This design comes from an exercise in tuning for small area and a short achievable clock period on the open sky130 flow, not from production work.
RTL that was checked went through simulation tests only; none was proved equivalent to the original.
The series may have gaps, and a smaller design here may also do less where the tests do not look.
For runs 2 and 3, only the layout was checked, not whether the RTL still works.
Power is estimated from default activity; no workload was simulated.

`design.v`:
```
module output_shift_byte_counter (clk, reset, data, pos, b_left,
                                  av0, av2, av3, av4, av5, av8,
                                  e2, e3, e4, e5, e8, unk,
                                  mss, scale_wnd, sack_nbr, sack, time_stp);
  input clk, reset;
  input [31:0] data;
  input [2:0] pos;
  output reg [5:0] b_left;
  output reg av0, av2, av3, av4, av5, av8;
  output reg e2, e3, e4, e5, e8, unk;
  output reg [15:0] mss;
  output reg [7:0] scale_wnd;
  output reg [2:0] sack_nbr;
  output reg [255:0] sack;      
  output reg [63:0] time_stp;
  wire [7:0] B0 = data[31:24];
  wire [7:0] B1 = data[23:16];
  wire [7:0] B2 = data[15:8];
  wire [7:0] B3 = data[7:0];
  function [7:0] lane;
    input [1:0] l;
    case (l)
      2'd0: lane = B0;
      2'd1: lane = B1;
      2'd2: lane = B2;
      default: lane = B3;
    endcase
  endfunction
  reg k2, k3, k4, k5, k8;
  reg [1:0] a;
  reg [3:0] j;
  wire ready = (b_left == 6'd0);
  wire st = ready & ~pos[2];
  wire [1:0] p = pos[1:0];
  wire [7:0] kb = lane(p);
  wire nk0 = (kb == 8'd0);
  wire nk2 = (kb == 8'd2);
  wire nk3 = (kb == 8'd3);
  wire nk4 = (kb == 8'd4);
  wire nk5 = (kb == 8'd5);
  wire nk8 = (kb == 8'd8);
  wire n_valid = (sack_nbr != 3'd0) && (sack_nbr <= 3'd4);
  wire to_unk = ~ready & ~unk & k5 & (j == {3'b000, a == 2'd3}) & ~n_valid;
  wire cont = ~ready & ~unk & ~to_unk;
  wire act = st | cont;
  wire K2 = st ? nk2 : k2;
  wire K3 = st ? nk3 : k3;
  wire K4 = st ? nk4 : k4;
  wire K5 = st ? nk5 : k5;
  wire K8 = st ? nk8 : k8;
  wire [1:0] A = st ? p : a;
  wire [3:0] J = st ? 4'd0 : j + 4'd1;
  wire LW = (A == 2'd3);
  wire at_len = act & (J == {3'b000, LW});
  wire [7:0] lenb = lane(A + 2'd1);
  wire [7:0] lenm2 = lenb - 8'd2;
  wire [7:0] R0 = lane(A + 2'd2);
  wire [7:0] R1 = lane(A + 2'd3);
  wire [7:0] R2 = lane(A);
  wire [7:0] R3 = lane(A + 2'd1);
  wire [31:0] rot = {R0, R1, R2, R3};
  function in_win;
    input [5:0] b;
    reg [6:0] t;
    begin
      t = {1'b0, b} + {5'd0, A} + 7'd2;
      in_win = (J == t[5:2]);
    end
  endfunction
  wire qa = act & K5 & (A == 2'd2) & (J == 4'd8);    
  wire qb = (A == 2'd3) & (J == 4'd9);               
  integer b;
  always @(posedge clk) begin
    if (reset) begin
      b_left <= 6'd0;
      av0 <= 0; av2 <= 0; av3 <= 0; av4 <= 0; av5 <= 0; av8 <= 0;
      e2 <= 0; e3 <= 0; e4 <= 0; e5 <= 0; e8 <= 0; unk <= 0;
      mss <= 0; scale_wnd <= 0; sack_nbr <= 0; sack <= 0; time_stp <= 0;
    end else begin
      if (to_unk) unk <= 1'b1;
      if (st) begin
        k2 <= nk2; k3 <= nk3; k4 <= nk4; k5 <= nk5; k8 <= nk8;
        a <= p;
        j <= 4'd0;
        if (nk0) av0 <= 1'b1;
        if (nk2) av2 <= 1'b1;
        if (nk3) av3 <= 1'b1;
        if (nk4) av4 <= 1'b1;
        if (nk5) av5 <= 1'b1;
        if (nk8) av8 <= 1'b1;
      end else if (cont) begin
        j <= j + 4'd1;
      end
      if (st) begin
        if (nk2) b_left <= {4'd0, p};
        else if (nk3) b_left <= (p == 2'd0) ? 6'd0 : {4'd0, p - 2'd1};
        else if (nk4) b_left <= (p[1] == 1'b0) ? 6'd0 : {5'd0, p[0]};
        else if (nk8) b_left <= 6'd6 + {4'd0, p};
        else if (nk5) b_left <= (p == 2'd3) ? 6'd1 : (lenb[5:0] - 6'd4);
        else b_left <= 6'd0;
      end else if (cont) begin
        if (K5 & at_len)
          b_left <= lenb[5:0] - 6'd4;
        else if (K5 & (J == {3'b000, LW} + 4'd1))
          b_left <= {sack_nbr, 3'b000} + {4'd0, A} - (LW ? 6'd10 : 6'd6);
        else
          b_left <= (b_left > 6'd4) ? (b_left - 6'd4) : 6'd0;
      end
      if (at_len) begin
        if (K2 && lenb != 8'd4) e2 <= 1'b1;
        if (K3 && lenb != 8'd3) e3 <= 1'b1;
        if (K4 && lenb != 8'd2) e4 <= 1'b1;
        if (K8 && lenb != 8'd10) e8 <= 1'b1;
        if (K5) begin
          if (lenb != 8'd10 && lenb != 8'd18 && lenb != 8'd26 && lenb != 8'd34) e5 <= 1'b1;
          sack_nbr <= lenm2[5:3];
        end
      end
      if (act & K2) begin
        if (in_win(0)) mss[15:8] <= rot[31:24];
        if (in_win(1)) mss[7:0] <= rot[23:16];
      end
      if (act & K3) begin
        if (in_win(0)) scale_wnd <= rot[31:24];
      end
      if (act & K8) begin
        for (b = 0; b < 8; b = b + 1)
          if (in_win(b)) time_stp[63-8*b -: 8] <= rot[31-8*(b%4) -: 8];
      end
      if (act & K5) begin
        for (b = 0; b < 32; b = b + 1)
          if (in_win(b) && (b < 3 || (b / 8) < sack_nbr) && !(qa && b >= 28)) begin
            if (b == 31 && qb)
              sack[255-8*b -: 8] <= rot[15:8];
            else
              sack[255-8*b -: 8] <= rot[31-8*(b%4) -: 8];
          end
      end
      if (qa) sack[255-8*20 -: 32] <= rot;
    end
  end
endmodule
module TCP_option_decoder (data, clk, reset,
                           option_av, mss, scale_wnd,
                           sack_nbr, sack_n0, sack_n1, sack_n2, sack_n3,
                           time_stp, option_err, av0);
  input [31:0] data;
  input clk, reset;
  output [8:0] option_av;
  output [15:0] mss;
  output [7:0] scale_wnd;
  output [2:0] sack_nbr;
  output [63:0] sack_n0, sack_n1, sack_n2, sack_n3;
  output [63:0] time_stp;
  output [8:0] option_err;
  output av0;
  wire [7:0] B0 = data[31:24];
  wire [7:0] B1 = data[23:16];
  wire [7:0] B2 = data[15:8];
  wire [7:0] B3 = data[7:0];
  function is_opt;
    input [7:0] x;
    is_opt = (x == 8'd0) || (x == 8'd2) || (x == 8'd3) ||
             (x == 8'd4) || (x == 8'd5) || (x == 8'd8);
  endfunction
  wire [3:0] det = {is_opt(B3), is_opt(B2), is_opt(B1), is_opt(B0)};
  function [2:0] first_from;
    input [3:0] d;
    input [5:0] s;
    begin
      if (d[0] && s < 6'd1) first_from = 3'd0;
      else if (d[1] && s < 6'd2) first_from = 3'd1;
      else if (d[2] && s < 6'd3) first_from = 3'd2;
      else if (d[3] && s < 6'd4) first_from = 3'd3;
      else first_from = 3'd4;
    end
  endfunction
  wire [5:0] b_left_0, b_left_1;
  wire bz0 = (b_left_0 == 6'd0);
  wire bz1 = (b_left_1 == 6'd0);
  wire fix0 = (b_left_0 == 6'd1) && (B1 == 8'd4);
  wire fix1 = (b_left_1 == 6'd1) && (B1 == 8'd4);
  wire [2:0] pos0_a = first_from(det, 6'd0);
  reg [7:0] kb0;
  always @(*) begin
    case (pos0_a[1:0])
      2'd0: kb0 = B0;
      2'd1: kb0 = B1;
      2'd2: kb0 = B2;
      default: kb0 = B3;
    endcase
  end
  wire [5:0] s1_a = pos0_a[2] ? 6'd4 :
                    (kb0 == 8'd3) ? {3'd0, pos0_a} + 6'd3 :
                    (kb0 == 8'd4) ? {3'd0, pos0_a} + 6'd2 : 6'd4;
  wire [2:0] pos0 = bz1 ? pos0_a : first_from(det, fix1 ? 6'd3 : b_left_1);
  wire [2:0] pos1 = bz0 ? first_from(det, s1_a) : first_from(det, fix0 ? 6'd3 : b_left_0);
  wire enable_fix = (~bz0 & bz1 & fix0) | (bz0 & ~bz1 & fix1);
  reg opt4_av;
  always @(posedge clk)
    if (reset) opt4_av <= 1'b0;
    else if (enable_fix) opt4_av <= 1'b1;
  wire a0_0, a2_0, a3_0, a4_0, a5_0, a8_0, e2_0, e3_0, e4_0, e5_0, e8_0, u_0;
  wire a0_1, a2_1, a3_1, a4_1, a5_1, a8_1, e2_1, e3_1, e4_1, e5_1, e8_1, u_1;
  wire [15:0] mss_0, mss_1;
  wire [7:0] sw_0, sw_1;
  wire [2:0] nbr_0, nbr_1;
  wire [255:0] sack_0, sack_1;
  wire [63:0] ts_0, ts_1;
  output_shift_byte_counter decoder0 (.clk(clk), .reset(reset), .data(data), .pos(pos0),
    .b_left(b_left_0), .av0(a0_0), .av2(a2_0), .av3(a3_0), .av4(a4_0), .av5(a5_0), .av8(a8_0),
    .e2(e2_0), .e3(e3_0), .e4(e4_0), .e5(e5_0), .e8(e8_0), .unk(u_0),
    .mss(mss_0), .scale_wnd(sw_0), .sack_nbr(nbr_0), .sack(sack_0), .time_stp(ts_0));
  output_shift_byte_counter decoder1 (.clk(clk), .reset(reset), .data(data), .pos(pos1),
    .b_left(b_left_1), .av0(a0_1), .av2(a2_1), .av3(a3_1), .av4(a4_1), .av5(a5_1), .av8(a8_1),
    .e2(e2_1), .e3(e3_1), .e4(e4_1), .e5(e5_1), .e8(e8_1), .unk(u_1),
    .mss(mss_1), .scale_wnd(sw_1), .sack_nbr(nbr_1), .sack(sack_1), .time_stp(ts_1));
  wire u = u_0 | u_1;
  assign av0 = a0_0 | a0_1;
  assign option_av = {a8_0 | a8_1, 2'b00, a5_0 | a5_1, a4_0 | a4_1 | opt4_av,
                      a3_0 | a3_1, a2_0 | a2_1, 1'b0, av0};
  assign option_err = {e8_0 | e8_1 | u, u, u, e5_0 | e5_1 | u, e4_0 | e4_1 | u,
                       e3_0 | e3_1 | u, e2_0 | e2_1 | u, u, u};
  assign mss = mss_0 | mss_1;
  assign scale_wnd = sw_0 | sw_1;
  assign sack_nbr = nbr_0 | nbr_1;
  wire [255:0] sack = sack_0 | sack_1;
  assign sack_n0 = sack[255:192];
  assign sack_n1 = sack[191:128];
  assign sack_n2 = sack[127:64];
  assign sack_n3 = sack[63:0];
  assign time_stp = ts_0 | ts_1;
endmodule
module IP_decoder (data, start, clk, reset,
                   version, IHL, type_of_ser, total_length, identification, flag,
                   frag_offset, time_to_live, protocol, src_ip, dest_ip,
                   len_out, data_out, wr_en, ok, fin,
                   s_r3, s_r4, s_r5, dq, n_fin, ok_nx);
  input [31:0] data;
  input start;
  input clk;
  input reset;
  output reg [3:0] version;
  output reg [3:0] IHL;
  output reg [7:0] type_of_ser;
  output reg [15:0] total_length;
  output reg [15:0] identification;
  output reg [2:0] flag;
  output reg [12:0] frag_offset;
  output reg [7:0] time_to_live;
  output reg [7:0] protocol;
  output reg [31:0] src_ip;
  output reg [31:0] dest_ip;
  output reg [15:0] len_out;
  output reg [31:0] data_out;
  output wr_en;
  output reg ok;
  output fin;
  output reg s_r3, s_r4, s_r5;
  output reg [31:0] dq;
  output n_fin;
  output ok_nx;
  reg s_idle, s_r1, s_r2, s_opt, s_data, s_fin;
  reg [13:0] bl_hi;
  reg bl_lo;
  reg [3:0] owl;
  wire bl_nz = (|bl_hi) | bl_lo;
  wire hdr_end = s_r5 | s_opt;
  wire owl_nz = |owl;
  wire n_r1 = s_idle & start;
  wire n_opt = hdr_end & owl_nz;
  wire n_data = ((hdr_end & ~owl_nz) | s_data) & bl_nz;
  assign n_fin = ((hdr_end & ~owl_nz) | s_data) & ~bl_nz | s_fin;
  assign wr_en = s_data;
  assign fin = s_fin;
  always @(posedge clk) begin
    if (reset) begin
      s_idle <= 1'b1; s_r1 <= 1'b0; s_r2 <= 1'b0; s_r3 <= 1'b0; s_r4 <= 1'b0;
      s_r5 <= 1'b0; s_opt <= 1'b0; s_data <= 1'b0; s_fin <= 1'b0;
    end else begin
      s_idle <= s_idle & ~start;
      s_r1 <= n_r1;
      s_r2 <= s_r1;
      s_r3 <= s_r2;
      s_r4 <= s_r3;
      s_r5 <= s_r4;
      s_opt <= n_opt;
      s_data <= n_data;
      s_fin <= n_fin;
    end
  end
  always @(posedge clk) begin
    if (s_r1) begin
      bl_hi <= len_out[15:2];
      bl_lo <= |len_out[1:0];
      owl <= IHL - 4'd5;
    end else begin
      if (n_data) begin
        if (|bl_hi) bl_hi <= bl_hi - 14'd1;
        else bl_lo <= 1'b0;
      end
      if (n_opt) owl <= owl - 4'd1;
    end
  end
  always @(posedge clk) begin
    if (reset) begin
      version <= 0; IHL <= 0; type_of_ser <= 0; total_length <= 0;
      identification <= 0; flag <= 0; frag_offset <= 0; time_to_live <= 0;
      protocol <= 8'hFF; src_ip <= 0; dest_ip <= 0; len_out <= 0;
    end else begin
      if (n_r1) begin
        version <= data[31:28];
        IHL <= data[27:24];
        type_of_ser <= data[23:16];
        total_length <= data[15:0];
        len_out <= {data[15:2] - {10'd0, data[27:24]}, data[1:0]};
      end
      if (s_r1) begin
        identification <= data[31:16];
        flag <= data[15:13];
        frag_offset <= data[12:0];
      end
      if (s_r2) begin
        time_to_live <= data[31:24];
        protocol <= data[23:16];
      end
      if (s_r3) src_ip <= data;
      if (s_r4) dest_ip <= data;
    end
  end
  always @(posedge clk)
    data_out <= (n_data & ~reset) ? data : 32'd0;
  always @(posedge clk) dq <= data;
  reg [15:0] acc;
  wire acc_en = s_r1 | s_r2 | s_r3 | s_r4 | s_r5 | s_opt;
  wire [17:0] t1 = {2'b00, acc} + {2'b00, dq[31:16]} + {2'b00, dq[15:0]};
  wire [16:0] t2 = {1'b0, t1[15:0]} + {15'd0, t1[17:16]};
  wire [15:0] acc_sum = t2[15:0] + {15'd0, t2[16]};
  wire [15:0] acc_d = acc_en ? acc_sum : acc;
  assign ok_nx = n_fin & (acc_d == 16'hFFFF);
  always @(posedge clk) begin
    if (reset) begin
      acc <= 16'd0;
      ok <= 1'b0;
    end else begin
      acc <= acc_d;
      ok <= ok_nx;
    end
  end
endmodule
module TCP_decoder (clk, reset, start, is_tcp, is_udp, len_ip, data,
                    pseudo_en, pseudo,
                    ports, seq_num, ack_num, flags, window, urg_ptr,
                    len_data, data_l4, wr_en, fin, n_fin, l4ok_nx, no_ck,
                    option_av, mss, scale_wnd, sack_nbr,
                    sack_n0, sack_n1, sack_n2, sack_n3, time_stp, option_err);
  input clk, reset, start;
  input is_tcp, is_udp;
  input [15:0] len_ip;
  input [31:0] data;
  input pseudo_en;
  input [31:0] pseudo;
  output reg [31:0] ports;
  output reg [31:0] seq_num;
  output reg [31:0] ack_num;
  output reg [5:0] flags;
  output reg [15:0] window;
  output reg [15:0] urg_ptr;
  output reg [15:0] len_data;
  output reg [31:0] data_l4;
  output wr_en;
  output fin;
  output n_fin;
  output l4ok_nx;
  output reg no_ck;
  output [8:0] option_av;
  output [15:0] mss;
  output [7:0] scale_wnd;
  output [2:0] sack_nbr;
  output [63:0] sack_n0, sack_n1, sack_n2, sack_n3;
  output [63:0] time_stp;
  output [8:0] option_err;
  reg l_idle, l_r1, l_r2, l_r3, l_r4, l_r5, l_opt, l_data, l_fin;
  reg [13:0] bl_hi;
  reg bl_lo;
  reg [3:0] doff;
  reg [3:0] owl;
  wire bl_nz = (|bl_hi) | bl_lo;
  wire hdr_end = l_r5 | l_opt;
  wire owl_nz = |owl;
  wire l_start = l_idle & start;
  wire n_opt = hdr_end & owl_nz;
  wire n_data = ((hdr_end & ~owl_nz) | l_data) & bl_nz | (l_r2 & is_udp);
  assign n_fin = ((hdr_end & ~owl_nz) | l_data) & ~bl_nz | l_fin;
  assign wr_en = l_data;
  assign fin = l_fin;
  always @(posedge clk) begin
    if (reset) begin
      l_idle <= 1'b1; l_r1 <= 1'b0; l_r2 <= 1'b0; l_r3 <= 1'b0; l_r4 <= 1'b0;
      l_r5 <= 1'b0; l_opt <= 1'b0; l_data <= 1'b0; l_fin <= 1'b0;
    end else begin
      l_idle <= l_idle & ~start;
      l_r1 <= l_start;
      l_r2 <= l_r1;
      l_r3 <= l_r2 & is_tcp;
      l_r4 <= l_r3;
      l_r5 <= l_r4;
      l_opt <= n_opt;
      l_data <= n_data;
      l_fin <= n_fin;
    end
  end
  wire [3:0] sub_x = l_r3 ? data[31:28] : l_idle ? 4'd1 : doff;
  wire [13:0] sub_hi = len_ip[15:2] - {10'd0, sub_x};
  always @(posedge clk) begin
    if (l_start | l_r3) begin
      bl_hi <= sub_hi;
      bl_lo <= |len_ip[1:0];
    end else if (l_r1 | n_data) begin
      if (|bl_hi) bl_hi <= bl_hi - 14'd1;
      else bl_lo <= 1'b0;
    end
    if (l_r3) doff <= data[31:28];
    if (l_r4) owl <= doff - 4'd5;
    else if (n_opt) owl <= owl - 4'd1;
  end
  always @(posedge clk) begin
    if (reset) begin
      ports <= 0; seq_num <= 0; ack_num <= 0; flags <= 0; window <= 0;
      urg_ptr <= 0; len_data <= 0; no_ck <= 0;
    end else begin
      if (l_start) ports <= data;
      if (l_r1 & is_tcp) seq_num <= data;
      if (l_r1 & is_udp) begin
        len_data <= data[31:16] - 16'd8;
        if (data[15:0] == 16'd0) no_ck <= 1'b1;
      end
      if (l_r2 & is_tcp) ack_num <= data;
      if (l_r3) begin
        flags <= data[21:16];
        window <= data[15:0];
      end
      if (l_r4) urg_ptr <= data[15:0];
      if (n_fin & is_tcp) len_data <= {sub_hi, len_ip[1:0]};
    end
  end
  always @(posedge clk)
    data_l4 <= (n_data & ~reset) ? data : 32'd0;
  reg [15:0] acc;
  wire acc_en = (~l_idle & ~l_fin & ~n_fin) | l_start | pseudo_en;
  wire [31:0] x = data | pseudo;
  wire [17:0] t1 = {2'b00, acc} + {2'b00, x[31:16]} + {2'b00, x[15:0]};
  wire [16:0] t2 = {1'b0, t1[15:0]} + {15'd0, t1[17:16]};
  wire [15:0] acc_sum = t2[15:0] + {15'd0, t2[16]};
  wire [15:0] acc_d = acc_en ? acc_sum : acc;
  assign l4ok_nx = (acc_d == 16'h0000) | (acc_d == 16'hFFFF);
  always @(posedge clk)
    if (reset) acc <= 16'd0;
    else acc <= acc_d;
  wire av0;
  wire [31:0] opt_data = (n_opt & ~av0) ? data : 32'h0101_0101;
  TCP_option_decoder opt (.data(opt_data), .clk(clk), .reset(reset),
    .option_av(option_av), .mss(mss), .scale_wnd(scale_wnd), .sack_nbr(sack_nbr),
    .sack_n0(sack_n0), .sack_n1(sack_n1), .sack_n2(sack_n2), .sack_n3(sack_n3),
    .time_stp(time_stp), .option_err(option_err), .av0(av0));
endmodule
module combine_decoder (data, start, clk, reset, 
                        version, IHL, type_of_ser, 
                        total_length, identification, flag, frag_offset,
                        time_to_live, protocol, src_ip, dest_ip,
                        len_ip_out, data_ip_out, wr_en_ip, ok_ip, fin_ip,
                        src_port_tcp, dest_port_tcp, seq_num, ack_num,
                        f_urg, f_ack, f_psh, f_rst, f_syn, f_fin, 
                        window, urg_ptr, option_av, mss, scale_wnd,
                        sack_nbr, sack_n0, sack_n1, sack_n2, sack_n3,
                        time_stp, option_err, len_tcp_data, data_tcp_out,
                        wr_en_tcp, ok_tcp, fin_tcp,
                        dest_port_udp, src_port_udp, len_udp_data, data_udp_out,
                        wr_en_udp, ok_udp, fin_udp, ok, fin);
  input [31:0] data;
  input start;
  input clk;
  input reset;
  output [3:0] version;
  output [3:0] IHL;
  output [7:0] type_of_ser;
  output [15:0] total_length;
  output [15:0] identification;
  output [2:0] flag;
  output [12:0] frag_offset;
  output [7:0] time_to_live;
  output [7:0] protocol;
  output [31:0] src_ip;
  output [31:0] dest_ip;
  output [15:0] len_ip_out;
  output [31:0] data_ip_out;
  output wr_en_ip;
  output ok_ip;
  output fin_ip;
  output [15:0] src_port_tcp;
  output [15:0] dest_port_tcp;
  output [31:0] seq_num;
  output [31:0] ack_num;
  output f_urg, f_ack, f_psh, f_rst, f_syn, f_fin;
  output [15:0] window;
  output [15:0] urg_ptr;
  output [8:0] option_av;
    output [15:0] mss;  
    output [7:0] scale_wnd;  
    output [2:0] sack_nbr;  
      output [63:0] sack_n0, sack_n1, sack_n2, sack_n3;  
    output [63:0] time_stp;  
  output [8:0] option_err;
  output [15:0] len_tcp_data;
  output [31:0] data_tcp_out;
  output wr_en_tcp;
  output ok_tcp;
  output fin_tcp;
  output [15:0] dest_port_udp;
  output [15:0] src_port_udp;
  output [15:0] len_udp_data;
  output [31:0] data_udp_out;
  output wr_en_udp;
  output ok_udp;
  output fin_udp;
  output ok;
  output fin;
  wire s_r3, s_r4, s_r5;
  wire [31:0] dq;
  wire ip_n_fin, ip_ok_nx;
  IP_decoder ip_d
  (.data(data), .start(start), .clk(clk), .reset(reset),
   .version(version), .IHL(IHL), .type_of_ser(type_of_ser),
   .total_length(total_length), .identification(identification), .flag(flag),
   .frag_offset(frag_offset), .time_to_live(time_to_live),
   .protocol(protocol), .src_ip(src_ip), .dest_ip(dest_ip),
   .len_out(len_ip_out), .data_out(data_ip_out),
   .wr_en(wr_en_ip), .ok(ok_ip), .fin(fin_ip),
   .s_r3(s_r3), .s_r4(s_r4), .s_r5(s_r5), .dq(dq), .n_fin(ip_n_fin), .ok_nx(ip_ok_nx));
  reg is_tcp, is_udp;
  always @(posedge clk) begin
    if (reset) begin
      is_tcp <= 1'b0;
      is_udp <= 1'b0;
    end else if (s_r3) begin
      is_tcp <= (protocol == 8'd6);
      is_udp <= (protocol == 8'd17);
    end
  end
  wire [31:0] ports, data_l4;
  wire [15:0] len_l4;
  wire wr_l4, fin_l4, l4_n_fin, l4ok_nx, no_ck;
  wire [5:0] flags;
  wire pseudo_en = s_r3 | s_r4 | s_r5;
  wire [31:0] pseudo = ({32{s_r3}} & {len_ip_out, 8'd0, protocol}) |
                       ({32{s_r4 | s_r5}} & dq);
  TCP_decoder l4_d
  (.clk(clk), .reset(reset), .start(wr_en_ip), .is_tcp(is_tcp), .is_udp(is_udp),
   .len_ip(len_ip_out), .data(data_ip_out), .pseudo_en(pseudo_en), .pseudo(pseudo),
   .ports(ports), .seq_num(seq_num), .ack_num(ack_num), .flags(flags),
   .window(window), .urg_ptr(urg_ptr), .len_data(len_l4), .data_l4(data_l4),
   .wr_en(wr_l4), .fin(fin_l4), .n_fin(l4_n_fin), .l4ok_nx(l4ok_nx), .no_ck(no_ck),
   .option_av(option_av), .mss(mss), .scale_wnd(scale_wnd), .sack_nbr(sack_nbr),
   .sack_n0(sack_n0), .sack_n1(sack_n1), .sack_n2(sack_n2), .sack_n3(sack_n3),
   .time_stp(time_stp), .option_err(option_err));
  assign {f_urg, f_ack, f_psh, f_rst, f_syn, f_fin} = flags;
  assign src_port_tcp = ports[31:16] & {16{is_tcp}};
  assign dest_port_tcp = ports[15:0] & {16{is_tcp}};
  assign src_port_udp = ports[31:16] & {16{is_udp}};
  assign dest_port_udp = ports[15:0] & {16{is_udp}};
  assign len_tcp_data = len_l4 & {16{is_tcp}};
  assign len_udp_data = len_l4 & {16{is_udp}};
  assign data_tcp_out = data_l4 & {32{is_tcp}};
  assign data_udp_out = data_l4 & {32{is_udp}};
  assign wr_en_tcp = wr_l4 & is_tcp;
  assign wr_en_udp = wr_l4 & is_udp;
  assign fin_tcp = fin_l4 & is_tcp;
  assign fin_udp = fin_l4 & is_udp;
  reg l4ok;
  always @(posedge clk)
    if (reset) l4ok <= 1'b0;
    else l4ok <= l4ok_nx;
  assign ok_tcp = fin_tcp & l4ok & ~(|option_err);
  assign ok_udp = fin_udp & (no_ck | l4ok);
  assign ok = ok_ip & (~is_tcp | ok_tcp) & (~is_udp | ok_udp);
  assign fin = fin_ip & (~is_tcp | fin_tcp) & (~is_udp | fin_udp);
endmodule
```
`run.sh`:
```
#!/bin/bash
# synth_recipe.tcl (not shown) runs the flow's synth.tcl, then flattens the netlist and writes it again
# the make line also repeats each setting of config.mk as NAME=value (left out here)
make -C /OpenROAD-flow-scripts/flow DESIGN_CONFIG=/design/flow/config.mk WORK_HOME=/design/flow/orfs CLKGATE_MAP_FILE= SYNTH_SCRIPT=/design/flow/synth_recipe.tcl finish
```
`config.mk`:
```
export PLATFORM = sky130hd
export DESIGN_NAME = combine_decoder
export DESIGN_NICKNAME = combine_decoder
export VERILOG_FILES = /design/flow/design.v
export SDC_FILE = /design/flow/constraint.sdc
export NUM_CORES = 4
export LEC_CHECK = 0
export CAP_MARGIN = 20
export CORE_MARGIN = 2
export CORE_UTILIZATION = 30
export PLACE_DENSITY = 0.45
export SLEW_MARGIN = 20
```
`constraint.sdc`:
```
create_clock -name core_clock -period 35.0 [get_ports {clk}]
set_input_delay 7.0000 -clock core_clock [delete_from_list [all_inputs] [get_ports {clk}]]
set_output_delay 7.0000 -clock core_clock [all_outputs]
set_load 0.01 [all_outputs]
```
**Run 1: metal 1**

The bar under the picture is 100 microns long. Supply wires on this layer in grey.
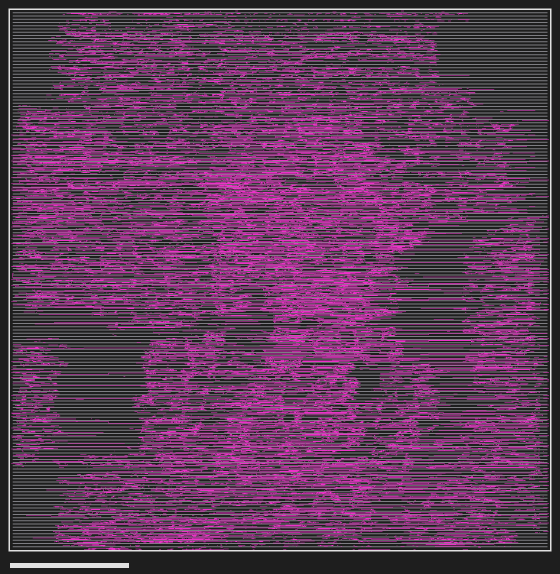
The longest straight run is 140 microns. The layer carries 119 mm of wire. 7323 nets have wire on it. The wires run mostly horizontal.

**Run 1: the metal 4 layer**

The bar under the picture is 100 microns long. Supply wires on this layer in grey.
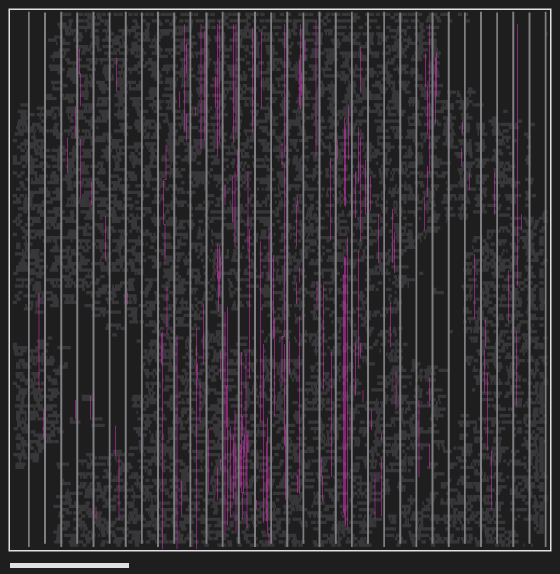
The longest straight run is 245 microns. The layer carries 8890 microns of wire.
WL final: 268 mm
via count: 53300

==> summary.txt, run 1 <==
- Grt met1 use: between 30% and 40%
- Post-synthesis register bit count: between 1000 and 1500
- Post-Syn Instances: between 6000 and 7000
- Initial antenna violation count: 22
- GP Congestion: 0.905
- Final hold slack: 0.444 ns
- Hold path depth: 2
- Ys async rst share: 0%
- Post-layout util: between 30% and 40%
- Crit Path Category: register to output pin
- Worst Hold Class: register to register
- Ratio of cells with drive above 1 in the final layout: about an eighth
- CP delay by family, top: simple AND/OR/NAND/NOR gates
- Comb power: 1.75 mW
- Clock-cell share: ~6.6%
- P&R area growth vs syn: 27.4%
- Seq group: 1.56 mW
- CP required: roughly 28 ns
- Multi-input combinational area share: a little over two fifths
- Seq/total area: roughly a third
- Cell taking the most area after synthesis: dfxtp_1
- Overall Power: 4.92 mW
- Sequential Area: 25800 sq um
- Most used routing layer: met2
- Worst-Margin Slew: between 1 and 1.5 ns
- Die height: ~450 microns
- Comb_multi_in: between 5000 and 6000
- Arrival time at the worst endpoint: roughly 3.4 ns
- First-pass GRT wire length: approximately 380 mm
- Placed cells: 10100
- WL per Instance: 25.9 microns
- M2 GR Usage: between 40% and 50%
- Most frequent cells in the layout: nor2_1 (1164), dfxtp_1 (1164), mux2i_1 (860), clkdlybuf4s50_1 (860), nand2_1 (544)
- Worst Setup EP: ok
- Int Power: 2.97 mW
- # fillers: approximately 20000
- Pin count of the biggest net entering global routing: 190
- Synth Area in Adders: ~3%
- Clock network fraction of design power: about a third
- Total GRT Usage: between 20% and 30%
- Remaining global-route overflow: 0
- Worst hold start: l4_d.opt.decoder0.av2
- Initial Utilization: 30.1%
- Number of global-route vias before repair: 50300
- Worst setup SP type: register
- CTS tree: built
- Max power group: combinational logic
- CTS buffer count: ~150
- Reg-to-reg setup timing slack: between 20 and 25 ns
- Max Fclk: 0.0960 GHz
- Ant. Diodes: 6
- Register area share after synthesis: between 40% and 50%
- Levels on crit path: 6
- CTS root buffer: clkbuf_16
- Pwr Density: roughly 64 nW/um^2
- Avg Cell Area, Syn: approximately 9 sq um
- Sw Share: 39.7%
- CP startpoint: l4_d.opt.decoder1.unk
- Logic pwr share: 35.5%
- Cell row count: 165
- Most common cell in the netlist: dfxtp_1
- Max Slew Vio Count: 0
- I/O Buffers: approximately 860
- # clk buffers: ~220
- Area of the multi-input gates: between 30000 and 40000 sq um
- Crit path largest cell delay: roughly 0.57 ns
- Slowest stage cell, crit path: or3_1
- CP Cell Sequence: nor2_1 > inv_1 > or3_1 > nor4_2 > o221a_2 > clkdlybuf4s50_1
- XOR/XNOR share of the synthesized area: around 2.6%
- R2R cell count: 42
- Post-route DRC: 0
- Largest family of logic cells by synthesized area: simple AND/OR/NAND/NOR gates
- Largest regs: l4_d.opt.decoder0.sack (256), l4_d.opt.decoder1.sack (256)
- NetSw: just under 2 mW
- Met2 WL post-DR: 123 mm
- Max-cap viol count: 0
- Uppermost routed layer: met4
- Placed cell areas: 72100 sq um
- M1 wire length: about 120 mm
- Compound-Gate Fraction of Synth Area: between 10 and 15%
- CP max FO: 6
- Non-clock buffer share: roughly an eighth
- Htree depth: 4
- Top class by area: multi-input gates
- Post-CTS Setup Repair Bufs: 0
- Routed wl met3: 17.2 mm
- HPWL Detailed: 190 mm
- CTS Hold Buffers Added: 0
- Post-synth top cells: dfxtp_1 (1190), nor2_1 (1184), mux2i_1 (862), nand2_1 (545), clkbuf_1 (393)
- Worst flop-to-flop path endpoint: l4ok
- Max IR drop VDD: ~0.062 mV
- Normalized max-slew margin: between 20 and 25%
- Reg power frac: a little under a third
- RSZ-0062 raised after global routing: false
- Clk slew on worst S/H paths: 0.06 ns
- Max clock buf depth: 3
- Inverters: 120
- Post-synth top area share: roughly two fifths
- Final Setup Violations: 0
- Seq_cells: about 1300
- Outcome: timing/DRC/antenna clean
- Post-synth EDFFs: 64
- Core area: a little over 200000 sq um
- Drt first-iter violations: around 5200
- Pleak: ~30 nW
- Met3 usage: 4.63%
- Clock Power: between 1.5 and 2 mW
- Synth Cell Area: about 61000 sq um
- Post-synthesis cell type count: 121
- Hold EP: l4_d.opt.decoder0.av2
- Antenna Nets Post-Route: 0
- Period Utilization, post-route: between 20% and 30%
- Post_cts resized: 0
- Drt via density: between 5 and 6
- Post-Synth Simple-Gate Area: ~22%
- Post-route non-filler standard cell count: around 10000
- Die area: 206000 sq um
- Final Hold Viols: 0
- Final nets: 7727
**Run 1: drive-strength map**

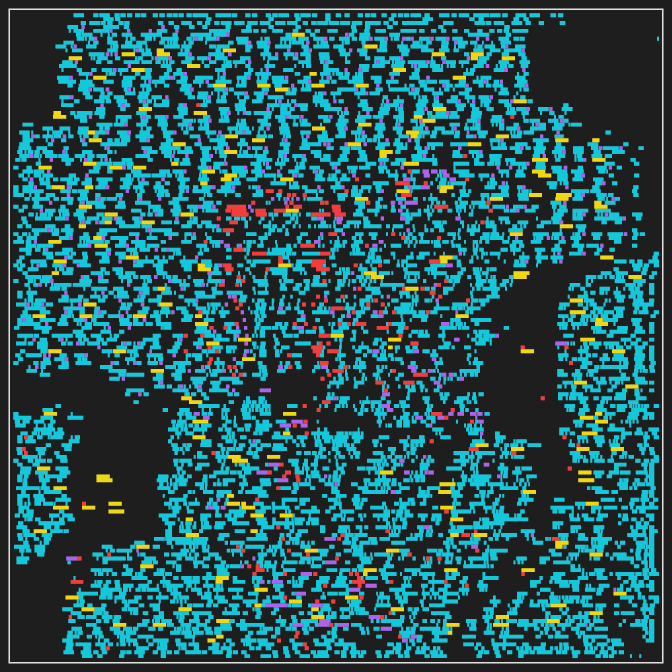
Key: yellow = drive 6 and up [cells 211, share 2.8%]; purple = drive 2 [cells 493, share 6.4%]; red = drive 3 to 4 [cells 228, share 3.0%]; cyan = drive 1 or less [cells 6740, share 88%]
Final Cell Area: 77300 sq um
nonclk buf count: 1022

**Run 1: worst path highlighted**

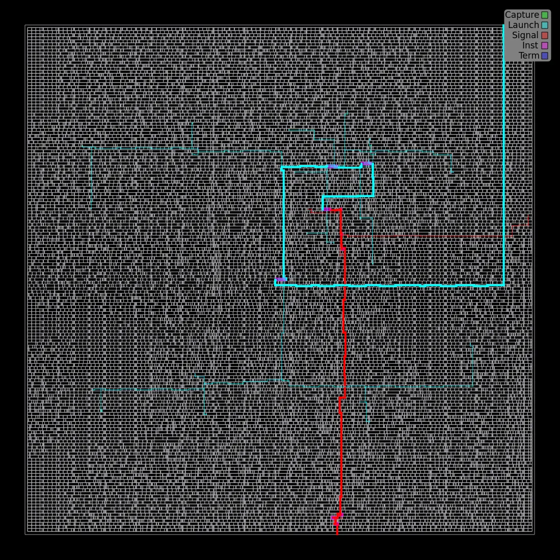
Tmin final: 10.42 ns
Fin Setup TNS: 0 ns

**Run 1: clock network drawn from the DEF**

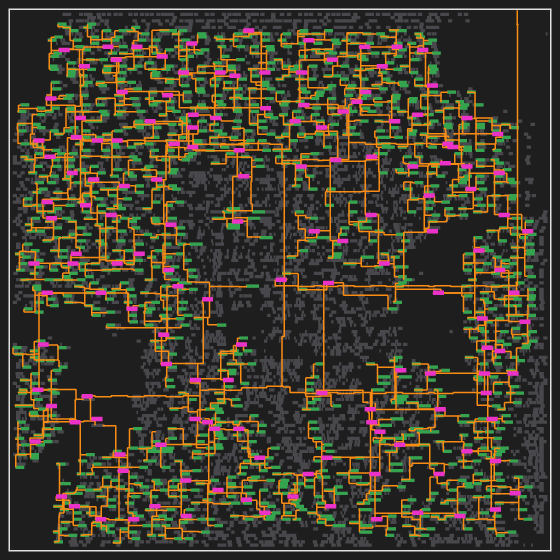

## Run 2: files that changed since run 1, shown whole
==> design.v <==
module output_shift_byte_counter (clk, reset, data, pos, b_left,
                                  av0, av2, av3, av4, av5, av8,
                                  e2, e3, e4, e5, e8, unk,
                                  mss, scale_wnd, sack_nbr, sack, time_stp, err_set);
  input clk, reset;
  input [31:0] data;
  input [2:0] pos;
  output reg [5:0] b_left;
  output reg av0, av2, av3, av4, av5, av8;
  output reg e2, e3, e4, e5, e8, unk;
  output reg [15:0] mss;
  output reg [7:0] scale_wnd;
  output reg [2:0] sack_nbr;
  output reg [255:0] sack;      
  output reg [63:0] time_stp;
  output err_set;
  wire [7:0] B0 = data[31:24];
  wire [7:0] B1 = data[23:16];
  wire [7:0] B2 = data[15:8];
  wire [7:0] B3 = data[7:0];
  function [7:0] lane;
    input [1:0] l;
    case (l)
      2'd0: lane = B0;
      2'd1: lane = B1;
      2'd2: lane = B2;
      default: lane = B3;
    endcase
  endfunction
  reg k2, k3, k4, k5, k8;
  reg [1:0] a;
  reg [3:0] j;
  wire ready = (b_left == 6'd0);
  wire st = ready & ~pos[2];
  wire [1:0] p = pos[1:0];
  wire [7:0] kb = lane(p);
  wire nk0 = (kb == 8'd0);
  wire nk2 = (kb == 8'd2);
  wire nk3 = (kb == 8'd3);
  wire nk4 = (kb == 8'd4);
  wire nk5 = (kb == 8'd5);
  wire nk8 = (kb == 8'd8);
  wire n_valid = (sack_nbr != 3'd0) && (sack_nbr <= 3'd4);
  wire to_unk = ~ready & ~unk & k5 & (j == {3'b000, a == 2'd3}) & ~n_valid;
  wire cont = ~ready & ~unk & ~to_unk;
  wire act = st | cont;
  wire K2 = st ? nk2 : k2;
  wire K3 = st ? nk3 : k3;
  wire K4 = st ? nk4 : k4;
  wire K5 = st ? nk5 : k5;
  wire K8 = st ? nk8 : k8;
  wire [1:0] A = st ? p : a;
  wire [3:0] J = st ? 4'd0 : j + 4'd1;
  wire LW = (A == 2'd3);
  wire at_len = act & (J == {3'b000, LW});
  wire [7:0] lenb = lane(A + 2'd1);
  wire [7:0] lenm2 = lenb - 8'd2;
  wire [7:0] R0 = lane(A + 2'd2);
  wire [7:0] R1 = lane(A + 2'd3);
  wire [7:0] R2 = lane(A);
  wire [7:0] R3 = lane(A + 2'd1);
  wire [31:0] rot = {R0, R1, R2, R3};
  function in_win;
    input [5:0] b;
    reg [6:0] t;
    begin
      t = {1'b0, b} + {5'd0, A} + 7'd2;
      in_win = (J == t[5:2]);
    end
  endfunction
  wire qa = act & K5 & (A == 2'd2) & (J == 4'd8);    
  wire qb = (A == 2'd3) & (J == 4'd9);               
  wire [1:0] en_mss;
  assign en_mss[0] = act & K2 & in_win(0);
  assign en_mss[1] = act & K2 & in_win(1);
  wire en_sw = act & K3 & in_win(0);
  wire [7:0] en_ts;
  wire [31:0] en_sk;
  genvar g;
  generate
    for (g = 0; g < 8; g = g + 1) begin : ts_en
      assign en_ts[g] = act & K8 & in_win(g);
    end
    for (g = 0; g < 32; g = g + 1) begin : sk_en
      if (g >= 20 && g < 24)
        assign en_sk[g] = (act & K5 & in_win(g) & ((g / 8) < sack_nbr)) | qa;
      else if (g >= 28)
        assign en_sk[g] = act & K5 & in_win(g) & ((g / 8) < sack_nbr) & ~qa;
      else if (g < 3)
        assign en_sk[g] = act & K5 & in_win(g);
      else
        assign en_sk[g] = act & K5 & in_win(g) & ((g / 8) < sack_nbr);
    end
  endgenerate
  wire [31:0] rg = rot & {32{~reset}};
  wire [7:0] last_src = qb ? rg[15:8] : rg[7:0];
  generate
    for (g = 0; g < 2; g = g + 1) begin : mss_r
      always @(posedge clk)
        if (reset | en_mss[g]) mss[15-8*g -: 8] <= rg[31-8*g -: 8];
    end
    for (g = 0; g < 8; g = g + 1) begin : ts_r
      always @(posedge clk)
        if (reset | en_ts[g]) time_stp[63-8*g -: 8] <= rg[31-8*(g%4) -: 8];
    end
    for (g = 0; g < 32; g = g + 1) begin : sk_r
      if (g == 31) begin : l
        always @(posedge clk)
          if (reset | en_sk[g]) sack[7:0] <= last_src;
      end else begin : n
        always @(posedge clk)
          if (reset | en_sk[g]) sack[255-8*g -: 8] <= rg[31-8*(g%4) -: 8];
      end
    end
  endgenerate
  always @(posedge clk)
    if (reset | en_sw) scale_wnd <= rg[31:24];
  always @(posedge clk) begin
    if (st) begin
      k2 <= nk2; k3 <= nk3; k4 <= nk4; k5 <= nk5; k8 <= nk8;
      a <= p;
    end
    if (st | cont) j <= J;
  end
  reg [5:0] bl_nx;
  always @(*) begin
    if (st) begin
      if (nk2) bl_nx = {4'd0, p};
      else if (nk3) bl_nx = (p == 2'd0) ? 6'd0 : {4'd0, p - 2'd1};
      else if (nk4) bl_nx = (p[1] == 1'b0) ? 6'd0 : {5'd0, p[0]};
      else if (nk8) bl_nx = 6'd6 + {4'd0, p};
      else if (nk5) bl_nx = (p == 2'd3) ? 6'd1 : (lenb[5:0] - 6'd4);
      else bl_nx = 6'd0;
    end else begin
      if (K5 & at_len)
        bl_nx = lenb[5:0] - 6'd4;
      else if (K5 & (J == {3'b000, LW} + 4'd1))
        bl_nx = {sack_nbr, 3'b000} + {4'd0, A} - (LW ? 6'd10 : 6'd6);
      else
        bl_nx = (b_left > 6'd4) ? (b_left - 6'd4) : 6'd0;
    end
  end
  always @(posedge clk)
    if (reset | st | cont) b_left <= reset ? 6'd0 : bl_nx;
  wire len_k5 = at_len & K5;
  always @(posedge clk)
    if (reset | len_k5) sack_nbr <= reset ? 3'd0 : lenm2[5:3];
  wire set_e2 = at_len & K2 & (lenb != 8'd4);
  wire set_e3 = at_len & K3 & (lenb != 8'd3);
  wire set_e4 = at_len & K4 & (lenb != 8'd2);
  wire set_e8 = at_len & K8 & (lenb != 8'd10);
  wire set_e5 = len_k5 & (lenb != 8'd10) & (lenb != 8'd18) & (lenb != 8'd26) & (lenb != 8'd34);
  assign err_set = to_unk | set_e2 | set_e3 | set_e4 | set_e5 | set_e8;
  always @(posedge clk) begin
    if (reset | to_unk) unk <= ~reset;
    if (reset | set_e2) e2 <= ~reset;
    if (reset | set_e3) e3 <= ~reset;
    if (reset | set_e4) e4 <= ~reset;
    if (reset | set_e5) e5 <= ~reset;
    if (reset | set_e8) e8 <= ~reset;
    if (reset | (st & nk0)) av0 <= ~reset;
    if (reset | (st & nk2)) av2 <= ~reset;
    if (reset | (st & nk3)) av3 <= ~reset;
    if (reset | (st & nk4)) av4 <= ~reset;
    if (reset | (st & nk5)) av5 <= ~reset;
    if (reset | (st & nk8)) av8 <= ~reset;
  end
endmodule
module TCP_option_decoder (data, clk, reset,
                           option_av, mss, scale_wnd,
                           sack_nbr, sack_n0, sack_n1, sack_n2, sack_n3,
                           time_stp, option_err, av0, err_any_nx);
  input [31:0] data;
  input clk, reset;
  output [8:0] option_av;
  output [15:0] mss;
  output [7:0] scale_wnd;
  output [2:0] sack_nbr;
  output [63:0] sack_n0, sack_n1, sack_n2, sack_n3;
  output [63:0] time_stp;
  output [8:0] option_err;
  output av0;
  output err_any_nx;
  wire [7:0] B0 = data[31:24];
  wire [7:0] B1 = data[23:16];
  wire [7:0] B2 = data[15:8];
  wire [7:0] B3 = data[7:0];
  function is_opt;
    input [7:0] x;
    is_opt = (x == 8'd0) || (x == 8'd2) || (x == 8'd3) ||
             (x == 8'd4) || (x == 8'd5) || (x == 8'd8);
  endfunction
  wire [3:0] det = {is_opt(B3), is_opt(B2), is_opt(B1), is_opt(B0)};
  function [2:0] first_from;
    input [3:0] d;
    input [5:0] s;
    begin
      if (d[0] && s < 6'd1) first_from = 3'd0;
      else if (d[1] && s < 6'd2) first_from = 3'd1;
      else if (d[2] && s < 6'd3) first_from = 3'd2;
      else if (d[3] && s < 6'd4) first_from = 3'd3;
      else first_from = 3'd4;
    end
  endfunction
  wire [5:0] b_left_0, b_left_1;
  wire bz0 = (b_left_0 == 6'd0);
  wire bz1 = (b_left_1 == 6'd0);
  wire fix0 = (b_left_0 == 6'd1) && (B1 == 8'd4);
  wire fix1 = (b_left_1 == 6'd1) && (B1 == 8'd4);
  wire [2:0] pos0_a = first_from(det, 6'd0);
  reg [7:0] kb0;
  always @(*) begin
    case (pos0_a[1:0])
      2'd0: kb0 = B0;
      2'd1: kb0 = B1;
      2'd2: kb0 = B2;
      default: kb0 = B3;
    endcase
  end
  wire [5:0] s1_a = pos0_a[2] ? 6'd4 :
                    (kb0 == 8'd3) ? {3'd0, pos0_a} + 6'd3 :
                    (kb0 == 8'd4) ? {3'd0, pos0_a} + 6'd2 : 6'd4;
  wire [2:0] pos0 = bz1 ? pos0_a : first_from(det, fix1 ? 6'd3 : b_left_1);
  wire [2:0] pos1 = bz0 ? first_from(det, s1_a) : first_from(det, fix0 ? 6'd3 : b_left_0);
  wire enable_fix = (~bz0 & bz1 & fix0) | (bz0 & ~bz1 & fix1);
  reg opt4_av;
  always @(posedge clk)
    if (reset | enable_fix) opt4_av <= ~reset;
  wire a0_0, a2_0, a3_0, a4_0, a5_0, a8_0, e2_0, e3_0, e4_0, e5_0, e8_0, u_0;
  wire a0_1, a2_1, a3_1, a4_1, a5_1, a8_1, e2_1, e3_1, e4_1, e5_1, e8_1, u_1;
  wire [15:0] mss_0, mss_1;
  wire [7:0] sw_0, sw_1;
  wire [2:0] nbr_0, nbr_1;
  wire [255:0] sack_0, sack_1;
  wire [63:0] ts_0, ts_1;
  wire es_0, es_1;
  output_shift_byte_counter decoder0 (.clk(clk), .reset(reset), .data(data), .pos(pos0),
    .b_left(b_left_0), .av0(a0_0), .av2(a2_0), .av3(a3_0), .av4(a4_0), .av5(a5_0), .av8(a8_0),
    .e2(e2_0), .e3(e3_0), .e4(e4_0), .e5(e5_0), .e8(e8_0), .unk(u_0),
    .mss(mss_0), .scale_wnd(sw_0), .sack_nbr(nbr_0), .sack(sack_0), .time_stp(ts_0), .err_set(es_0));
  output_shift_byte_counter decoder1 (.clk(clk), .reset(reset), .data(data), .pos(pos1),
    .b_left(b_left_1), .av0(a0_1), .av2(a2_1), .av3(a3_1), .av4(a4_1), .av5(a5_1), .av8(a8_1),
    .e2(e2_1), .e3(e3_1), .e4(e4_1), .e5(e5_1), .e8(e8_1), .unk(u_1),
    .mss(mss_1), .scale_wnd(sw_1), .sack_nbr(nbr_1), .sack(sack_1), .time_stp(ts_1), .err_set(es_1));
  wire u = u_0 | u_1;
  assign av0 = a0_0 | a0_1;
  assign option_av = {a8_0 | a8_1, 2'b00, a5_0 | a5_1, a4_0 | a4_1 | opt4_av,
                      a3_0 | a3_1, a2_0 | a2_1, 1'b0, av0};
  assign option_err = {e8_0 | e8_1 | u, u, u, e5_0 | e5_1 | u, e4_0 | e4_1 | u,
                       e3_0 | e3_1 | u, e2_0 | e2_1 | u, u, u};
  assign mss = mss_0 | mss_1;
  assign scale_wnd = sw_0 | sw_1;
  assign sack_nbr = nbr_0 | nbr_1;
  wire [255:0] sack = sack_0 | sack_1;
  assign sack_n0 = sack[255:192];
  assign sack_n1 = sack[191:128];
  assign sack_n2 = sack[127:64];
  assign sack_n3 = sack[63:0];
  assign time_stp = ts_0 | ts_1;
  assign err_any_nx = (|option_err) | es_0 | es_1;
endmodule
module IP_decoder (data, start, clk, reset,
                   version, IHL, type_of_ser, total_length, identification, flag,
                   frag_offset, time_to_live, protocol, src_ip, dest_ip,
                   len_out, data_out, wr_en, ok, fin,
                   s_r3, s_r4, s_r5, dq, n_fin, ok_nx);
  input [31:0] data;
  input start;
  input clk;
  input reset;
  output reg [3:0] version;
  output reg [3:0] IHL;
  output reg [7:0] type_of_ser;
  output reg [15:0] total_length;
  output reg [15:0] identification;
  output reg [2:0] flag;
  output reg [12:0] frag_offset;
  output reg [7:0] time_to_live;
  output reg [7:0] protocol;
  output reg [31:0] src_ip;
  output reg [31:0] dest_ip;
  output reg [15:0] len_out;
  output reg [31:0] data_out;
  output wr_en;
  output reg ok;
  output fin;
  output reg s_r3, s_r4, s_r5;
  output reg [31:0] dq;
  output n_fin;
  output ok_nx;
  reg s_idle, s_r1, s_r2, s_opt, s_data, s_fin;
  reg [13:0] bl_hi;
  reg bl_lo;
  reg [3:0] owl;
  wire bl_nz = (|bl_hi) | bl_lo;
  wire hdr_end = s_r5 | s_opt;
  wire owl_nz = |owl;
  wire n_r1 = s_idle & start;
  wire n_opt = hdr_end & owl_nz;
  wire n_data = ((hdr_end & ~owl_nz) | s_data) & bl_nz;
  assign n_fin = ((hdr_end & ~owl_nz) | s_data) & ~bl_nz | s_fin;
  assign wr_en = s_data;
  assign fin = s_fin;
  always @(posedge clk) begin
    if (reset) begin
      s_idle <= 1'b1; s_r1 <= 1'b0; s_r2 <= 1'b0; s_r3 <= 1'b0; s_r4 <= 1'b0;
      s_r5 <= 1'b0; s_opt <= 1'b0; s_data <= 1'b0; s_fin <= 1'b0;
    end else begin
      s_idle <= s_idle & ~start;
      s_r1 <= n_r1;
      s_r2 <= s_r1;
      s_r3 <= s_r2;
      s_r4 <= s_r3;
      s_r5 <= s_r4;
      s_opt <= n_opt;
      s_data <= n_data;
      s_fin <= n_fin;
    end
  end
  always @(posedge clk) begin
    if (s_r1) begin
      bl_hi <= len_out[15:2];
      bl_lo <= |len_out[1:0];
      owl <= IHL - 4'd5;
    end else begin
      if (n_data) begin
        if (|bl_hi) bl_hi <= bl_hi - 14'd1;
        else bl_lo <= 1'b0;
      end
      if (n_opt) owl <= owl - 4'd1;
    end
  end
  wire [31:0] dg = data & {32{~reset}};
  wire [13:0] len_hi = data[15:2] - {10'd0, data[27:24]};
  always @(posedge clk) begin
    if (reset | n_r1) begin
      version <= dg[31:28];
      IHL <= dg[27:24];
      type_of_ser <= dg[23:16];
      total_length <= dg[15:0];
      len_out <= {len_hi & {14{~reset}}, dg[1:0]};
    end
    if (reset | s_r1) begin
      identification <= dg[31:16];
      flag <= dg[15:13];
      frag_offset <= dg[12:0];
    end
    if (reset | s_r2) begin
      time_to_live <= dg[31:24];
      protocol <= data[23:16] | {8{reset}};
    end
    if (reset | s_r3) src_ip <= dg;
    if (reset | s_r4) dest_ip <= dg;
  end
  always @(posedge clk)
    data_out <= (n_data & ~reset) ? data : 32'd0;
  always @(posedge clk) dq <= data;
  reg [17:0] acc;
  wire acc_en = s_r1 | s_r2 | s_r3 | s_r4 | s_r5 | s_opt;
  wire [17:0] acc_sum = {2'b00, acc[15:0]} + {16'd0, acc[17:16]} +
                        {2'b00, dq[31:16]} + {2'b00, dq[15:0]};
  wire [17:0] acc_d = acc_en ? acc_sum : acc;
  assign ok_nx = n_fin & ((acc_d == 18'h0FFFF) | (acc_d == 18'h1FFFE) | (acc_d == 18'h2FFFD));
  always @(posedge clk) begin
    if (reset) begin
      acc <= 18'd0;
      ok <= 1'b0;
    end else begin
      acc <= acc_d;
      ok <= ok_nx;
    end
  end
endmodule
module TCP_decoder (clk, reset, start, is_tcp, is_udp, len_ip, data,
                    pseudo_en, pseudo,
                    ports, seq_num, ack_num, flags, window, urg_ptr,
                    len_data, data_l4, wr_en, fin, n_fin, l4ok_nx, no_ck,
                    option_av, mss, scale_wnd, sack_nbr,
                    sack_n0, sack_n1, sack_n2, sack_n3, time_stp, option_err, err_any_nx);
  input clk, reset, start;
  input is_tcp, is_udp;
  input [15:0] len_ip;
  input [31:0] data;
  input pseudo_en;
  input [31:0] pseudo;
  output reg [31:0] ports;
  output reg [31:0] seq_num;
  output reg [31:0] ack_num;
  output reg [5:0] flags;
  output reg [15:0] window;
  output reg [15:0] urg_ptr;
  output reg [15:0] len_data;
  output reg [31:0] data_l4;
  output wr_en;
  output fin;
  output n_fin;
  output l4ok_nx;
  output reg no_ck;
  output [8:0] option_av;
  output [15:0] mss;
  output [7:0] scale_wnd;
  output [2:0] sack_nbr;
  output [63:0] sack_n0, sack_n1, sack_n2, sack_n3;
  output [63:0] time_stp;
  output [8:0] option_err;
  output err_any_nx;
  reg l_idle, l_r1, l_r2, l_r3, l_r4, l_r5, l_opt, l_data, l_fin;
  reg [13:0] bl_hi;
  reg bl_lo;
  reg [3:0] doff;
  reg [3:0] owl;
  wire bl_nz = (|bl_hi) | bl_lo;
  wire hdr_end = l_r5 | l_opt;
  wire owl_nz = |owl;
  wire l_start = l_idle & start;
  wire n_opt = hdr_end & owl_nz;
  wire n_data = ((hdr_end & ~owl_nz) | l_data) & bl_nz | (l_r2 & is_udp);
  assign n_fin = ((hdr_end & ~owl_nz) | l_data) & ~bl_nz | l_fin;
  assign wr_en = l_data;
  assign fin = l_fin;
  always @(posedge clk) begin
    if (reset) begin
      l_idle <= 1'b1; l_r1 <= 1'b0; l_r2 <= 1'b0; l_r3 <= 1'b0; l_r4 <= 1'b0;
      l_r5 <= 1'b0; l_opt <= 1'b0; l_data <= 1'b0; l_fin <= 1'b0;
    end else begin
      l_idle <= l_idle & ~start;
      l_r1 <= l_start;
      l_r2 <= l_r1;
      l_r3 <= l_r2 & is_tcp;
      l_r4 <= l_r3;
      l_r5 <= l_r4;
      l_opt <= n_opt;
      l_data <= n_data;
      l_fin <= n_fin;
    end
  end
  wire [3:0] sub_x = l_r3 ? data[31:28] : l_idle ? 4'd1 : doff;
  wire [13:0] sub_hi = len_ip[15:2] - {10'd0, sub_x};
  always @(posedge clk) begin
    if (l_start | l_r3) begin
      bl_hi <= sub_hi;
      bl_lo <= |len_ip[1:0];
    end else if (l_r1 | n_data) begin
      if (|bl_hi) bl_hi <= bl_hi - 14'd1;
      else bl_lo <= 1'b0;
    end
    if (l_r3) doff <= data[31:28];
    if (l_r4) owl <= doff - 4'd5;
    else if (n_opt) owl <= owl - 4'd1;
  end
  wire udp_r2 = l_r1 & is_udp;
  wire tcp_fin = n_fin & is_tcp;
  wire [31:0] dg = data & {32{~reset}};
  wire [15:0] len_nx = udp_r2 ? data[31:16] - 16'd8 : {sub_hi, len_ip[1:0]};
  always @(posedge clk) begin
    if (reset | l_start) ports <= dg;
    if (reset | (l_r1 & is_tcp)) seq_num <= dg;
    if (reset | (l_r2 & is_tcp)) ack_num <= dg;
    if (reset | l_r3) begin
      flags <= dg[21:16];
      window <= dg[15:0];
    end
    if (reset | l_r4) urg_ptr <= dg[15:0];
    if (reset | udp_r2 | tcp_fin) len_data <= len_nx & {16{~reset}};
    if (reset | (udp_r2 & (data[15:0] == 16'd0))) no_ck <= ~reset;
  end
  always @(posedge clk)
    data_l4 <= (n_data & ~reset) ? data : 32'd0;
  reg [17:0] acc;
  wire acc_en = (~l_idle & ~l_fin & ~n_fin) | l_start | pseudo_en;
  wire [31:0] x = data | pseudo;
  wire [17:0] acc_sum = {2'b00, acc[15:0]} + {16'd0, acc[17:16]} +
                        {2'b00, x[31:16]} + {2'b00, x[15:0]};
  wire [17:0] acc_d = acc_en ? acc_sum : acc;
  assign l4ok_nx = (acc_d == 18'h00000) | (acc_d == 18'h0FFFF) |
                   (acc_d == 18'h1FFFE) | (acc_d == 18'h2FFFD);
  always @(posedge clk)
    if (reset) acc <= 18'd0;
    else acc <= acc_d;
  wire av0;
  wire [31:0] opt_data = (n_opt & ~av0) ? data : 32'h0101_0101;
  TCP_option_decoder opt (.data(opt_data), .clk(clk), .reset(reset),
    .option_av(option_av), .mss(mss), .scale_wnd(scale_wnd), .sack_nbr(sack_nbr),
    .sack_n0(sack_n0), .sack_n1(sack_n1), .sack_n2(sack_n2), .sack_n3(sack_n3),
    .time_stp(time_stp), .option_err(option_err), .av0(av0), .err_any_nx(err_any_nx));
endmodule
module combine_decoder (data, start, clk, reset, 
                        version, IHL, type_of_ser, 
                        total_length, identification, flag, frag_offset,
                        time_to_live, protocol, src_ip, dest_ip,
                        len_ip_out, data_ip_out, wr_en_ip, ok_ip, fin_ip,
                        src_port_tcp, dest_port_tcp, seq_num, ack_num,
                        f_urg, f_ack, f_psh, f_rst, f_syn, f_fin, 
                        window, urg_ptr, option_av, mss, scale_wnd,
                        sack_nbr, sack_n0, sack_n1, sack_n2, sack_n3,
                        time_stp, option_err, len_tcp_data, data_tcp_out,
                        wr_en_tcp, ok_tcp, fin_tcp,
                        dest_port_udp, src_port_udp, len_udp_data, data_udp_out,
                        wr_en_udp, ok_udp, fin_udp, ok, fin);
  input [31:0] data;
  input start;
  input clk;
  input reset;
  output [3:0] version;
  output [3:0] IHL;
  output [7:0] type_of_ser;
  output [15:0] total_length;
  output [15:0] identification;
  output [2:0] flag;
  output [12:0] frag_offset;
  output [7:0] time_to_live;
  output [7:0] protocol;
  output [31:0] src_ip;
  output [31:0] dest_ip;
  output [15:0] len_ip_out;
  output [31:0] data_ip_out;
  output wr_en_ip;
  output ok_ip;
  output fin_ip;
  output [15:0] src_port_tcp;
  output [15:0] dest_port_tcp;
  output [31:0] seq_num;
  output [31:0] ack_num;
  output f_urg, f_ack, f_psh, f_rst, f_syn, f_fin;
  output [15:0] window;
  output [15:0] urg_ptr;
  output [8:0] option_av;
    output [15:0] mss;  
    output [7:0] scale_wnd;  
    output [2:0] sack_nbr;  
      output [63:0] sack_n0, sack_n1, sack_n2, sack_n3;  
    output [63:0] time_stp;  
  output [8:0] option_err;
  output [15:0] len_tcp_data;
  output [31:0] data_tcp_out;
  output wr_en_tcp;
  output ok_tcp;
  output fin_tcp;
  output [15:0] dest_port_udp;
  output [15:0] src_port_udp;
  output [15:0] len_udp_data;
  output [31:0] data_udp_out;
  output wr_en_udp;
  output ok_udp;
  output fin_udp;
  output ok;
  output fin;
  wire s_r3, s_r4, s_r5;
  wire [31:0] dq;
  wire ip_n_fin, ip_ok_nx;
  IP_decoder ip_d
  (.data(data), .start(start), .clk(clk), .reset(reset),
   .version(version), .IHL(IHL), .type_of_ser(type_of_ser),
   .total_length(total_length), .identification(identification), .flag(flag),
   .frag_offset(frag_offset), .time_to_live(time_to_live),
   .protocol(protocol), .src_ip(src_ip), .dest_ip(dest_ip),
   .len_out(len_ip_out), .data_out(data_ip_out),
   .wr_en(wr_en_ip), .ok(ok_ip), .fin(fin_ip),
   .s_r3(s_r3), .s_r4(s_r4), .s_r5(s_r5), .dq(dq), .n_fin(ip_n_fin), .ok_nx(ip_ok_nx));
  reg is_tcp, is_udp;
  always @(posedge clk) begin
    if (reset) begin
      is_tcp <= 1'b0;
      is_udp <= 1'b0;
    end else if (s_r3) begin
      is_tcp <= (protocol == 8'd6);
      is_udp <= (protocol == 8'd17);
    end
  end
  wire [31:0] ports, data_l4;
  wire [15:0] len_l4;
  wire wr_l4, fin_l4, l4_n_fin, l4ok_nx, no_ck, err_any_nx;
  wire [5:0] flags;
  wire pseudo_en = s_r3 | s_r4 | s_r5;
  wire [31:0] pseudo = ({32{s_r3}} & {len_ip_out, 8'd0, protocol}) |
                       ({32{s_r4 | s_r5}} & dq);
  TCP_decoder l4_d
  (.clk(clk), .reset(reset), .start(wr_en_ip), .is_tcp(is_tcp), .is_udp(is_udp),
   .len_ip(len_ip_out), .data(data_ip_out), .pseudo_en(pseudo_en), .pseudo(pseudo),
   .ports(ports), .seq_num(seq_num), .ack_num(ack_num), .flags(flags),
   .window(window), .urg_ptr(urg_ptr), .len_data(len_l4), .data_l4(data_l4),
   .wr_en(wr_l4), .fin(fin_l4), .n_fin(l4_n_fin), .l4ok_nx(l4ok_nx), .no_ck(no_ck),
   .option_av(option_av), .mss(mss), .scale_wnd(scale_wnd), .sack_nbr(sack_nbr),
   .sack_n0(sack_n0), .sack_n1(sack_n1), .sack_n2(sack_n2), .sack_n3(sack_n3),
   .time_stp(time_stp), .option_err(option_err), .err_any_nx(err_any_nx));
  assign {f_urg, f_ack, f_psh, f_rst, f_syn, f_fin} = flags;
  assign src_port_tcp = ports[31:16] & {16{is_tcp}};
  assign dest_port_tcp = ports[15:0] & {16{is_tcp}};
  assign src_port_udp = ports[31:16] & {16{is_udp}};
  assign dest_port_udp = ports[15:0] & {16{is_udp}};
  assign len_tcp_data = len_l4 & {16{is_tcp}};
  assign len_udp_data = len_l4 & {16{is_udp}};
  assign data_tcp_out = data_l4 & {32{is_tcp}};
  assign data_udp_out = data_l4 & {32{is_udp}};
  assign wr_en_tcp = wr_l4 & is_tcp;
  assign wr_en_udp = wr_l4 & is_udp;
  assign fin_tcp = fin_l4 & is_tcp;
  assign fin_udp = fin_l4 & is_udp;
  wire ok_tcp_nx = l4_n_fin & is_tcp & l4ok_nx & ~err_any_nx;
  wire ok_udp_nx = l4_n_fin & is_udp & (no_ck | l4ok_nx);
  wire ok_nx = ip_ok_nx & (~is_tcp | ok_tcp_nx) & (~is_udp | ok_udp_nx);
  wire fin_nx = ip_n_fin & (~(is_tcp | is_udp) | l4_n_fin);
  reg ok_tcp_r, ok_udp_r, ok_r, fin_r;
  always @(posedge clk) begin
    ok_tcp_r <= ~reset & ok_tcp_nx;
    ok_udp_r <= ~reset & ok_udp_nx;
    ok_r <= ~reset & ok_nx;
    fin_r <= ~reset & fin_nx;
  end
  assign ok_tcp = ok_tcp_r;
  assign ok_udp = ok_udp_r;
  assign ok = ok_r;
  assign fin = fin_r;
endmodule
**Run 2: clock network drawn from the DEF**

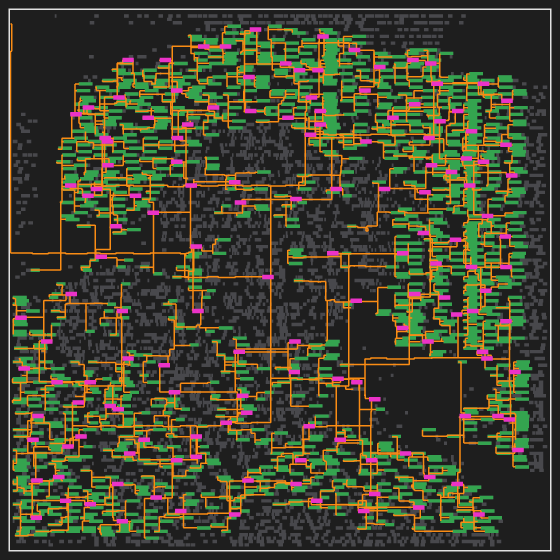
Key: orange = clock wires [length 17300 microns]; magenta = cells driving clock nets [count 147]; green = flip-flops [count 1261]
There are 148 routed clock nets. Position of the flops: all over the die.

==> run 2 against run 1 <==
Net effect:
- total power shrank 23%
- design area down 6.9%
- critical path type unchanged
- still clean on timing, DRC and antenna
- sequential power grew 13%
- largest cell class is now flip-flops and latches
- global-route usage shrank 1.2 points
- clock power fell by 6%
- core utilization grew 1.0 points
- sequential share of layout area is 17 points higher
- first-iteration DRC count fell by 8.8%
==> summary.txt, run 2 <==
- Die height: approximately 430 microns
- Pleak: ~27 nW
- Max clock buf depth: 3
- Post-synth top area share: 59.2%
- Crit Path Category: register to output pin
- Reg power frac: a little under half
- Ys async rst share: 0%
- Hold EP: l4_d.opt.decoder1.k4
- Pin count of the biggest net entering global routing: roughly 130
- RSZ-0062 raised after global routing: false
- HPWL Detailed: around 170 mm
- Clk slew on worst S/H paths: roughly 0.070 ns
- Final hold slack: ~0.45 ns
- Skew final: ~0.055 ns
- Outcome: timing/DRC/antenna clean
- Nonclk buf count: between 900 and 1000
- Largest regs: l4_d.opt.decoder0.sack (256), l4_d.opt.decoder1.sack (256)
- Met3 usage: slightly below 5%
- Commonest non-fill, non-tap cell in the layout: edfxtp_1
- Grt met1 use: about 33%
- Seq group: around 1.8 mW
- Worst hold start: l4_d.opt.decoder1.k4
- Post-synthesis register bit count: 1261
- Drt first-iter violations: between 4000 and 5000
- Overall Power: approximately 3.8 mW
- XOR/XNOR share of the synthesized area: 2.49%
- Pwr Density: between 50 and 60 nW/um^2
- Most common cell in the netlist: edfxtp_1
- Worst Hold Class: register to register
- Compound-Gate Fraction of Synth Area: 7.88%
- Met2 WL post-DR: 106 mm
- # fillers: between 15000 and 20000
- Core area: about 180000 sq um
- Sw Share: approximately 27%
- Remaining global-route overflow: 0
- Yosys warnings: 5
- CP delay by family, top: simple AND/OR/NAND/NOR gates
- CP startpoint: l4_d.opt.decoder1.unk
- Tmin final: slightly below 10 ns
- Uppermost routed layer: met5
- Final Setup Violations: 0
- Int Power: roughly 2.8 mW
- Cell row count: approximately 160
- Seq_cells: 1261
- Ant. Diodes: 5
- Placed cells: about 7600
- CTS buffer count: approximately 150
- Synth Cell Area: about 55000 sq um
- CTS tree: built
- P&R area growth vs syn: 30.3%
- Crit path largest cell delay: a little under 0.6 ns
- Max Slew Vio Count: 0
- Worst setup SP type: register
- WL per Instance: slightly below 30 microns
- Top cells by area, synth: edfxtp_1 (59%), dfxtp_1 (6.2%), or2_2 (4.2%), and2_1 (2.6%), nor2_1 (2.3%)
- Post-synth top cells: edfxtp_1 (1090), or2_2 (375), nor2_1 (346), nand2_1 (306), and2_1 (228)
- Mux cell area share after synthesis: between 1 and 1.5%
- Later-pin clock latency in the skew report: roughly 0.8 ns
- Post_cts resized: 0
- Avg Cell Area, Syn: approximately 13 sq um
- GP Congestion: 0.962
- Slowest stage cell, crit path: clkdlybuf4s50_1
- Clock-cell share: 6.71%
- First-pass GRT wire length: 313 mm
- Inverters: around 160
- Comb_multi_in: around 2700
- Max IR drop VDD: between 0.04 and 0.05 mV
- Setup slack at placement: roughly 25 ns
- CTS Hold Buffers Added: 0
- Synth Area in Adders: approximately 3.5%
- CTS root buffer: clkbuf_16
- Period Utilization, post-route: between 20% and 30%
- Final Hold Viols: 0
- R2R cell count: 29
- M2 GR Usage: ~38%
- Initial antenna violation count: 19
- Sequential Area: about 36000 sq um
- Post-layout util: between 30% and 40%
- Critical path endpoint category: output pin
- Post-route DRC: 0
- Final Cell Area: between 70000 and 80000 sq um
- Worst flop-to-flop path endpoint: ok_r
- Seq/total area: between 50 and 60%
- Placed cell areas: 67100 sq um
- Initial Utilization: roughly 30%
- Clock Power: about 1.5 mW
- Die Span X: ~430 microns
- M1 wire length: just under 100 mm
- Register area share after synthesis: roughly two thirds
- Ratio of cells with drive above 1 in the final layout: 15.3%
- Most frequent cells in the layout: edfxtp_1 (1090), clkdlybuf4s50_1 (860), or2_2 (375)
- Setup ws final: roughly 25 ns
- # clk buffers: between 150 and 200
- Total GRT Usage: about a quarter
- CP max FO: 9
- Crit path buffers/inverters: 1
- Post-synth EDFFs: 1090
- Initial DRT Pass Iterations: 14
- Max Fclk: roughly 0.10 GHz
- Post-CTS Setup Repair Bufs: 0
- Largest family of logic cells by synthesized area: simple AND/OR/NAND/NOR gates
- Routed wl met3: 18.3 mm
- Top FF cell, synth: edfxtp_1
- NetSw: approximately 1.0 mW
- Post-Syn Instances: approximately 4400
- Clock network fraction of design power: about 40%
- Comb power: 0.511 mW
- Fin Setup TNS: 0 ns
- Final nets: 5427
- CP required: roughly 28 ns
- Htree depth: 4
- Tap cells: 2464
- Max-cap viol count: 0
- Post-synthesis cell type count: ~110
- Post-route non-filler standard cell count: between 7000 and 8000
- Logic pwr share: 13.4%
- Clk sinks: approximately 1300
- Arrival time at the worst endpoint: between 2 and 3 ns
- Area of the multi-input gates: 17700 sq um
- Top class by area: flip-flops and latches
- Hold path depth: 2
- Max power group: registers
- Antenna Nets Post-Route: 0
- Die area: 188000 sq um
- Normalized max-slew margin: between 20 and 25%
- Multi-input combinational area share: around a quarter
- I/O pin cnt: a little under 900
- Reg-to-reg setup timing slack: about 25 ns
- Drt via density: a little over 5
- R2R Path Start: l4_d.owl[0]
- Worst Setup EP: option_err[8]
- I/O Buffers: approximately 860
- Post-Synth Simple-Gate Area: between 15 and 20%
- Non-clock buffer share: roughly an eighth
- Worst-Margin Slew: around 1.2 ns
- Number of global-route vias before repair: approximately 38000
- Most used routing layer: met2
- Levels on crit path: 3
- Cell taking the most area after synthesis: edfxtp_1
- CP Cell Sequence: or2_1 > or3_1 > clkdlybuf4s50_1
**Run 2: the metal 4 layer**

The bar under the picture is 100 microns long. Supply wires on this layer in grey.
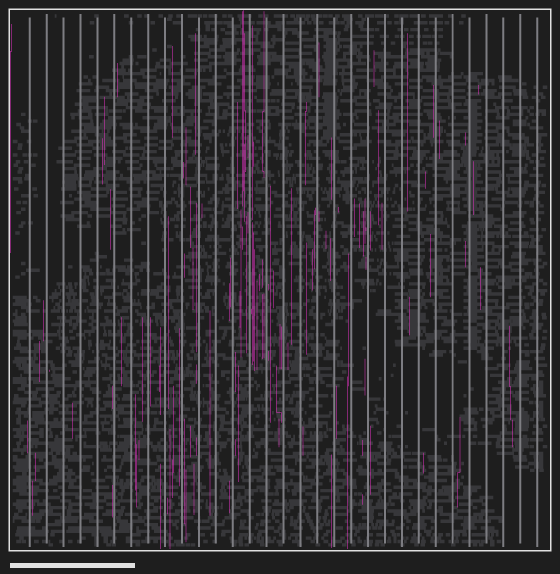
The layer carries 6750 microns of wire. The longest straight run is 190 microns.
WL final: 231 mm
via count: 39800

**Run 2: metal 1**

The bar under the picture is 100 microns long. Supply wires on this layer in grey.
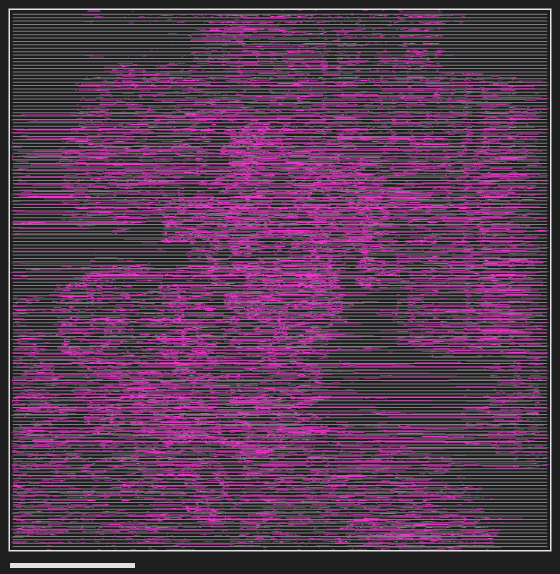

==> inputs of run 3 (changes only) <==
==> flow/run.sh (new file) <==
#!/bin/bash
# Standard ORFS layout, but the port buffers are the smallest plain buffer
# (sky130_fd_sc_hd__buf_1) instead of the delay cell buffer_ports picks.
set -euo pipefail
bash standard.sh BUFFER_PORTS_ARGS="-buffer_cell sky130_fd_sc_hd__buf_1" finish > make_finish.log 2>&1
==> standard.sh (new file) <==
#!/bin/bash
# synth_recipe.tcl (not shown) runs the flow's synth.tcl, then flattens the netlist and writes it again
# the make line also repeats each setting of config.mk as NAME=value (left out here)
make -C /OpenROAD-flow-scripts/flow DESIGN_CONFIG=/design/flow/config.mk WORK_HOME=/design/flow/orfs CLKGATE_MAP_FILE= SYNTH_SCRIPT=/design/flow/synth_recipe.tcl "${@:-finish}"
removed: run.sh
**Run 3: metal 1**

The bar under the picture is 100 microns long. Supply wires on this layer in grey.
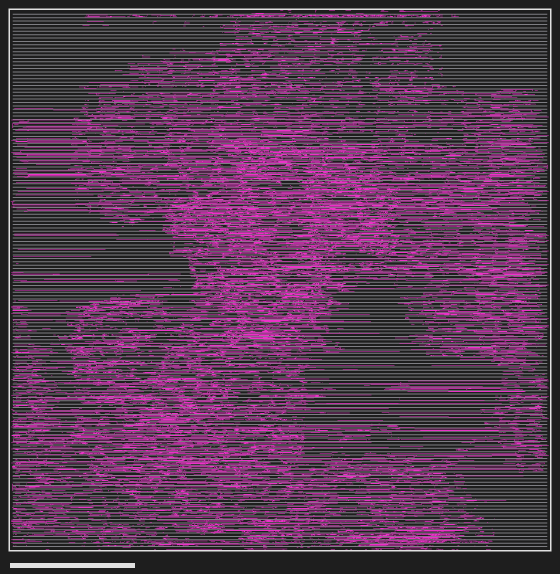
The wires run mostly horizontal. 4973 nets have wire on it. The longest straight run is 143 microns.

**Run 3: clock network drawn from the DEF**

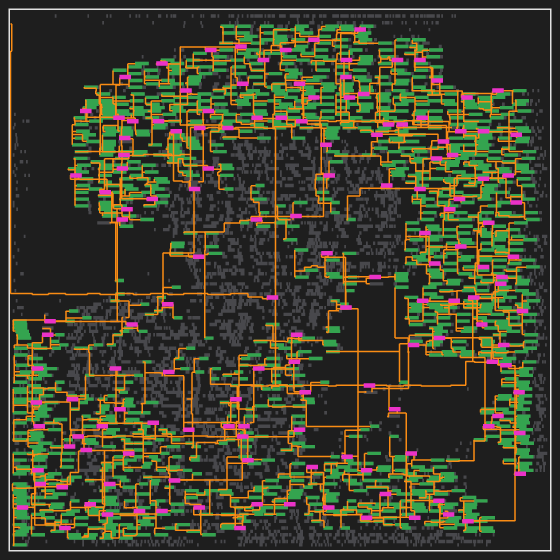
later-pin clock latency in the skew report: 0.81 ns
Clock Power: 1.56 mW

==> run 3 against run 2 <==
Net effect:
- synthesized cell count unchanged
- worst setup slack gained 0.32 ns
- cell count about the same
- clock power about the same
- die area did not move
- global-route usage fell by 0.37 points
==> summary.txt, run 3 <==
- Ys async rst share: 0%
- Pleak: between 20 and 25 nW
- Commonest non-fill, non-tap cell in the layout: edfxtp_1
- CP startpoint: l4_d.opt.decoder0.unk
- Worst hold start: l4_d.opt.decoder0.k4
- Post-synthesis cell type count: ~110
- Crit Path Category: register to output pin
- Int Power: 2.75 mW
- Clock network fraction of design power: 41.1%
- Die height: ~430 microns
- P&R area growth vs syn: 20.6%
- Max Fclk: 0.106 GHz
- Slowest stage cell, crit path: or3_1
- Number of global-route vias before repair: about 38000
- Drt via density: ~5.1
- Yosys warnings: 5
- Non-clock buffer share: under 10%
- Worst Setup EP: option_err[5]
- XOR/XNOR share of the synthesized area: 2.49%
- GP Congestion: ~0.94
- Placed cells: between 7000 and 8000
- Final Cell Area: ~67000 sq um
- Max-cap viol count: 0
- Comb power: between 0.4 and 0.5 mW
- I/O Buffers: between 800 and 900
- Area of the multi-input gates: roughly 18000 sq um
- Crit path buffers/inverters: 1
- Register area share after synthesis: between 60% and 70%
- Top class by area: flip-flops and latches
- Synth Area in Adders: under 10%
- Clk sinks: between 1000 and 1500
- Most common cell in the netlist: edfxtp_1
- Uppermost routed layer: met5
- Tap cells: around 2500
- RSZ-0062 raised after global routing: false
- Via count: 39900
- Max power group: registers
- R2R cell count: 31
- Outcome: timing/DRC/antenna clean
- Core area: around 180000 sq um
- Grt met1 use: a little under a third
- Mux cell area share after synthesis: 1.44%
- Logic pwr share: between 10% and 20%
- Worst setup SP type: register
- Post-synthesis register bit count: 1261
- Die Span X: between 400 and 500 microns
- Post-route non-filler standard cell count: 7846
- First-pass GRT wire length: between 300 and 400 mm
- CP required: 28.00 ns
- # clk buffers: between 150 and 200
- CP max FO: 9
- Final nets: about 5400
- Nonclk buf count: about 980
- Cell row count: ~160
- Htree depth: 4
- Initial Utilization: 30.2%
- Max IR drop VDD: 0.0461 mV
- Inverters: 157
- Clk slew on worst S/H paths: ~0.06 ns
- Worst-Margin Slew: 1.18 ns
- Multi-input combinational area share: 26.6%
- Worst Hold Class: register to register
- Setup slack at placement: 25.06 ns
- Reg-to-reg setup timing slack: 25.58 ns
- Ant. Diodes: 7
- Post-CTS Setup Repair Bufs: 0
**Run 3: worst path highlighted**

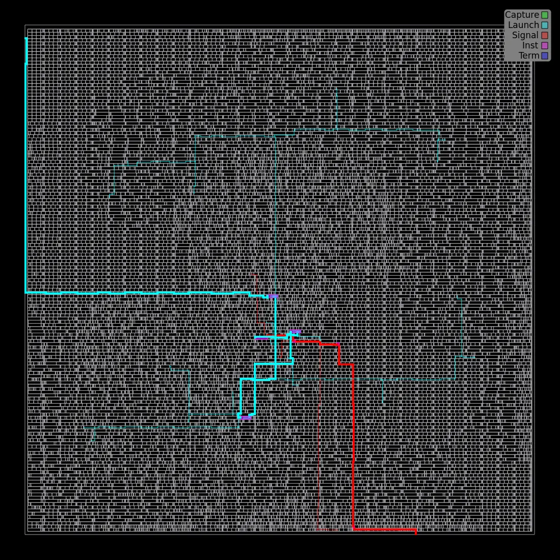

==> inputs of run 4 (changes only) <==
--- a/design.v
+++ b/design.v
@@ -1,2 +1,2 @@
-module output_shift_byte_counter (clk, reset, data, pos, b_left,
+module output_shift_byte_counter (clk, reset, data, pos, ext_av4, b_left,
                                   av0, av2, av3, av4, av5, av8,
@@ -7,2 +7,3 @@
   input [2:0] pos;
+  input ext_av4;
   output reg [5:0] b_left;
@@ -155,7 +156,7 @@
     if (reset | to_unk) unk <= ~reset;
-    if (reset | set_e2) e2 <= ~reset;
-    if (reset | set_e3) e3 <= ~reset;
-    if (reset | set_e4) e4 <= ~reset;
-    if (reset | set_e5) e5 <= ~reset;
-    if (reset | set_e8) e8 <= ~reset;
+    if (reset | set_e2 | to_unk) e2 <= ~reset;
+    if (reset | set_e3 | to_unk) e3 <= ~reset;
+    if (reset | set_e4 | to_unk) e4 <= ~reset;
+    if (reset | set_e5 | to_unk) e5 <= ~reset;
+    if (reset | set_e8 | to_unk) e8 <= ~reset;
     if (reset | (st & nk0)) av0 <= ~reset;
@@ -163,3 +164,3 @@
     if (reset | (st & nk3)) av3 <= ~reset;
-    if (reset | (st & nk4)) av4 <= ~reset;
+    if (reset | (st & nk4) | ext_av4) av4 <= ~reset;
     if (reset | (st & nk5)) av5 <= ~reset;
@@ -225,5 +226,2 @@
   wire enable_fix = (~bz0 & bz1 & fix0) | (bz0 & ~bz1 & fix1);
-  reg opt4_av;
-  always @(posedge clk)
-    if (reset | enable_fix) opt4_av <= ~reset;
   wire a0_0, a2_0, a3_0, a4_0, a5_0, a8_0, e2_0, e3_0, e4_0, e5_0, e8_0, u_0;
@@ -236,3 +234,3 @@
   wire es_0, es_1;
-  output_shift_byte_counter decoder0 (.clk(clk), .reset(reset), .data(data), .pos(pos0),
+  output_shift_byte_counter decoder0 (.clk(clk), .reset(reset), .data(data), .pos(pos0), .ext_av4(enable_fix),
     .b_left(b_left_0), .av0(a0_0), .av2(a2_0), .av3(a3_0), .av4(a4_0), .av5(a5_0), .av8(a8_0),
@@ -240,3 +238,3 @@
     .mss(mss_0), .scale_wnd(sw_0), .sack_nbr(nbr_0), .sack(sack_0), .time_stp(ts_0), .err_set(es_0));
-  output_shift_byte_counter decoder1 (.clk(clk), .reset(reset), .data(data), .pos(pos1),
+  output_shift_byte_counter decoder1 (.clk(clk), .reset(reset), .data(data), .pos(pos1), .ext_av4(1'b0),
     .b_left(b_left_1), .av0(a0_1), .av2(a2_1), .av3(a3_1), .av4(a4_1), .av5(a5_1), .av8(a8_1),
@@ -246,6 +244,6 @@
   assign av0 = a0_0 | a0_1;
-  assign option_av = {a8_0 | a8_1, 2'b00, a5_0 | a5_1, a4_0 | a4_1 | opt4_av,
+  assign option_av = {a8_0 | a8_1, 2'b00, a5_0 | a5_1, a4_0 | a4_1,
                       a3_0 | a3_1, a2_0 | a2_1, 1'b0, av0};
-  assign option_err = {e8_0 | e8_1 | u, u, u, e5_0 | e5_1 | u, e4_0 | e4_1 | u,
-                       e3_0 | e3_1 | u, e2_0 | e2_1 | u, u, u};
+  assign option_err = {e8_0 | e8_1, u, u, e5_0 | e5_1, e4_0 | e4_1,
+                       e3_0 | e3_1, e2_0 | e2_1, u, u};
   assign mss = mss_0 | mss_1;
@@ -265,3 +263,3 @@
                    len_out, data_out, wr_en, ok, fin,
-                   s_r3, s_r4, s_r5, dq, n_fin, ok_nx);
+                   s_r2, s_r3, s_r4, s_r5, dq, n_fin, ok_nx);
   input [31:0] data;
@@ -282,3 +280,3 @@
   output reg [15:0] len_out;
-  output reg [31:0] data_out;
+  output [31:0] data_out;
   output wr_en;
@@ -286,3 +284,3 @@
   output fin;
-  output reg s_r3, s_r4, s_r5;
+  output reg s_r2, s_r3, s_r4, s_r5;
   output reg [31:0] dq;
@@ -290,3 +288,3 @@
   output ok_nx;
-  reg s_idle, s_r1, s_r2, s_opt, s_data, s_fin;
+  reg s_idle, s_r1, s_opt, s_data, s_fin;
   reg [13:0] bl_hi;
@@ -354,4 +352,3 @@
   end
-  always @(posedge clk)
-    data_out <= (n_data & ~reset) ? data : 32'd0;
+  assign data_out = dq & {32{s_data}};
   always @(posedge clk) dq <= data;
@@ -480,3 +477,6 @@
   wire av0;
-  wire [31:0] opt_data = (n_opt & ~av0) ? data : 32'h0101_0101;
+  reg opt_q;
+  always @(posedge clk)
+    opt_q <= ~reset & ((l_r4 & (doff != 4'd5)) | (n_opt & (owl != 4'd1)));
+  wire [31:0] opt_data = (opt_q & ~av0) ? data : 32'h0101_0101;
   TCP_option_decoder opt (.data(opt_data), .clk(clk), .reset(reset),
@@ -547,3 +547,3 @@
   output fin;
-  wire s_r3, s_r4, s_r5;
+  wire s_r2, s_r3, s_r4, s_r5;
   wire [31:0] dq;
@@ -558,3 +558,3 @@
    .wr_en(wr_en_ip), .ok(ok_ip), .fin(fin_ip),
-   .s_r3(s_r3), .s_r4(s_r4), .s_r5(s_r5), .dq(dq), .n_fin(ip_n_fin), .ok_nx(ip_ok_nx));
+   .s_r2(s_r2), .s_r3(s_r3), .s_r4(s_r4), .s_r5(s_r5), .dq(dq), .n_fin(ip_n_fin), .ok_nx(ip_ok_nx));
   reg is_tcp, is_udp;
@@ -586,15 +586,34 @@
   assign {f_urg, f_ack, f_psh, f_rst, f_syn, f_fin} = flags;
-  assign src_port_tcp = ports[31:16] & {16{is_tcp}};
-  assign dest_port_tcp = ports[15:0] & {16{is_tcp}};
-  assign src_port_udp = ports[31:16] & {16{is_udp}};
-  assign dest_port_udp = ports[15:0] & {16{is_udp}};
-  assign len_tcp_data = len_l4 & {16{is_tcp}};
-  assign len_udp_data = len_l4 & {16{is_udp}};
-  assign data_tcp_out = data_l4 & {32{is_tcp}};
-  assign data_udp_out = data_l4 & {32{is_udp}};
-  assign wr_en_tcp = wr_l4 & is_tcp;
-  assign wr_en_udp = wr_l4 & is_udp;
-  assign fin_tcp = fin_l4 & is_tcp;
-  assign fin_udp = fin_l4 & is_udp;
-  wire ok_tcp_nx = l4_n_fin & is_tcp & l4ok_nx & ~err_any_nx;
+  reg [3:0] gt, gu;
+  always @(posedge clk) begin
+    if (reset | s_r2) begin
+      gt[0] <= ~reset & (data[23:16] == 8'd6);
+      gu[0] <= ~reset & (data[23:16] == 8'd17);
+    end
+    if (reset | s_r3) begin
+      gt[1] <= ~reset & (protocol == 8'd6);
+      gu[1] <= ~reset & (protocol == 8'd17);
+    end
+    if (reset | s_r4) begin
+      gt[2] <= ~reset & (protocol == 8'd6);
+      gu[2] <= ~reset & (protocol == 8'd17);
+    end
+    if (reset | s_r5) begin
+      gt[3] <= ~reset & (protocol == 8'd6);
+      gu[3] <= ~reset & (protocol == 8'd17);
+    end
+  end
+  assign src_port_tcp = ports[31:16] & {16{gt[0]}};
+  assign dest_port_tcp = ports[15:0] & {16{gt[1]}};
+  assign src_port_udp = ports[31:16] & {16{gu[0]}};
+  assign dest_port_udp = ports[15:0] & {16{gu[1]}};
+  assign len_tcp_data = len_l4 & {16{gt[2]}};
+  assign len_udp_data = len_l4 & {16{gu[2]}};
+  assign data_tcp_out = data_l4 & {32{gt[3]}};
+  assign data_udp_out = data_l4 & {32{gu[3]}};
+  assign wr_en_tcp = wr_l4 & gt[2];
+  assign wr_en_udp = wr_l4 & gu[2];
+  assign fin_tcp = fin_l4 & gt[1];
+  assign fin_udp = fin_l4 & gu[1];
+  wire ok_tcp_nx = l4_n_fin & is_tcp & l4ok_nx;
   wire ok_udp_nx = l4_n_fin & is_udp & (no_ck | l4ok_nx);
@@ -602,3 +621,3 @@
   wire fin_nx = ip_n_fin & (~(is_tcp | is_udp) | l4_n_fin);
-  reg ok_tcp_r, ok_udp_r, ok_r, fin_r;
+  reg ok_tcp_r, ok_udp_r, ok_r, fin_r, kill;
   always @(posedge clk) begin
@@ -608,6 +627,7 @@
     fin_r <= ~reset & fin_nx;
+    kill <= ~reset & is_tcp & err_any_nx;
   end
-  assign ok_tcp = ok_tcp_r;
+  assign ok_tcp = ok_tcp_r & ~kill;
   assign ok_udp = ok_udp_r;
-  assign ok = ok_r;
+  assign ok = ok_r & ~kill;
   assign fin = fin_r;
==> flow/run.sh (replaced) <==
#!/bin/bash
# The standard ORFS layout with three changes: the port buffers are the
# plain sky130_fd_sc_hd__buf_1 (buffer_ports otherwise picks a delay cell),
# clock tree sinks are clustered by up to 24 within 60 um under clkbuf_16
# without dummy loads, and the timing repair after CTS and global routing aims
# at a setup slack of 25.8 ns instead of 0, so the longest paths get sized and
# buffered.  Each make run's full output goes to its own log here; the tools'
# own logs are under orfs/logs.
set -euo pipefail
V=("BUFFER_PORTS_ARGS=-buffer_cell sky130_fd_sc_hd__buf_1"
   "CTS_ARGS=-sink_clustering_enable -repair_clock_nets -dont_use_dummy_load -sink_clustering_size 24 -sink_clustering_max_diameter 60 -buf_list sky130_fd_sc_hd__clkbuf_16")
bash standard.sh "${V[@]}" place > make_place.log 2>&1
bash standard.sh "${V[@]}" SETUP_SLACK_MARGIN=25.8 finish > make_finish.log 2>&1
--- a/config.mk
+++ b/config.mk
@@ -9,4 +9,4 @@
 export CORE_MARGIN = 2
-export CORE_UTILIZATION = 30
-export PLACE_DENSITY = 0.45
+export CORE_UTILIZATION = 50
+export PLACE_DENSITY = 0.6
 export SLEW_MARGIN = 20
**Run 4: worst path highlighted**

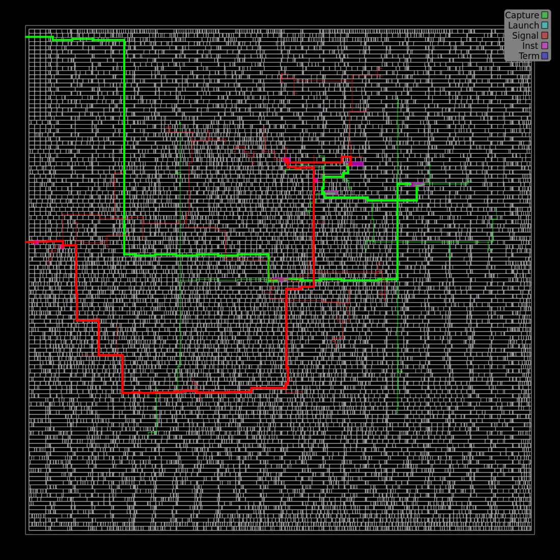
post-route non-filler standard cell count: 6587
Tmin final: 9.23 ns
post-layout util: 57.5%

==> run 4 against run 3 <==
Net effect:
- largest cell class unchanged
- flip-flop and latch count decreased by 23
- synthesized cell count is 1.4% lower
- via count decreased by 0.65%
- register-to-register slack improved by 0.74 ns
- design area shrank 6.4%
- total power down 17%
- critical path type is now input port to register
- die area decreased by 40%
- area after synthesis down 1.3%
- clock power decreased by about 40%
- cell count fell by 16%
- clock skew rose by 0.063 ns
==> summary.txt, run 4 <==
- Outcome: timing/DRC/antenna clean
- Synth Area in Adders: under 10%
- Remaining global-route overflow: 0
- CP startpoint: reset
- Hold EP: ip_d.s_idle
- CP delay by family, top: buffers and inverters
- Uppermost routed layer: met5
- Seq group: approximately 1.7 mW
- Worst setup SP type: input port
- CP max FO: 39
- Avg Cell Area, Syn: 12.7 sq um
- Drt via density: ~6
- CTS tree: built
- Die area: about 110000 sq um
- XOR/XNOR share of the synthesized area: approximately 2.4%
- Placed cell areas: 59800 sq um
- First-pass GRT wire length: approximately 280 mm
- Post-Syn Instances: between 4000 and 5000
- Top cells by area, synth: edfxtp_1 (60%), dfxtp_1 (5.2%), or2_2 (4.4%), and2_1 (2.3%), nand2_1 (2.3%)
- RSZ-0062 raised after global routing: true
- Setup slack at placement: about 25 ns
- CP Cell Sequence: clkbuf_4 > inv_4 > nand2_1 > buf_4 > a211oi_2
- Arrival time at the worst endpoint: approximately 9.6 ns
- Commonest non-fill, non-tap cell in the layout: edfxtp_1
- Post-Synth Simple-Gate Area: 15.6%
- Post-synth top area share: between 60 and 70%
- Reg power frac: between 50% and 60%
- Initial Utilization: roughly 50%
- Max clock buf depth: 3
- Met3 usage: 9.21%
- Inverters: 194
- Ys async rst share: 0%
- Placed cells: between 6000 and 7000
- WL per Instance: between 30 and 40 microns
- Clk slew on worst S/H paths: roughly 0.07 ns
- Worst Hold Class: register to register
- Initial DRT Pass Iterations: 8
- Max-cap viol count: 0
- Cell row count: roughly 120
- Post-route DRC: 0
- Seq_cells: 1238
- Register area share after synthesis: roughly two thirds
- Tap cells: between 1000 and 1500
- Core area: 109000 sq um
- Largest family of logic cells by synthesized area: simple AND/OR/NAND/NOR gates
- Reg-to-reg setup timing slack: ~26 ns
- Worst Setup EP: l4_d.opt.decoder0.sack[30]
- I/O pin cnt: around 870
- Non-clock buffer share: 6.67%
- WL final: between 200 and 250 mm
- Grt met1 use: 48.7%
- Cell taking the most area after synthesis: edfxtp_1
- Int Power: between 2 and 2.5 mW
- Met2 WL post-DR: 89.4 mm
- Clock network fraction of design power: approximately 30%
- Crit Path Category: input port to register
- Pleak: ~23 nW
- Top FF cell, synth: edfxtp_1
- Final Setup Violations: 0
- Worst hold start: ip_d.s_idle
- Htree depth: 3
- Largest regs: l4_d.opt.decoder0.sack (256), l4_d.opt.decoder1.sack (256)
- Seq/total area: a little under three fifths
- R2R cell count: 27
- M2 GR Usage: 53.3%
- Final Hold Viols: 0
- Initial antenna violation count: 19
- Total GRT Usage: a little over a third
- Worst-Margin Slew: approximately 1.2 ns
- Final hold slack: 0.472 ns
- CTS root buffer: clkbuf_16
- Sw Share: between 20% and 30%
- Ant. Diodes: 4
- Die Span X: about 330 microns
- I/O Buffers: 861
- Die height: around 330 microns
- Skew final: approximately 0.10 ns
- Comb power: about 0.49 mW
**Run 4: drive-strength map**

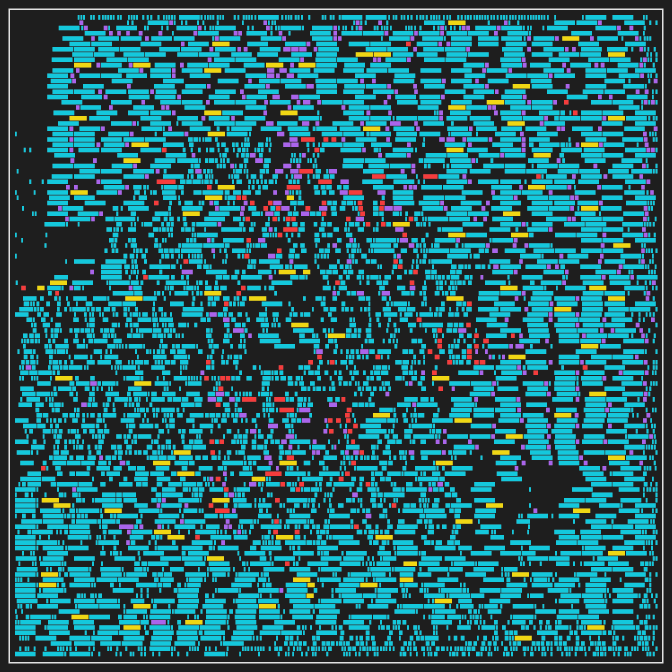
setup ws final: 25.77 ns
nonclk buf count: 976
Final Cell Area: 62400 sq um
P&R area growth vs syn: 14.4%

**Run 4: metal 1**

The bar under the picture is 100 microns long. Supply wires on this layer in grey.
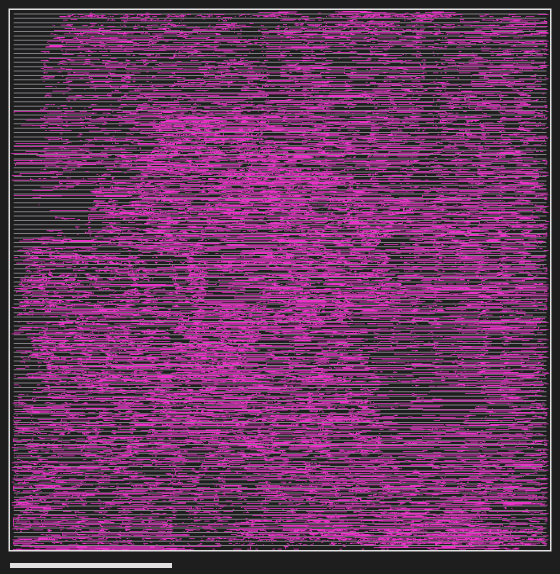

==> inputs of run 5 (changes only) <==
--- a/flow/run.sh
+++ b/flow/run.sh
@@ -5,3 +5,3 @@
 # without dummy loads, and the timing repair after CTS and global routing aims
-# at a setup slack of 25.8 ns instead of 0, so the longest paths get sized and
+# at a setup slack of 26.2 ns instead of 0, so the longest paths get sized and
 # buffered.  Each make run's full output goes to its own log here; the tools'
@@ -12,2 +12,2 @@
 bash standard.sh "${V[@]}" place > make_place.log 2>&1
-bash standard.sh "${V[@]}" SETUP_SLACK_MARGIN=25.8 finish > make_finish.log 2>&1
+bash standard.sh "${V[@]}" SETUP_SLACK_MARGIN=26.2 finish > make_finish.log 2>&1
--- a/config.mk
+++ b/config.mk
@@ -9,4 +9,4 @@
 export CORE_MARGIN = 2
-export CORE_UTILIZATION = 50
-export PLACE_DENSITY = 0.6
+export CORE_UTILIZATION = 65
+export PLACE_DENSITY = 0.75
 export SLEW_MARGIN = 20
**Run 5: metal 1**

The bar under the picture is 100 microns long. Supply wires on this layer in grey.
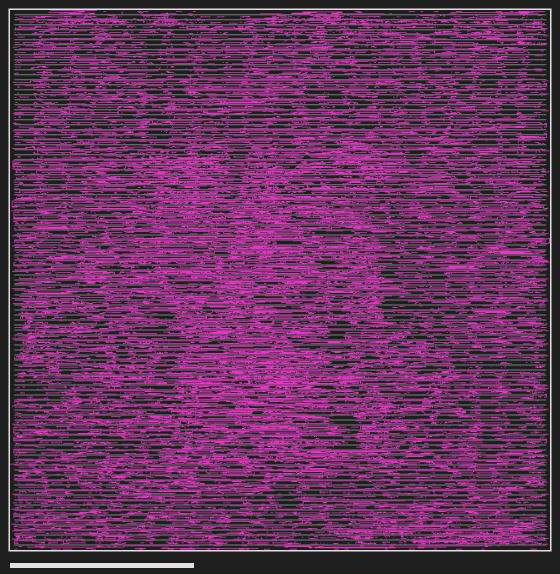
The layer carries 67.8 mm of wire. The wires run mostly horizontal. 4952 nets have wire on it. The longest straight run is 112 microns. The layer holds 35% of the routed length.
grt met1 use: 58.7%
via count: 40900

**Run 5: the metal 4 layer**

The bar under the picture is 100 microns long. Supply wires on this layer in grey.
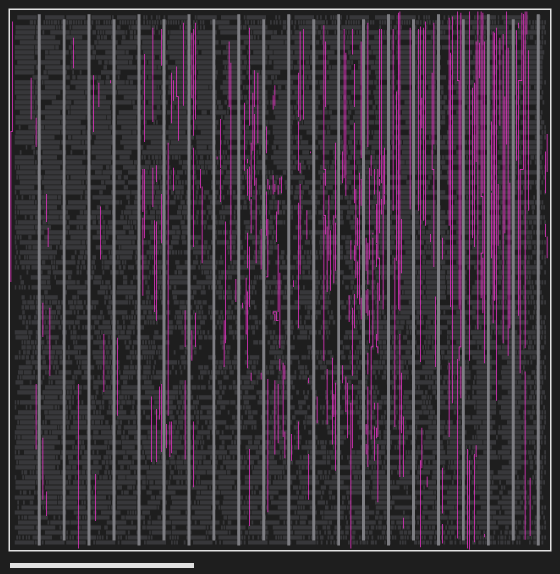
WL final: 196 mm

==> run 5 against run 4 <==
Net effect:
- core utilization rose by 17 points
- total power fell by 2.0%
- register-to-register slack better by 0.08 ns
- critical path type is now register to output pin
- critical endpoint is now data_ip_out[1]
==> summary.txt, run 5 <==
- Placed cell areas: approximately 59000 sq um
- Pwr Density: 50.1 nW/um^2
- Post-synthesis register bit count: between 1000 and 1500
- Final nets: 5327
- Reg power frac: 56.1%
- Final Cell Area: just over 60000 sq um
- M1 wire length: 67.8 mm
- Most common cell in the netlist: edfxtp_1
- R2R cell count: 31
- Number of global-route vias before repair: ~37000
- Post-Synth Simple-Gate Area: about 16%
- Register area share after synthesis: 65.6%
- Int Power: 2.25 mW
- Sequential Area: 35800 sq um
- Critical path endpoint category: output pin
- WL per Instance: ~31 microns
- Comb_multi_in: about 2700
- Htree depth: 3
- Post-synth EDFFs: 1097
- Outcome: timing/DRC/antenna clean
- Nonclk buf count: about 980
- CTS Hold Buffers Added: 0
- Largest regs: l4_d.opt.decoder0.sack (256), l4_d.opt.decoder1.sack (256)
- Logic pwr share: 16.2%
- Post-CTS Setup Repair Bufs: 19
- Initial DRT Pass Iterations: 9
- Clock-cell share: under 10%
- Drt first-iter violations: between 6000 and 7000
- Most frequent cells in the layout: edfxtp_1 (1097), buf_1 (842), or2_2 (380)
- Seq/total area: ~58%
- Max-cap viol count: 0
- Seq_cells: around 1200
- Post-synthesis cell type count: 100
- Remaining global-route overflow: 0
- Drt via density: approximately 6.6
- Die Span X: around 300 microns
- Met3 usage: 16.7%
- Clock network fraction of design power: 27.7%
- Non-clock buffer share: 7.02%
- Die area: around 86000 sq um
- Tmin final: 8.82 ns
- Post-Syn Instances: 4291
- Arrival time at the worst endpoint: 1.82 ns
- CP max FO: 6
- Sw Share: 27.6%
- I/O pin cnt: between 800 and 900
- Yosys warnings: 5
- I/O Buffers: 861
- Worst flop-to-flop path endpoint: kill
- Synth Cell Area: ~55000 sq um
- Setup slack at placement: 24.79 ns
- Crit Path Category: register to output pin
- Inverters: 194
- M2 GR Usage: ~65%
- XOR/XNOR share of the synthesized area: about 2.4%
- Largest family of logic cells by synthesized area: simple AND/OR/NAND/NOR gates
- Fin Setup TNS: 0 ns
- Total GRT Usage: about 44%
- Mux cell area share after synthesis: between 1 and 1.5%
- Max Fclk: roughly 0.11 GHz
- P&R area growth vs syn: 13.6%
- CTS root buffer: clkbuf_16
- Cell row count: 106
- Final Hold Viols: 0
- Area of the multi-input gates: 17600 sq um
- Worst-Margin Slew: roughly 1.3 ns
- Pleak: around 23 nW
- Post-synth top area share: approximately 60%
- CP delay by family, top: flip-flops
- Tap cells: 1080
- Die height: between 200 and 300 microns
- Post-layout util: roughly three quarters
- Worst setup SP type: register
- CP required: 28.00 ns
- Normalized max-slew margin: around 11%
- # fillers: between 5000 and 6000
- Period Utilization, post-route: between 20% and 30%
- Final hold slack: approximately 0.48 ns
- # clk buffers: ~80
- RSZ-0062 raised after global routing: true
- Compound-Gate Fraction of Synth Area: around 9%
- Routed wl met3: between 30 and 40 mm
- Ys async rst share: 0%
- Worst Setup EP: data_ip_out[1]
- Initial antenna violation count: 11
- CTS buffer count: 81
- CP startpoint: ip_d.dq[1]
- Post_cts resized: roughly 110
- Ratio of cells with drive above 1 in the final layout: between 10% and 20%
- Most used routing layer: met2
- Pin count of the biggest net entering global routing: 66
- Clock Power: 0.861 mW
- Worst hold start: ip_d.s_r2
- Crit path buffers/inverters: 2
- Initial Utilization: 65.4%
- CTS tree: built
- Max clock buf depth: 3
- HPWL Detailed: around 140 mm
- Seq group: ~1.7 mW
- Setup ws final: about 26 ns
- Avg Cell Area, Syn: roughly 13 sq um
- R2R Path Start: ip_d.s_data
- Hold EP: ip_d.s_r3
- Slowest stage cell, crit path: dfxtp_1
- Synth Area in Adders: under 10%
- Core area: between 80000 and 90000 sq um
- Uppermost routed layer: met5
- Skew final: 0.110 ns
- First-pass GRT wire length: between 200 and 300 mm
- Placed cells: just over 6000
- Comb power: roughly 0.5 mW
- Levels on crit path: 3
- Crit path largest cell delay: 0.57 ns
- Ant. Diodes: 3
- GP Congestion: ~1.0
- Commonest non-fill, non-tap cell in the layout: edfxtp_1
- Overall Power: ~3.1 mW
- Cell taking the most area after synthesis: edfxtp_1
- Top cells by area, synth: edfxtp_1 (60%), dfxtp_1 (5.2%), or2_2 (4.4%), and2_1 (2.3%), nand2_1 (2.3%)
- Final Setup Violations: 0
- Post-route non-filler standard cell count: about 6200
- Antenna Nets Post-Route: 0
- CP Cell Sequence: nand2_2 > inv_2 > buf_1
- Clk slew on worst S/H paths: around 0.080 ns
- Post-route DRC: 0
- Max IR drop VDD: just under 0.05 mV
- Top class by area: flip-flops and latches
**Run 5: worst path highlighted**

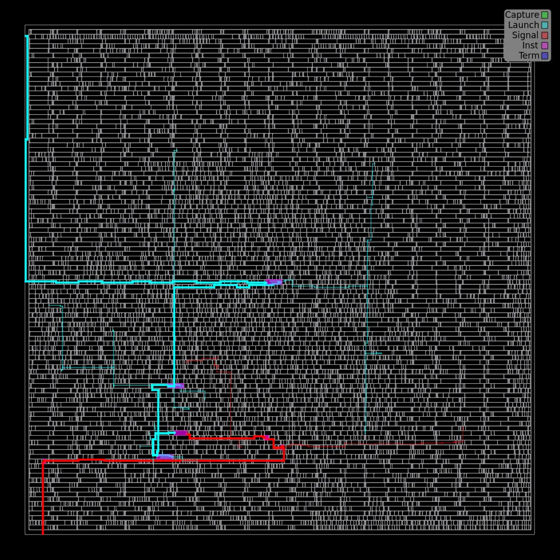

==> inputs of run 6 (changes only) <==
--- a/design.v
+++ b/design.v
@@ -155,14 +155,14 @@
   always @(posedge clk) begin
-    if (reset | to_unk) unk <= ~reset;
-    if (reset | set_e2 | to_unk) e2 <= ~reset;
-    if (reset | set_e3 | to_unk) e3 <= ~reset;
-    if (reset | set_e4 | to_unk) e4 <= ~reset;
-    if (reset | set_e5 | to_unk) e5 <= ~reset;
-    if (reset | set_e8 | to_unk) e8 <= ~reset;
-    if (reset | (st & nk0)) av0 <= ~reset;
-    if (reset | (st & nk2)) av2 <= ~reset;
-    if (reset | (st & nk3)) av3 <= ~reset;
-    if (reset | (st & nk4) | ext_av4) av4 <= ~reset;
-    if (reset | (st & nk5)) av5 <= ~reset;
-    if (reset | (st & nk8)) av8 <= ~reset;
+    unk <= ~reset & (unk | to_unk);
+    e2 <= ~reset & (e2 | set_e2 | to_unk);
+    e3 <= ~reset & (e3 | set_e3 | to_unk);
+    e4 <= ~reset & (e4 | set_e4 | to_unk);
+    e5 <= ~reset & (e5 | set_e5 | to_unk);
+    e8 <= ~reset & (e8 | set_e8 | to_unk);
+    av0 <= ~reset & (av0 | (st & nk0));
+    av2 <= ~reset & (av2 | (st & nk2));
+    av3 <= ~reset & (av3 | (st & nk3));
+    av4 <= ~reset & (av4 | (st & nk4) | ext_av4);
+    av5 <= ~reset & (av5 | (st & nk5));
+    av8 <= ~reset & (av8 | (st & nk8));
   end
@@ -461,5 +461,6 @@
     if (reset | udp_r2 | tcp_fin) len_data <= len_nx & {16{~reset}};
-    if (reset | (udp_r2 & (data[15:0] == 16'd0))) no_ck <= ~reset;
   end
   always @(posedge clk)
+    no_ck <= ~reset & (no_ck | (udp_r2 & (data[15:0] == 16'd0)));
+  always @(posedge clk)
     data_l4 <= (n_data & ~reset) ? data : 32'd0;
@@ -561,9 +562,4 @@
   always @(posedge clk) begin
-    if (reset) begin
-      is_tcp <= 1'b0;
-      is_udp <= 1'b0;
-    end else if (s_r3) begin
-      is_tcp <= (protocol == 8'd6);
-      is_udp <= (protocol == 8'd17);
-    end
+    is_tcp <= ~reset & (is_tcp | (s_r3 & (protocol == 8'd6)));
+    is_udp <= ~reset & (is_udp | (s_r3 & (protocol == 8'd17)));
   end
@@ -586,20 +582,22 @@
   assign {f_urg, f_ack, f_psh, f_rst, f_syn, f_fin} = flags;
-  reg [3:0] gt, gu;
+  reg [7:0] gt, gu;
+  wire pt = (protocol == 8'd6);
+  wire pu = (protocol == 8'd17);
   always @(posedge clk) begin
-    if (reset | s_r2) begin
-      gt[0] <= ~reset & (data[23:16] == 8'd6);
-      gu[0] <= ~reset & (data[23:16] == 8'd17);
-    end
-    if (reset | s_r3) begin
-      gt[1] <= ~reset & (protocol == 8'd6);
-      gu[1] <= ~reset & (protocol == 8'd17);
-    end
-    if (reset | s_r4) begin
-      gt[2] <= ~reset & (protocol == 8'd6);
-      gu[2] <= ~reset & (protocol == 8'd17);
-    end
-    if (reset | s_r5) begin
-      gt[3] <= ~reset & (protocol == 8'd6);
-      gu[3] <= ~reset & (protocol == 8'd17);
-    end
+    gt[0] <= ~reset & (gt[0] | (s_r2 & (data[23:16] == 8'd6)));
+    gu[0] <= ~reset & (gu[0] | (s_r2 & (data[23:16] == 8'd17)));
+    gt[1] <= ~reset & (gt[1] | (s_r3 & pt));
+    gu[1] <= ~reset & (gu[1] | (s_r3 & pu));
+    gt[2] <= ~reset & (gt[2] | (s_r4 & gt[0]));
+    gu[2] <= ~reset & (gu[2] | (s_r4 & gu[0]));
+    gt[3] <= ~reset & (gt[3] | (s_r4 & gt[1]));
+    gu[3] <= ~reset & (gu[3] | (s_r4 & gu[1]));
+    gt[4] <= ~reset & (gt[4] | (s_r5 & gt[0]));
+    gu[4] <= ~reset & (gu[4] | (s_r5 & gu[0]));
+    gt[5] <= ~reset & (gt[5] | (s_r5 & gt[1]));
+    gu[5] <= ~reset & (gu[5] | (s_r5 & gu[1]));
+    gt[6] <= ~reset & (gt[6] | (s_r5 & gt[2]));
+    gu[6] <= ~reset & (gu[6] | (s_r5 & gu[2]));
+    gt[7] <= ~reset & (gt[7] | (s_r5 & gt[3]));
+    gu[7] <= ~reset & (gu[7] | (s_r5 & gu[3]));
   end
@@ -611,8 +609,10 @@
   assign len_udp_data = len_l4 & {16{gu[2]}};
-  assign data_tcp_out = data_l4 & {32{gt[3]}};
-  assign data_udp_out = data_l4 & {32{gu[3]}};
-  assign wr_en_tcp = wr_l4 & gt[2];
-  assign wr_en_udp = wr_l4 & gu[2];
-  assign fin_tcp = fin_l4 & gt[1];
-  assign fin_udp = fin_l4 & gu[1];
+  assign data_tcp_out = {data_l4[31:24] & {8{gt[3]}}, data_l4[23:16] & {8{gt[4]}},
+                         data_l4[15:8] & {8{gt[5]}}, data_l4[7:0] & {8{gt[6]}}};
+  assign data_udp_out = {data_l4[31:24] & {8{gu[3]}}, data_l4[23:16] & {8{gu[4]}},
+                         data_l4[15:8] & {8{gu[5]}}, data_l4[7:0] & {8{gu[6]}}};
+  assign wr_en_tcp = wr_l4 & gt[7];
+  assign wr_en_udp = wr_l4 & gu[7];
+  assign fin_tcp = fin_l4 & gt[7];
+  assign fin_udp = fin_l4 & gu[7];
   wire ok_tcp_nx = l4_n_fin & is_tcp & l4ok_nx;
--- a/flow/run.sh
+++ b/flow/run.sh
@@ -5,3 +5,3 @@
 # without dummy loads, and the timing repair after CTS and global routing aims
-# at a setup slack of 26.2 ns instead of 0, so the longest paths get sized and
+# at a setup slack of 26.3 ns instead of 0, so the longest paths get sized and
 # buffered.  Each make run's full output goes to its own log here; the tools'
@@ -12,2 +12,2 @@
 bash standard.sh "${V[@]}" place > make_place.log 2>&1
-bash standard.sh "${V[@]}" SETUP_SLACK_MARGIN=26.2 finish > make_finish.log 2>&1
+bash standard.sh "${V[@]}" SETUP_SLACK_MARGIN=26.3 finish > make_finish.log 2>&1
**Run 6: worst path highlighted**

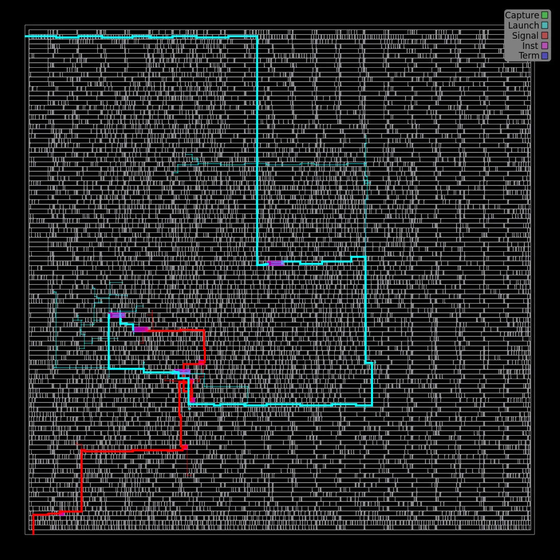
setup ws final: 26.21 ns
post-route non-filler standard cell count: 6299
post-layout util: 74.6%
Tmin final: 8.79 ns

==> run 6 against run 5 <==
Net effect:
- global-route usage down 1.3 points
- critical path depth up 2
- cell count up 0.88%
- register-to-register slack better by 0.27 ns
- still clean
==> summary.txt, run 6 <==
- I/O pin cnt: a little under 900
- Ratio of cells with drive above 1 in the final layout: approximately 16%
- Clk sinks: about 1200
- Crit path largest cell delay: between 0.4 and 0.5 ns
- Core area: about 83000 sq um
- Post-Syn Instances: 4326
- Final hold slack: between 0.4 and 0.5 ns
- Placed cell areas: about 60000 sq um
- Compound-Gate Fraction of Synth Area: 8.98%
- Overall Power: 3.21 mW
- WL per Instance: 30.1 microns
- Int Power: ~2.3 mW
- Levels on crit path: 5
- Fin Setup TNS: 0 ns
- Post_cts resized: around 110
- Pin count of the biggest net entering global routing: 72
- Mux cell area share after synthesis: ~1.4%
- Sequential Area: between 30000 and 40000 sq um
- Sw Share: between 20 and 30%
- Clk slew on worst S/H paths: about 0.09 ns
- CP Cell Sequence: buf_4 > buf_4 > nand2_2 > inv_4 > buf_4
- Met3 usage: 11.9%
- Ant. Diodes: 4
- Inverters: around 190
- Largest family of logic cells by synthesized area: simple AND/OR/NAND/NOR gates
- First-pass GRT wire length: ~260 mm
- Final nets: roughly 5400
- Crit Path Category: register to output pin
- Outcome: timing/DRC/antenna clean
- Tap cells: between 1000 and 1500
- Post-synth top cells: edfxtp_1 (1064), or2_2 (386), nor2_1 (360), nand2_1 (341), and2_1 (194)
- Skew final: about 0.11 ns
- Clock-cell share: around 3.2%
- Synth Cell Area: ~55000 sq um
- R2R Path Start: ip_d.s_data
- Routed wl met3: approximately 24 mm
- Most used routing layer: met2
- M2 GR Usage: approximately two thirds
- Hold path depth: 2
- Avg Cell Area, Syn: roughly 13 sq um
- I/O Buffers: about 860
- Hold EP: l4_d.opt.decoder1.k4
- Post-synth top area share: 58.5%
- Die height: roughly 300 microns
- Logic pwr share: 18.6%
- M1 wire length: ~65 mm
- Area of the multi-input gates: roughly 18000 sq um
- Critical path endpoint category: output pin
- Pleak: 23.5 nW
- CTS Hold Buffers Added: 0
- Clock network fraction of design power: 26.5%
- Clock Power: approximately 0.85 mW
- # fillers: roughly 5600
- Later-pin clock latency in the skew report: 0.69 ns
- Post-CTS Setup Repair Bufs: 14
- Final Cell Area: slightly above 60000 sq um
- Comb power: 0.599 mW
- Max IR drop VDD: ~0.048 mV
- Period Utilization, post-route: 25.1%
- P&R area growth vs syn: 14.1%
- Max Slew Vio Count: 0
- Nonclk buf count: 1000
**Run 6: clock network drawn from the DEF**

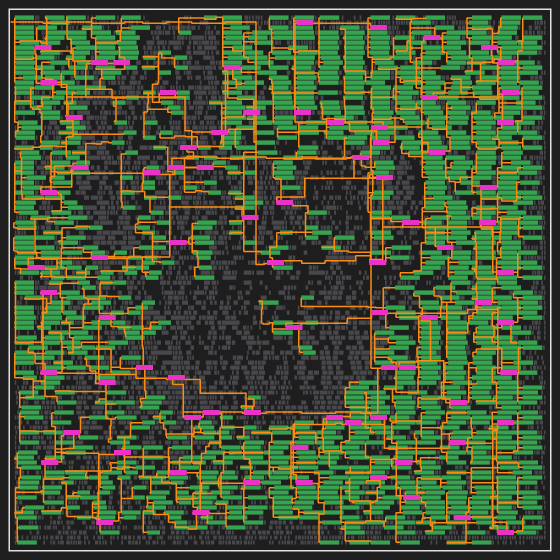
Key: green = flip-flops [count 1246]; magenta = cells driving clock nets [count 79]; orange = clock wires [length 11500 microns]
Position of the flops: all over the die.

**Run 6: drive-strength map**

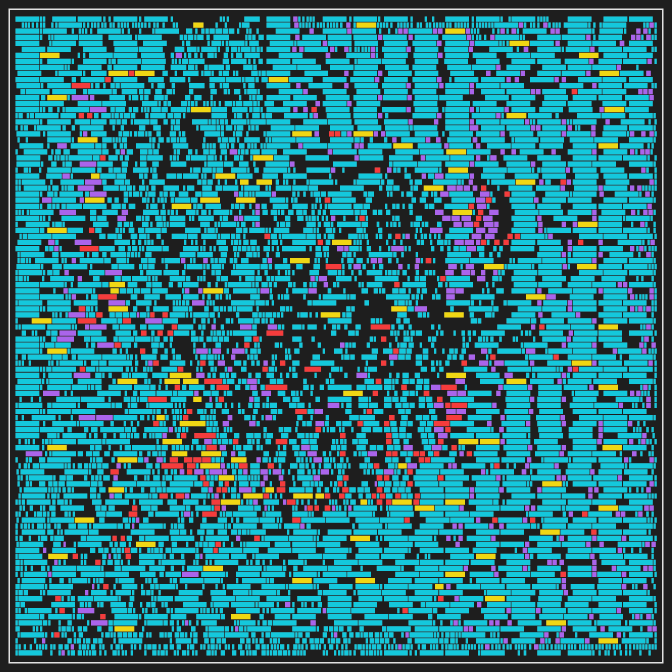

==> inputs of run 7 (changes only) <==
--- a/flow/run.sh
+++ b/flow/run.sh
@@ -5,3 +5,3 @@
 # without dummy loads, and the timing repair after CTS and global routing aims
-# at a setup slack of 26.3 ns instead of 0, so the longest paths get sized and
+# at a setup slack of 26.6 ns instead of 0, so the longest paths get sized and
 # buffered.  Each make run's full output goes to its own log here; the tools'
@@ -12,2 +12,2 @@
 bash standard.sh "${V[@]}" place > make_place.log 2>&1
-bash standard.sh "${V[@]}" SETUP_SLACK_MARGIN=26.3 finish > make_finish.log 2>&1
+bash standard.sh "${V[@]}" SETUP_SLACK_MARGIN=26.6 finish > make_finish.log 2>&1
**Run 7: drive-strength map**

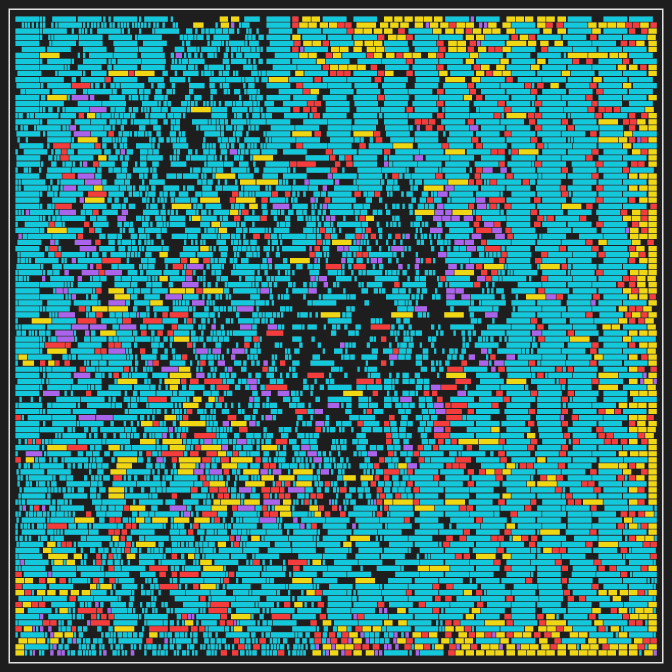
Key: cyan = drive 1 or less [cells 3793, share 71%]; purple = drive 2 [cells 252, share 4.7%]; yellow = drive 6 and up [cells 563, share 11%]; red = drive 3 to 4 [cells 703, share 13%]

==> run 7 against run 6 <==
Net effect:
- still clean
- clock skew grew 0.0064 ns
- combinational power grew 14%
- clock power is 2.9% higher
- worst setup slack gained 0.11 ns
- critical path depth stayed put
- sequential power is essentially flat
- global-route usage up 4.0 points
- area after synthesis is the same
- first-iteration DRC count increased by 19%
- maximum frequency up 1.2%
- largest cell class unchanged
==> summary.txt, run 7 <==
- CP max FO: 6
- Max IR drop VDD: 0.0505 mV
- Post-route DRC: 0
- CTS Hold Buffers Added: 0
- Core area: 83400 sq um
- Synth Area in Adders: approximately 3.6%
- Crit path buffers/inverters: 4
- CP Cell Sequence: buf_8 > buf_12 > nand2_8 > inv_6 > buf_6
- Int Power: roughly 2.3 mW
- R2R Path Start: ip_d.s_data
- Clk sinks: about 1200
- Overall Power: 3.33 mW
- Setup slack at placement: ~25 ns
- Worst-Margin Slew: around 1.3 ns
- Ratio of cells with drive above 1 in the final layout: 28.6%
- Most used routing layer: met2
- Number of global-route vias before repair: approximately 40000
- Hold path depth: 2
- Nonclk buf count: between 1000 and 1500
- Max Fclk: ~0.12 GHz
- Initial Utilization: 65.4%
- Sequential Area: approximately 36000 sq um
- Fin Setup TNS: 0 ns
- Htree depth: 3
- Clk slew on worst S/H paths: 0.09 ns
- Initial DRT Pass Iterations: 9
- Critical path endpoint category: output pin
- Reg-to-reg setup timing slack: about 27 ns
- CP delay by family, top: buffers and inverters
- Reg power frac: 53.2%
- Ant. Diodes: 5
- Drt first-iter violations: between 6000 and 7000
- Remaining global-route overflow: 0
- Pin count of the biggest net entering global routing: around 70
- Max Slew Vio Count: 0
- Cell row count: 106
- Cell taking the most area after synthesis: edfxtp_1
- Crit path largest cell delay: 0.41 ns
- XOR/XNOR share of the synthesized area: 2.42%
- Yosys warnings: 5
- Post-synth top area share: about 59%
- # clk buffers: 79
- CTS root buffer: clkbuf_16
- CP required: 28.00 ns
- Seq group: about 1.8 mW
- Skew final: ~0.12 ns
- Post-Syn Instances: roughly 4300
- Clock Power: around 0.88 mW
- WL per Instance: around 33 microns
- M1 wire length: between 60 and 70 mm
- Total GRT Usage: a little under half
- Max power group: registers
- Tap cells: between 1000 and 1500
- Antenna Nets Post-Route: 0
- Logic pwr share: 20.5%
- Sw Share: 29.7%
- WL final: 212 mm
- Clock network fraction of design power: a little over a quarter
- Slowest stage cell, crit path: dfxtp_4
- Commonest non-fill, non-tap cell in the layout: edfxtp_1
- RSZ-0062 raised after global routing: true
- CP startpoint: ip_d.s_data
- Initial antenna violation count: 14
- Die area: 86300 sq um
- Max-cap viol count: 0
- Worst setup SP type: register
- Period Utilization, post-route: 24.8%
- Seq/total area: between 50 and 60%
- # fillers: 4480
- Pleak: approximately 26 nW
- Uppermost routed layer: met5
- Worst Hold Class: register to register
- Largest regs: l4_d.opt.decoder0.sack (256), l4_d.opt.decoder1.sack (256)
- Max clock buf depth: 3
- Largest family of logic cells by synthesized area: simple AND/OR/NAND/NOR gates
- Register area share after synthesis: 65.2%
- Mux cell area share after synthesis: between 1 and 1.5%
- R2R cell count: 29
- Ys async rst share: 0%
- I/O Buffers: around 860
- I/O pin cnt: between 800 and 900
- Tmin final: 8.68 ns
- Top cells by area, synth: edfxtp_1 (59%), dfxtp_1 (6.7%), or2_2 (4.4%), nor2_1 (2.5%), nand2_1 (2.3%)
- CTS buffer count: 79
- NetSw: approximately 0.99 mW
- Final Cell Area: ~68000 sq um
- M2 GR Usage: between 70% and 80%
- Area of the multi-input gates: approximately 20000 sq um
- Post-Synth Simple-Gate Area: about 16%
- Worst flop-to-flop path endpoint: kill
- Most common cell in the netlist: edfxtp_1
- GP Congestion: 1.08
- Pwr Density: between 40 and 50 nW/um^2
- CTS tree: built
- Via count: 42700
- Drt via density: about 6.7
- Met3 usage: ~16%
- Final Setup Violations: 0
- Met2 WL post-DR: 96.0 mm
- Later-pin clock latency in the skew report: approximately 0.7 ns
- Hold EP: l4_d.opt.decoder1.k4
- Clock-cell share: slightly below 3%
- Final nets: roughly 5500
- HPWL Detailed: approximately 140 mm
- Worst Setup EP: data_ip_out[19]
- Post_cts resized: between 1500 and 2000
- Final hold slack: ~0.45 ns
- Synth Cell Area: 54600 sq um
- Normalized max-slew margin: between 10% and 20%
- First-pass GRT wire length: about 290 mm
- Top class by area: flip-flops and latches
- Avg Cell Area, Syn: 12.6 sq um
- Outcome: timing/DRC/antenna clean
- Compound-Gate Fraction of Synth Area: about 9%
- Arrival time at the worst endpoint: approximately 1.7 ns
- Post-synth EDFFs: ~1100
- Routed wl met3: 30.4 mm
- Worst hold start: l4_d.opt.decoder1.k4
- Placed cells: 6175
- Post-synth top cells: edfxtp_1 (1064), or2_2 (386), nor2_1 (360), nand2_1 (341), and2_1 (194)
- Comb_multi_in: between 2000 and 3000
- Crit Path Category: register to output pin
- Post-synthesis register bit count: about 1200
- Comb power: approximately 0.7 mW
- Non-clock buffer share: 12.6%
- Post-CTS Setup Repair Bufs: 73
- Grt met1 use: between 50 and 60%
- Placed cell areas: a little under 60000 sq um
- Inverters: ~190
- Final Hold Viols: 0
- Die height: 294 microns
- Top FF cell, synth: edfxtp_1
- Levels on crit path: 5
- Seq_cells: ~1200
- Most frequent cells in the layout: edfxtp_1 (1064), buf_6 (422), buf_1 (380)
- Die Span X: slightly below 300 microns
- Setup ws final: 26.32 ns
- Post-synthesis cell type count: between 100 and 150
- Multi-input combinational area share: between 20 and 30%
- P&R area growth vs syn: 24.6%
**Run 7: worst path highlighted**

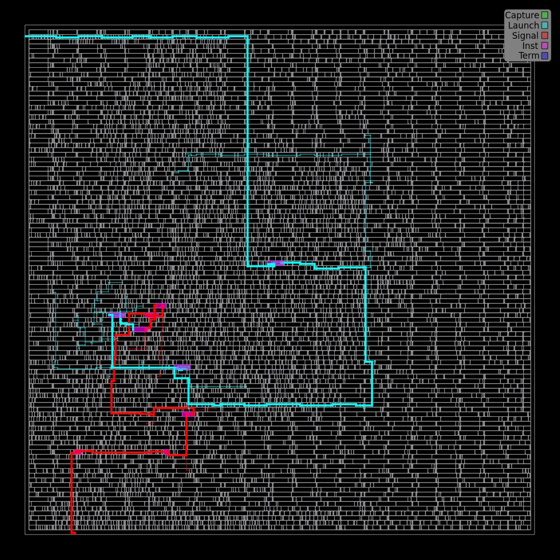
post-layout util: 81.5%
post-route non-filler standard cell count: 6396


==> screenshots <==
Drive-strength map.
Plate I
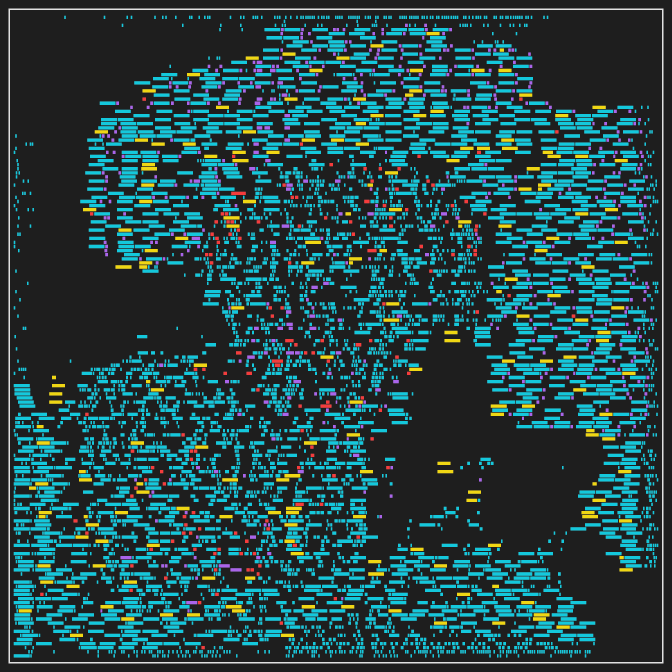
Plate II
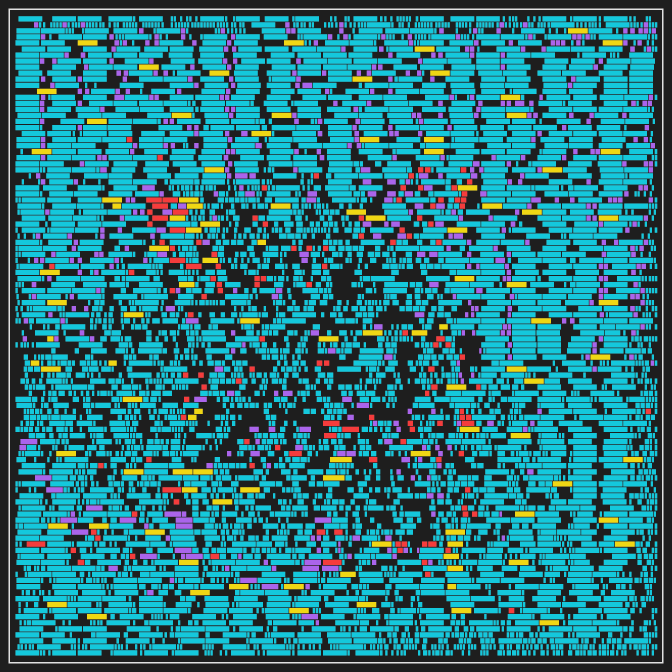
Plate II comes from run 5.
Plate I comes from run 3.


==> layout pictures side by side <==
Clock network drawn from the DEF.
picture 1
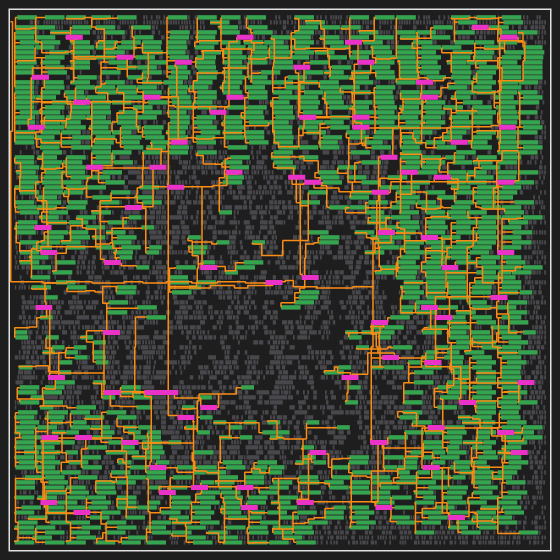
picture 2
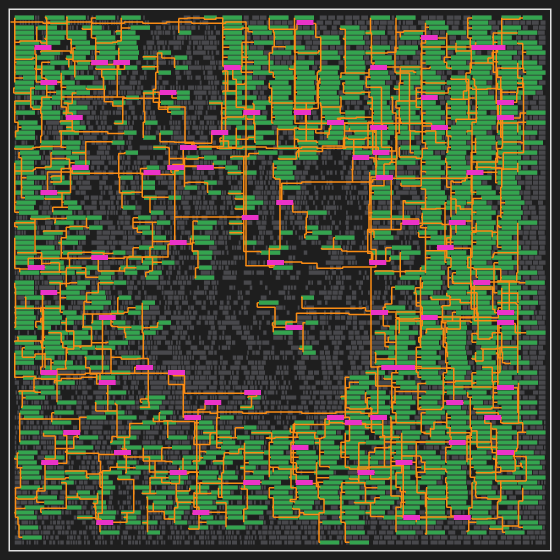
picture 3
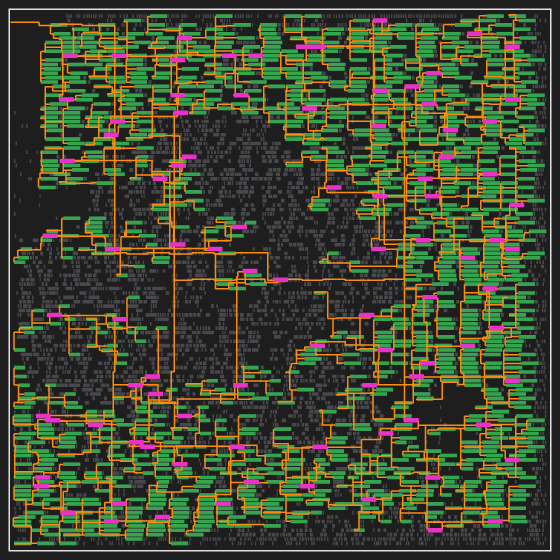
run 4 -> picture 3
run 7 -> picture 2
run 5 -> picture 1

Key to picture 2:
Key: magenta = cells driving clock nets [count 79]; green = flip-flops [count 1246]; orange = clock wires [length 12800 microns]
There are 80 routed clock nets.

-- static timing again, ports no longer ideal --
The flow's constraints put no driver on any port. The routed layouts listed below were extracted and timed again, unchanged, in two steps. Step 1 assumes that a clkbuf_16 drives the clock port and a buf_2 every other input. Step 2 moves the port delays by t, midway between the first and last clock arrival at a register: inputs arrive t later, outputs are due t later. That takes back most of the time a late clock gives input paths. Three values: ideal, step 1, step 2; two values: the first two.
| run | t, ns | setup WS [ns] | hold WS [ns] | worst setup path at the end | worst slew at a driven data input, ns |
|---|---|---|---|---|---|
| run 1 | 0.904 | 24.582 / 24.489 / 23.787 | 0.444 / 0.444 / 0.444 | input to register | 0.06 |
| run 2 | 0.864 | 25.254 / 25.173 / 24.698 | 0.449 / 0.449 / 0.449 | input to register | 0.09 |
| run 3 | 0.870 | 25.575 / 25.492 / 25.068 | 0.441 / 0.441 / 0.441 | input to register | 0.12 |
| run 4 | 0.737 | 25.769 / 25.741 / 25.089 | 0.472 / 0.472 / 0.472 | input to register | 0.13 |
| run 5 | 0.700 | 26.175 / 26.104 / 25.622 | 0.479 / 0.479 / 0.479 | input to register | 0.07 |
| run 6 | 0.703 | 26.211 / 26.140 / 25.643 | 0.444 / 0.444 / 0.444 | input to register | 0.11 |
| run 7 | 0.709 | 26.320 / 26.244 / 25.881 | 0.449 / 0.449 / 0.449 | input to register | 0.11 |
After both steps every run listed still meets setup and hold. The setup slack of run 1, which loses most, moves by -0.093 ns with the drivers and by -0.795 ns with both steps.
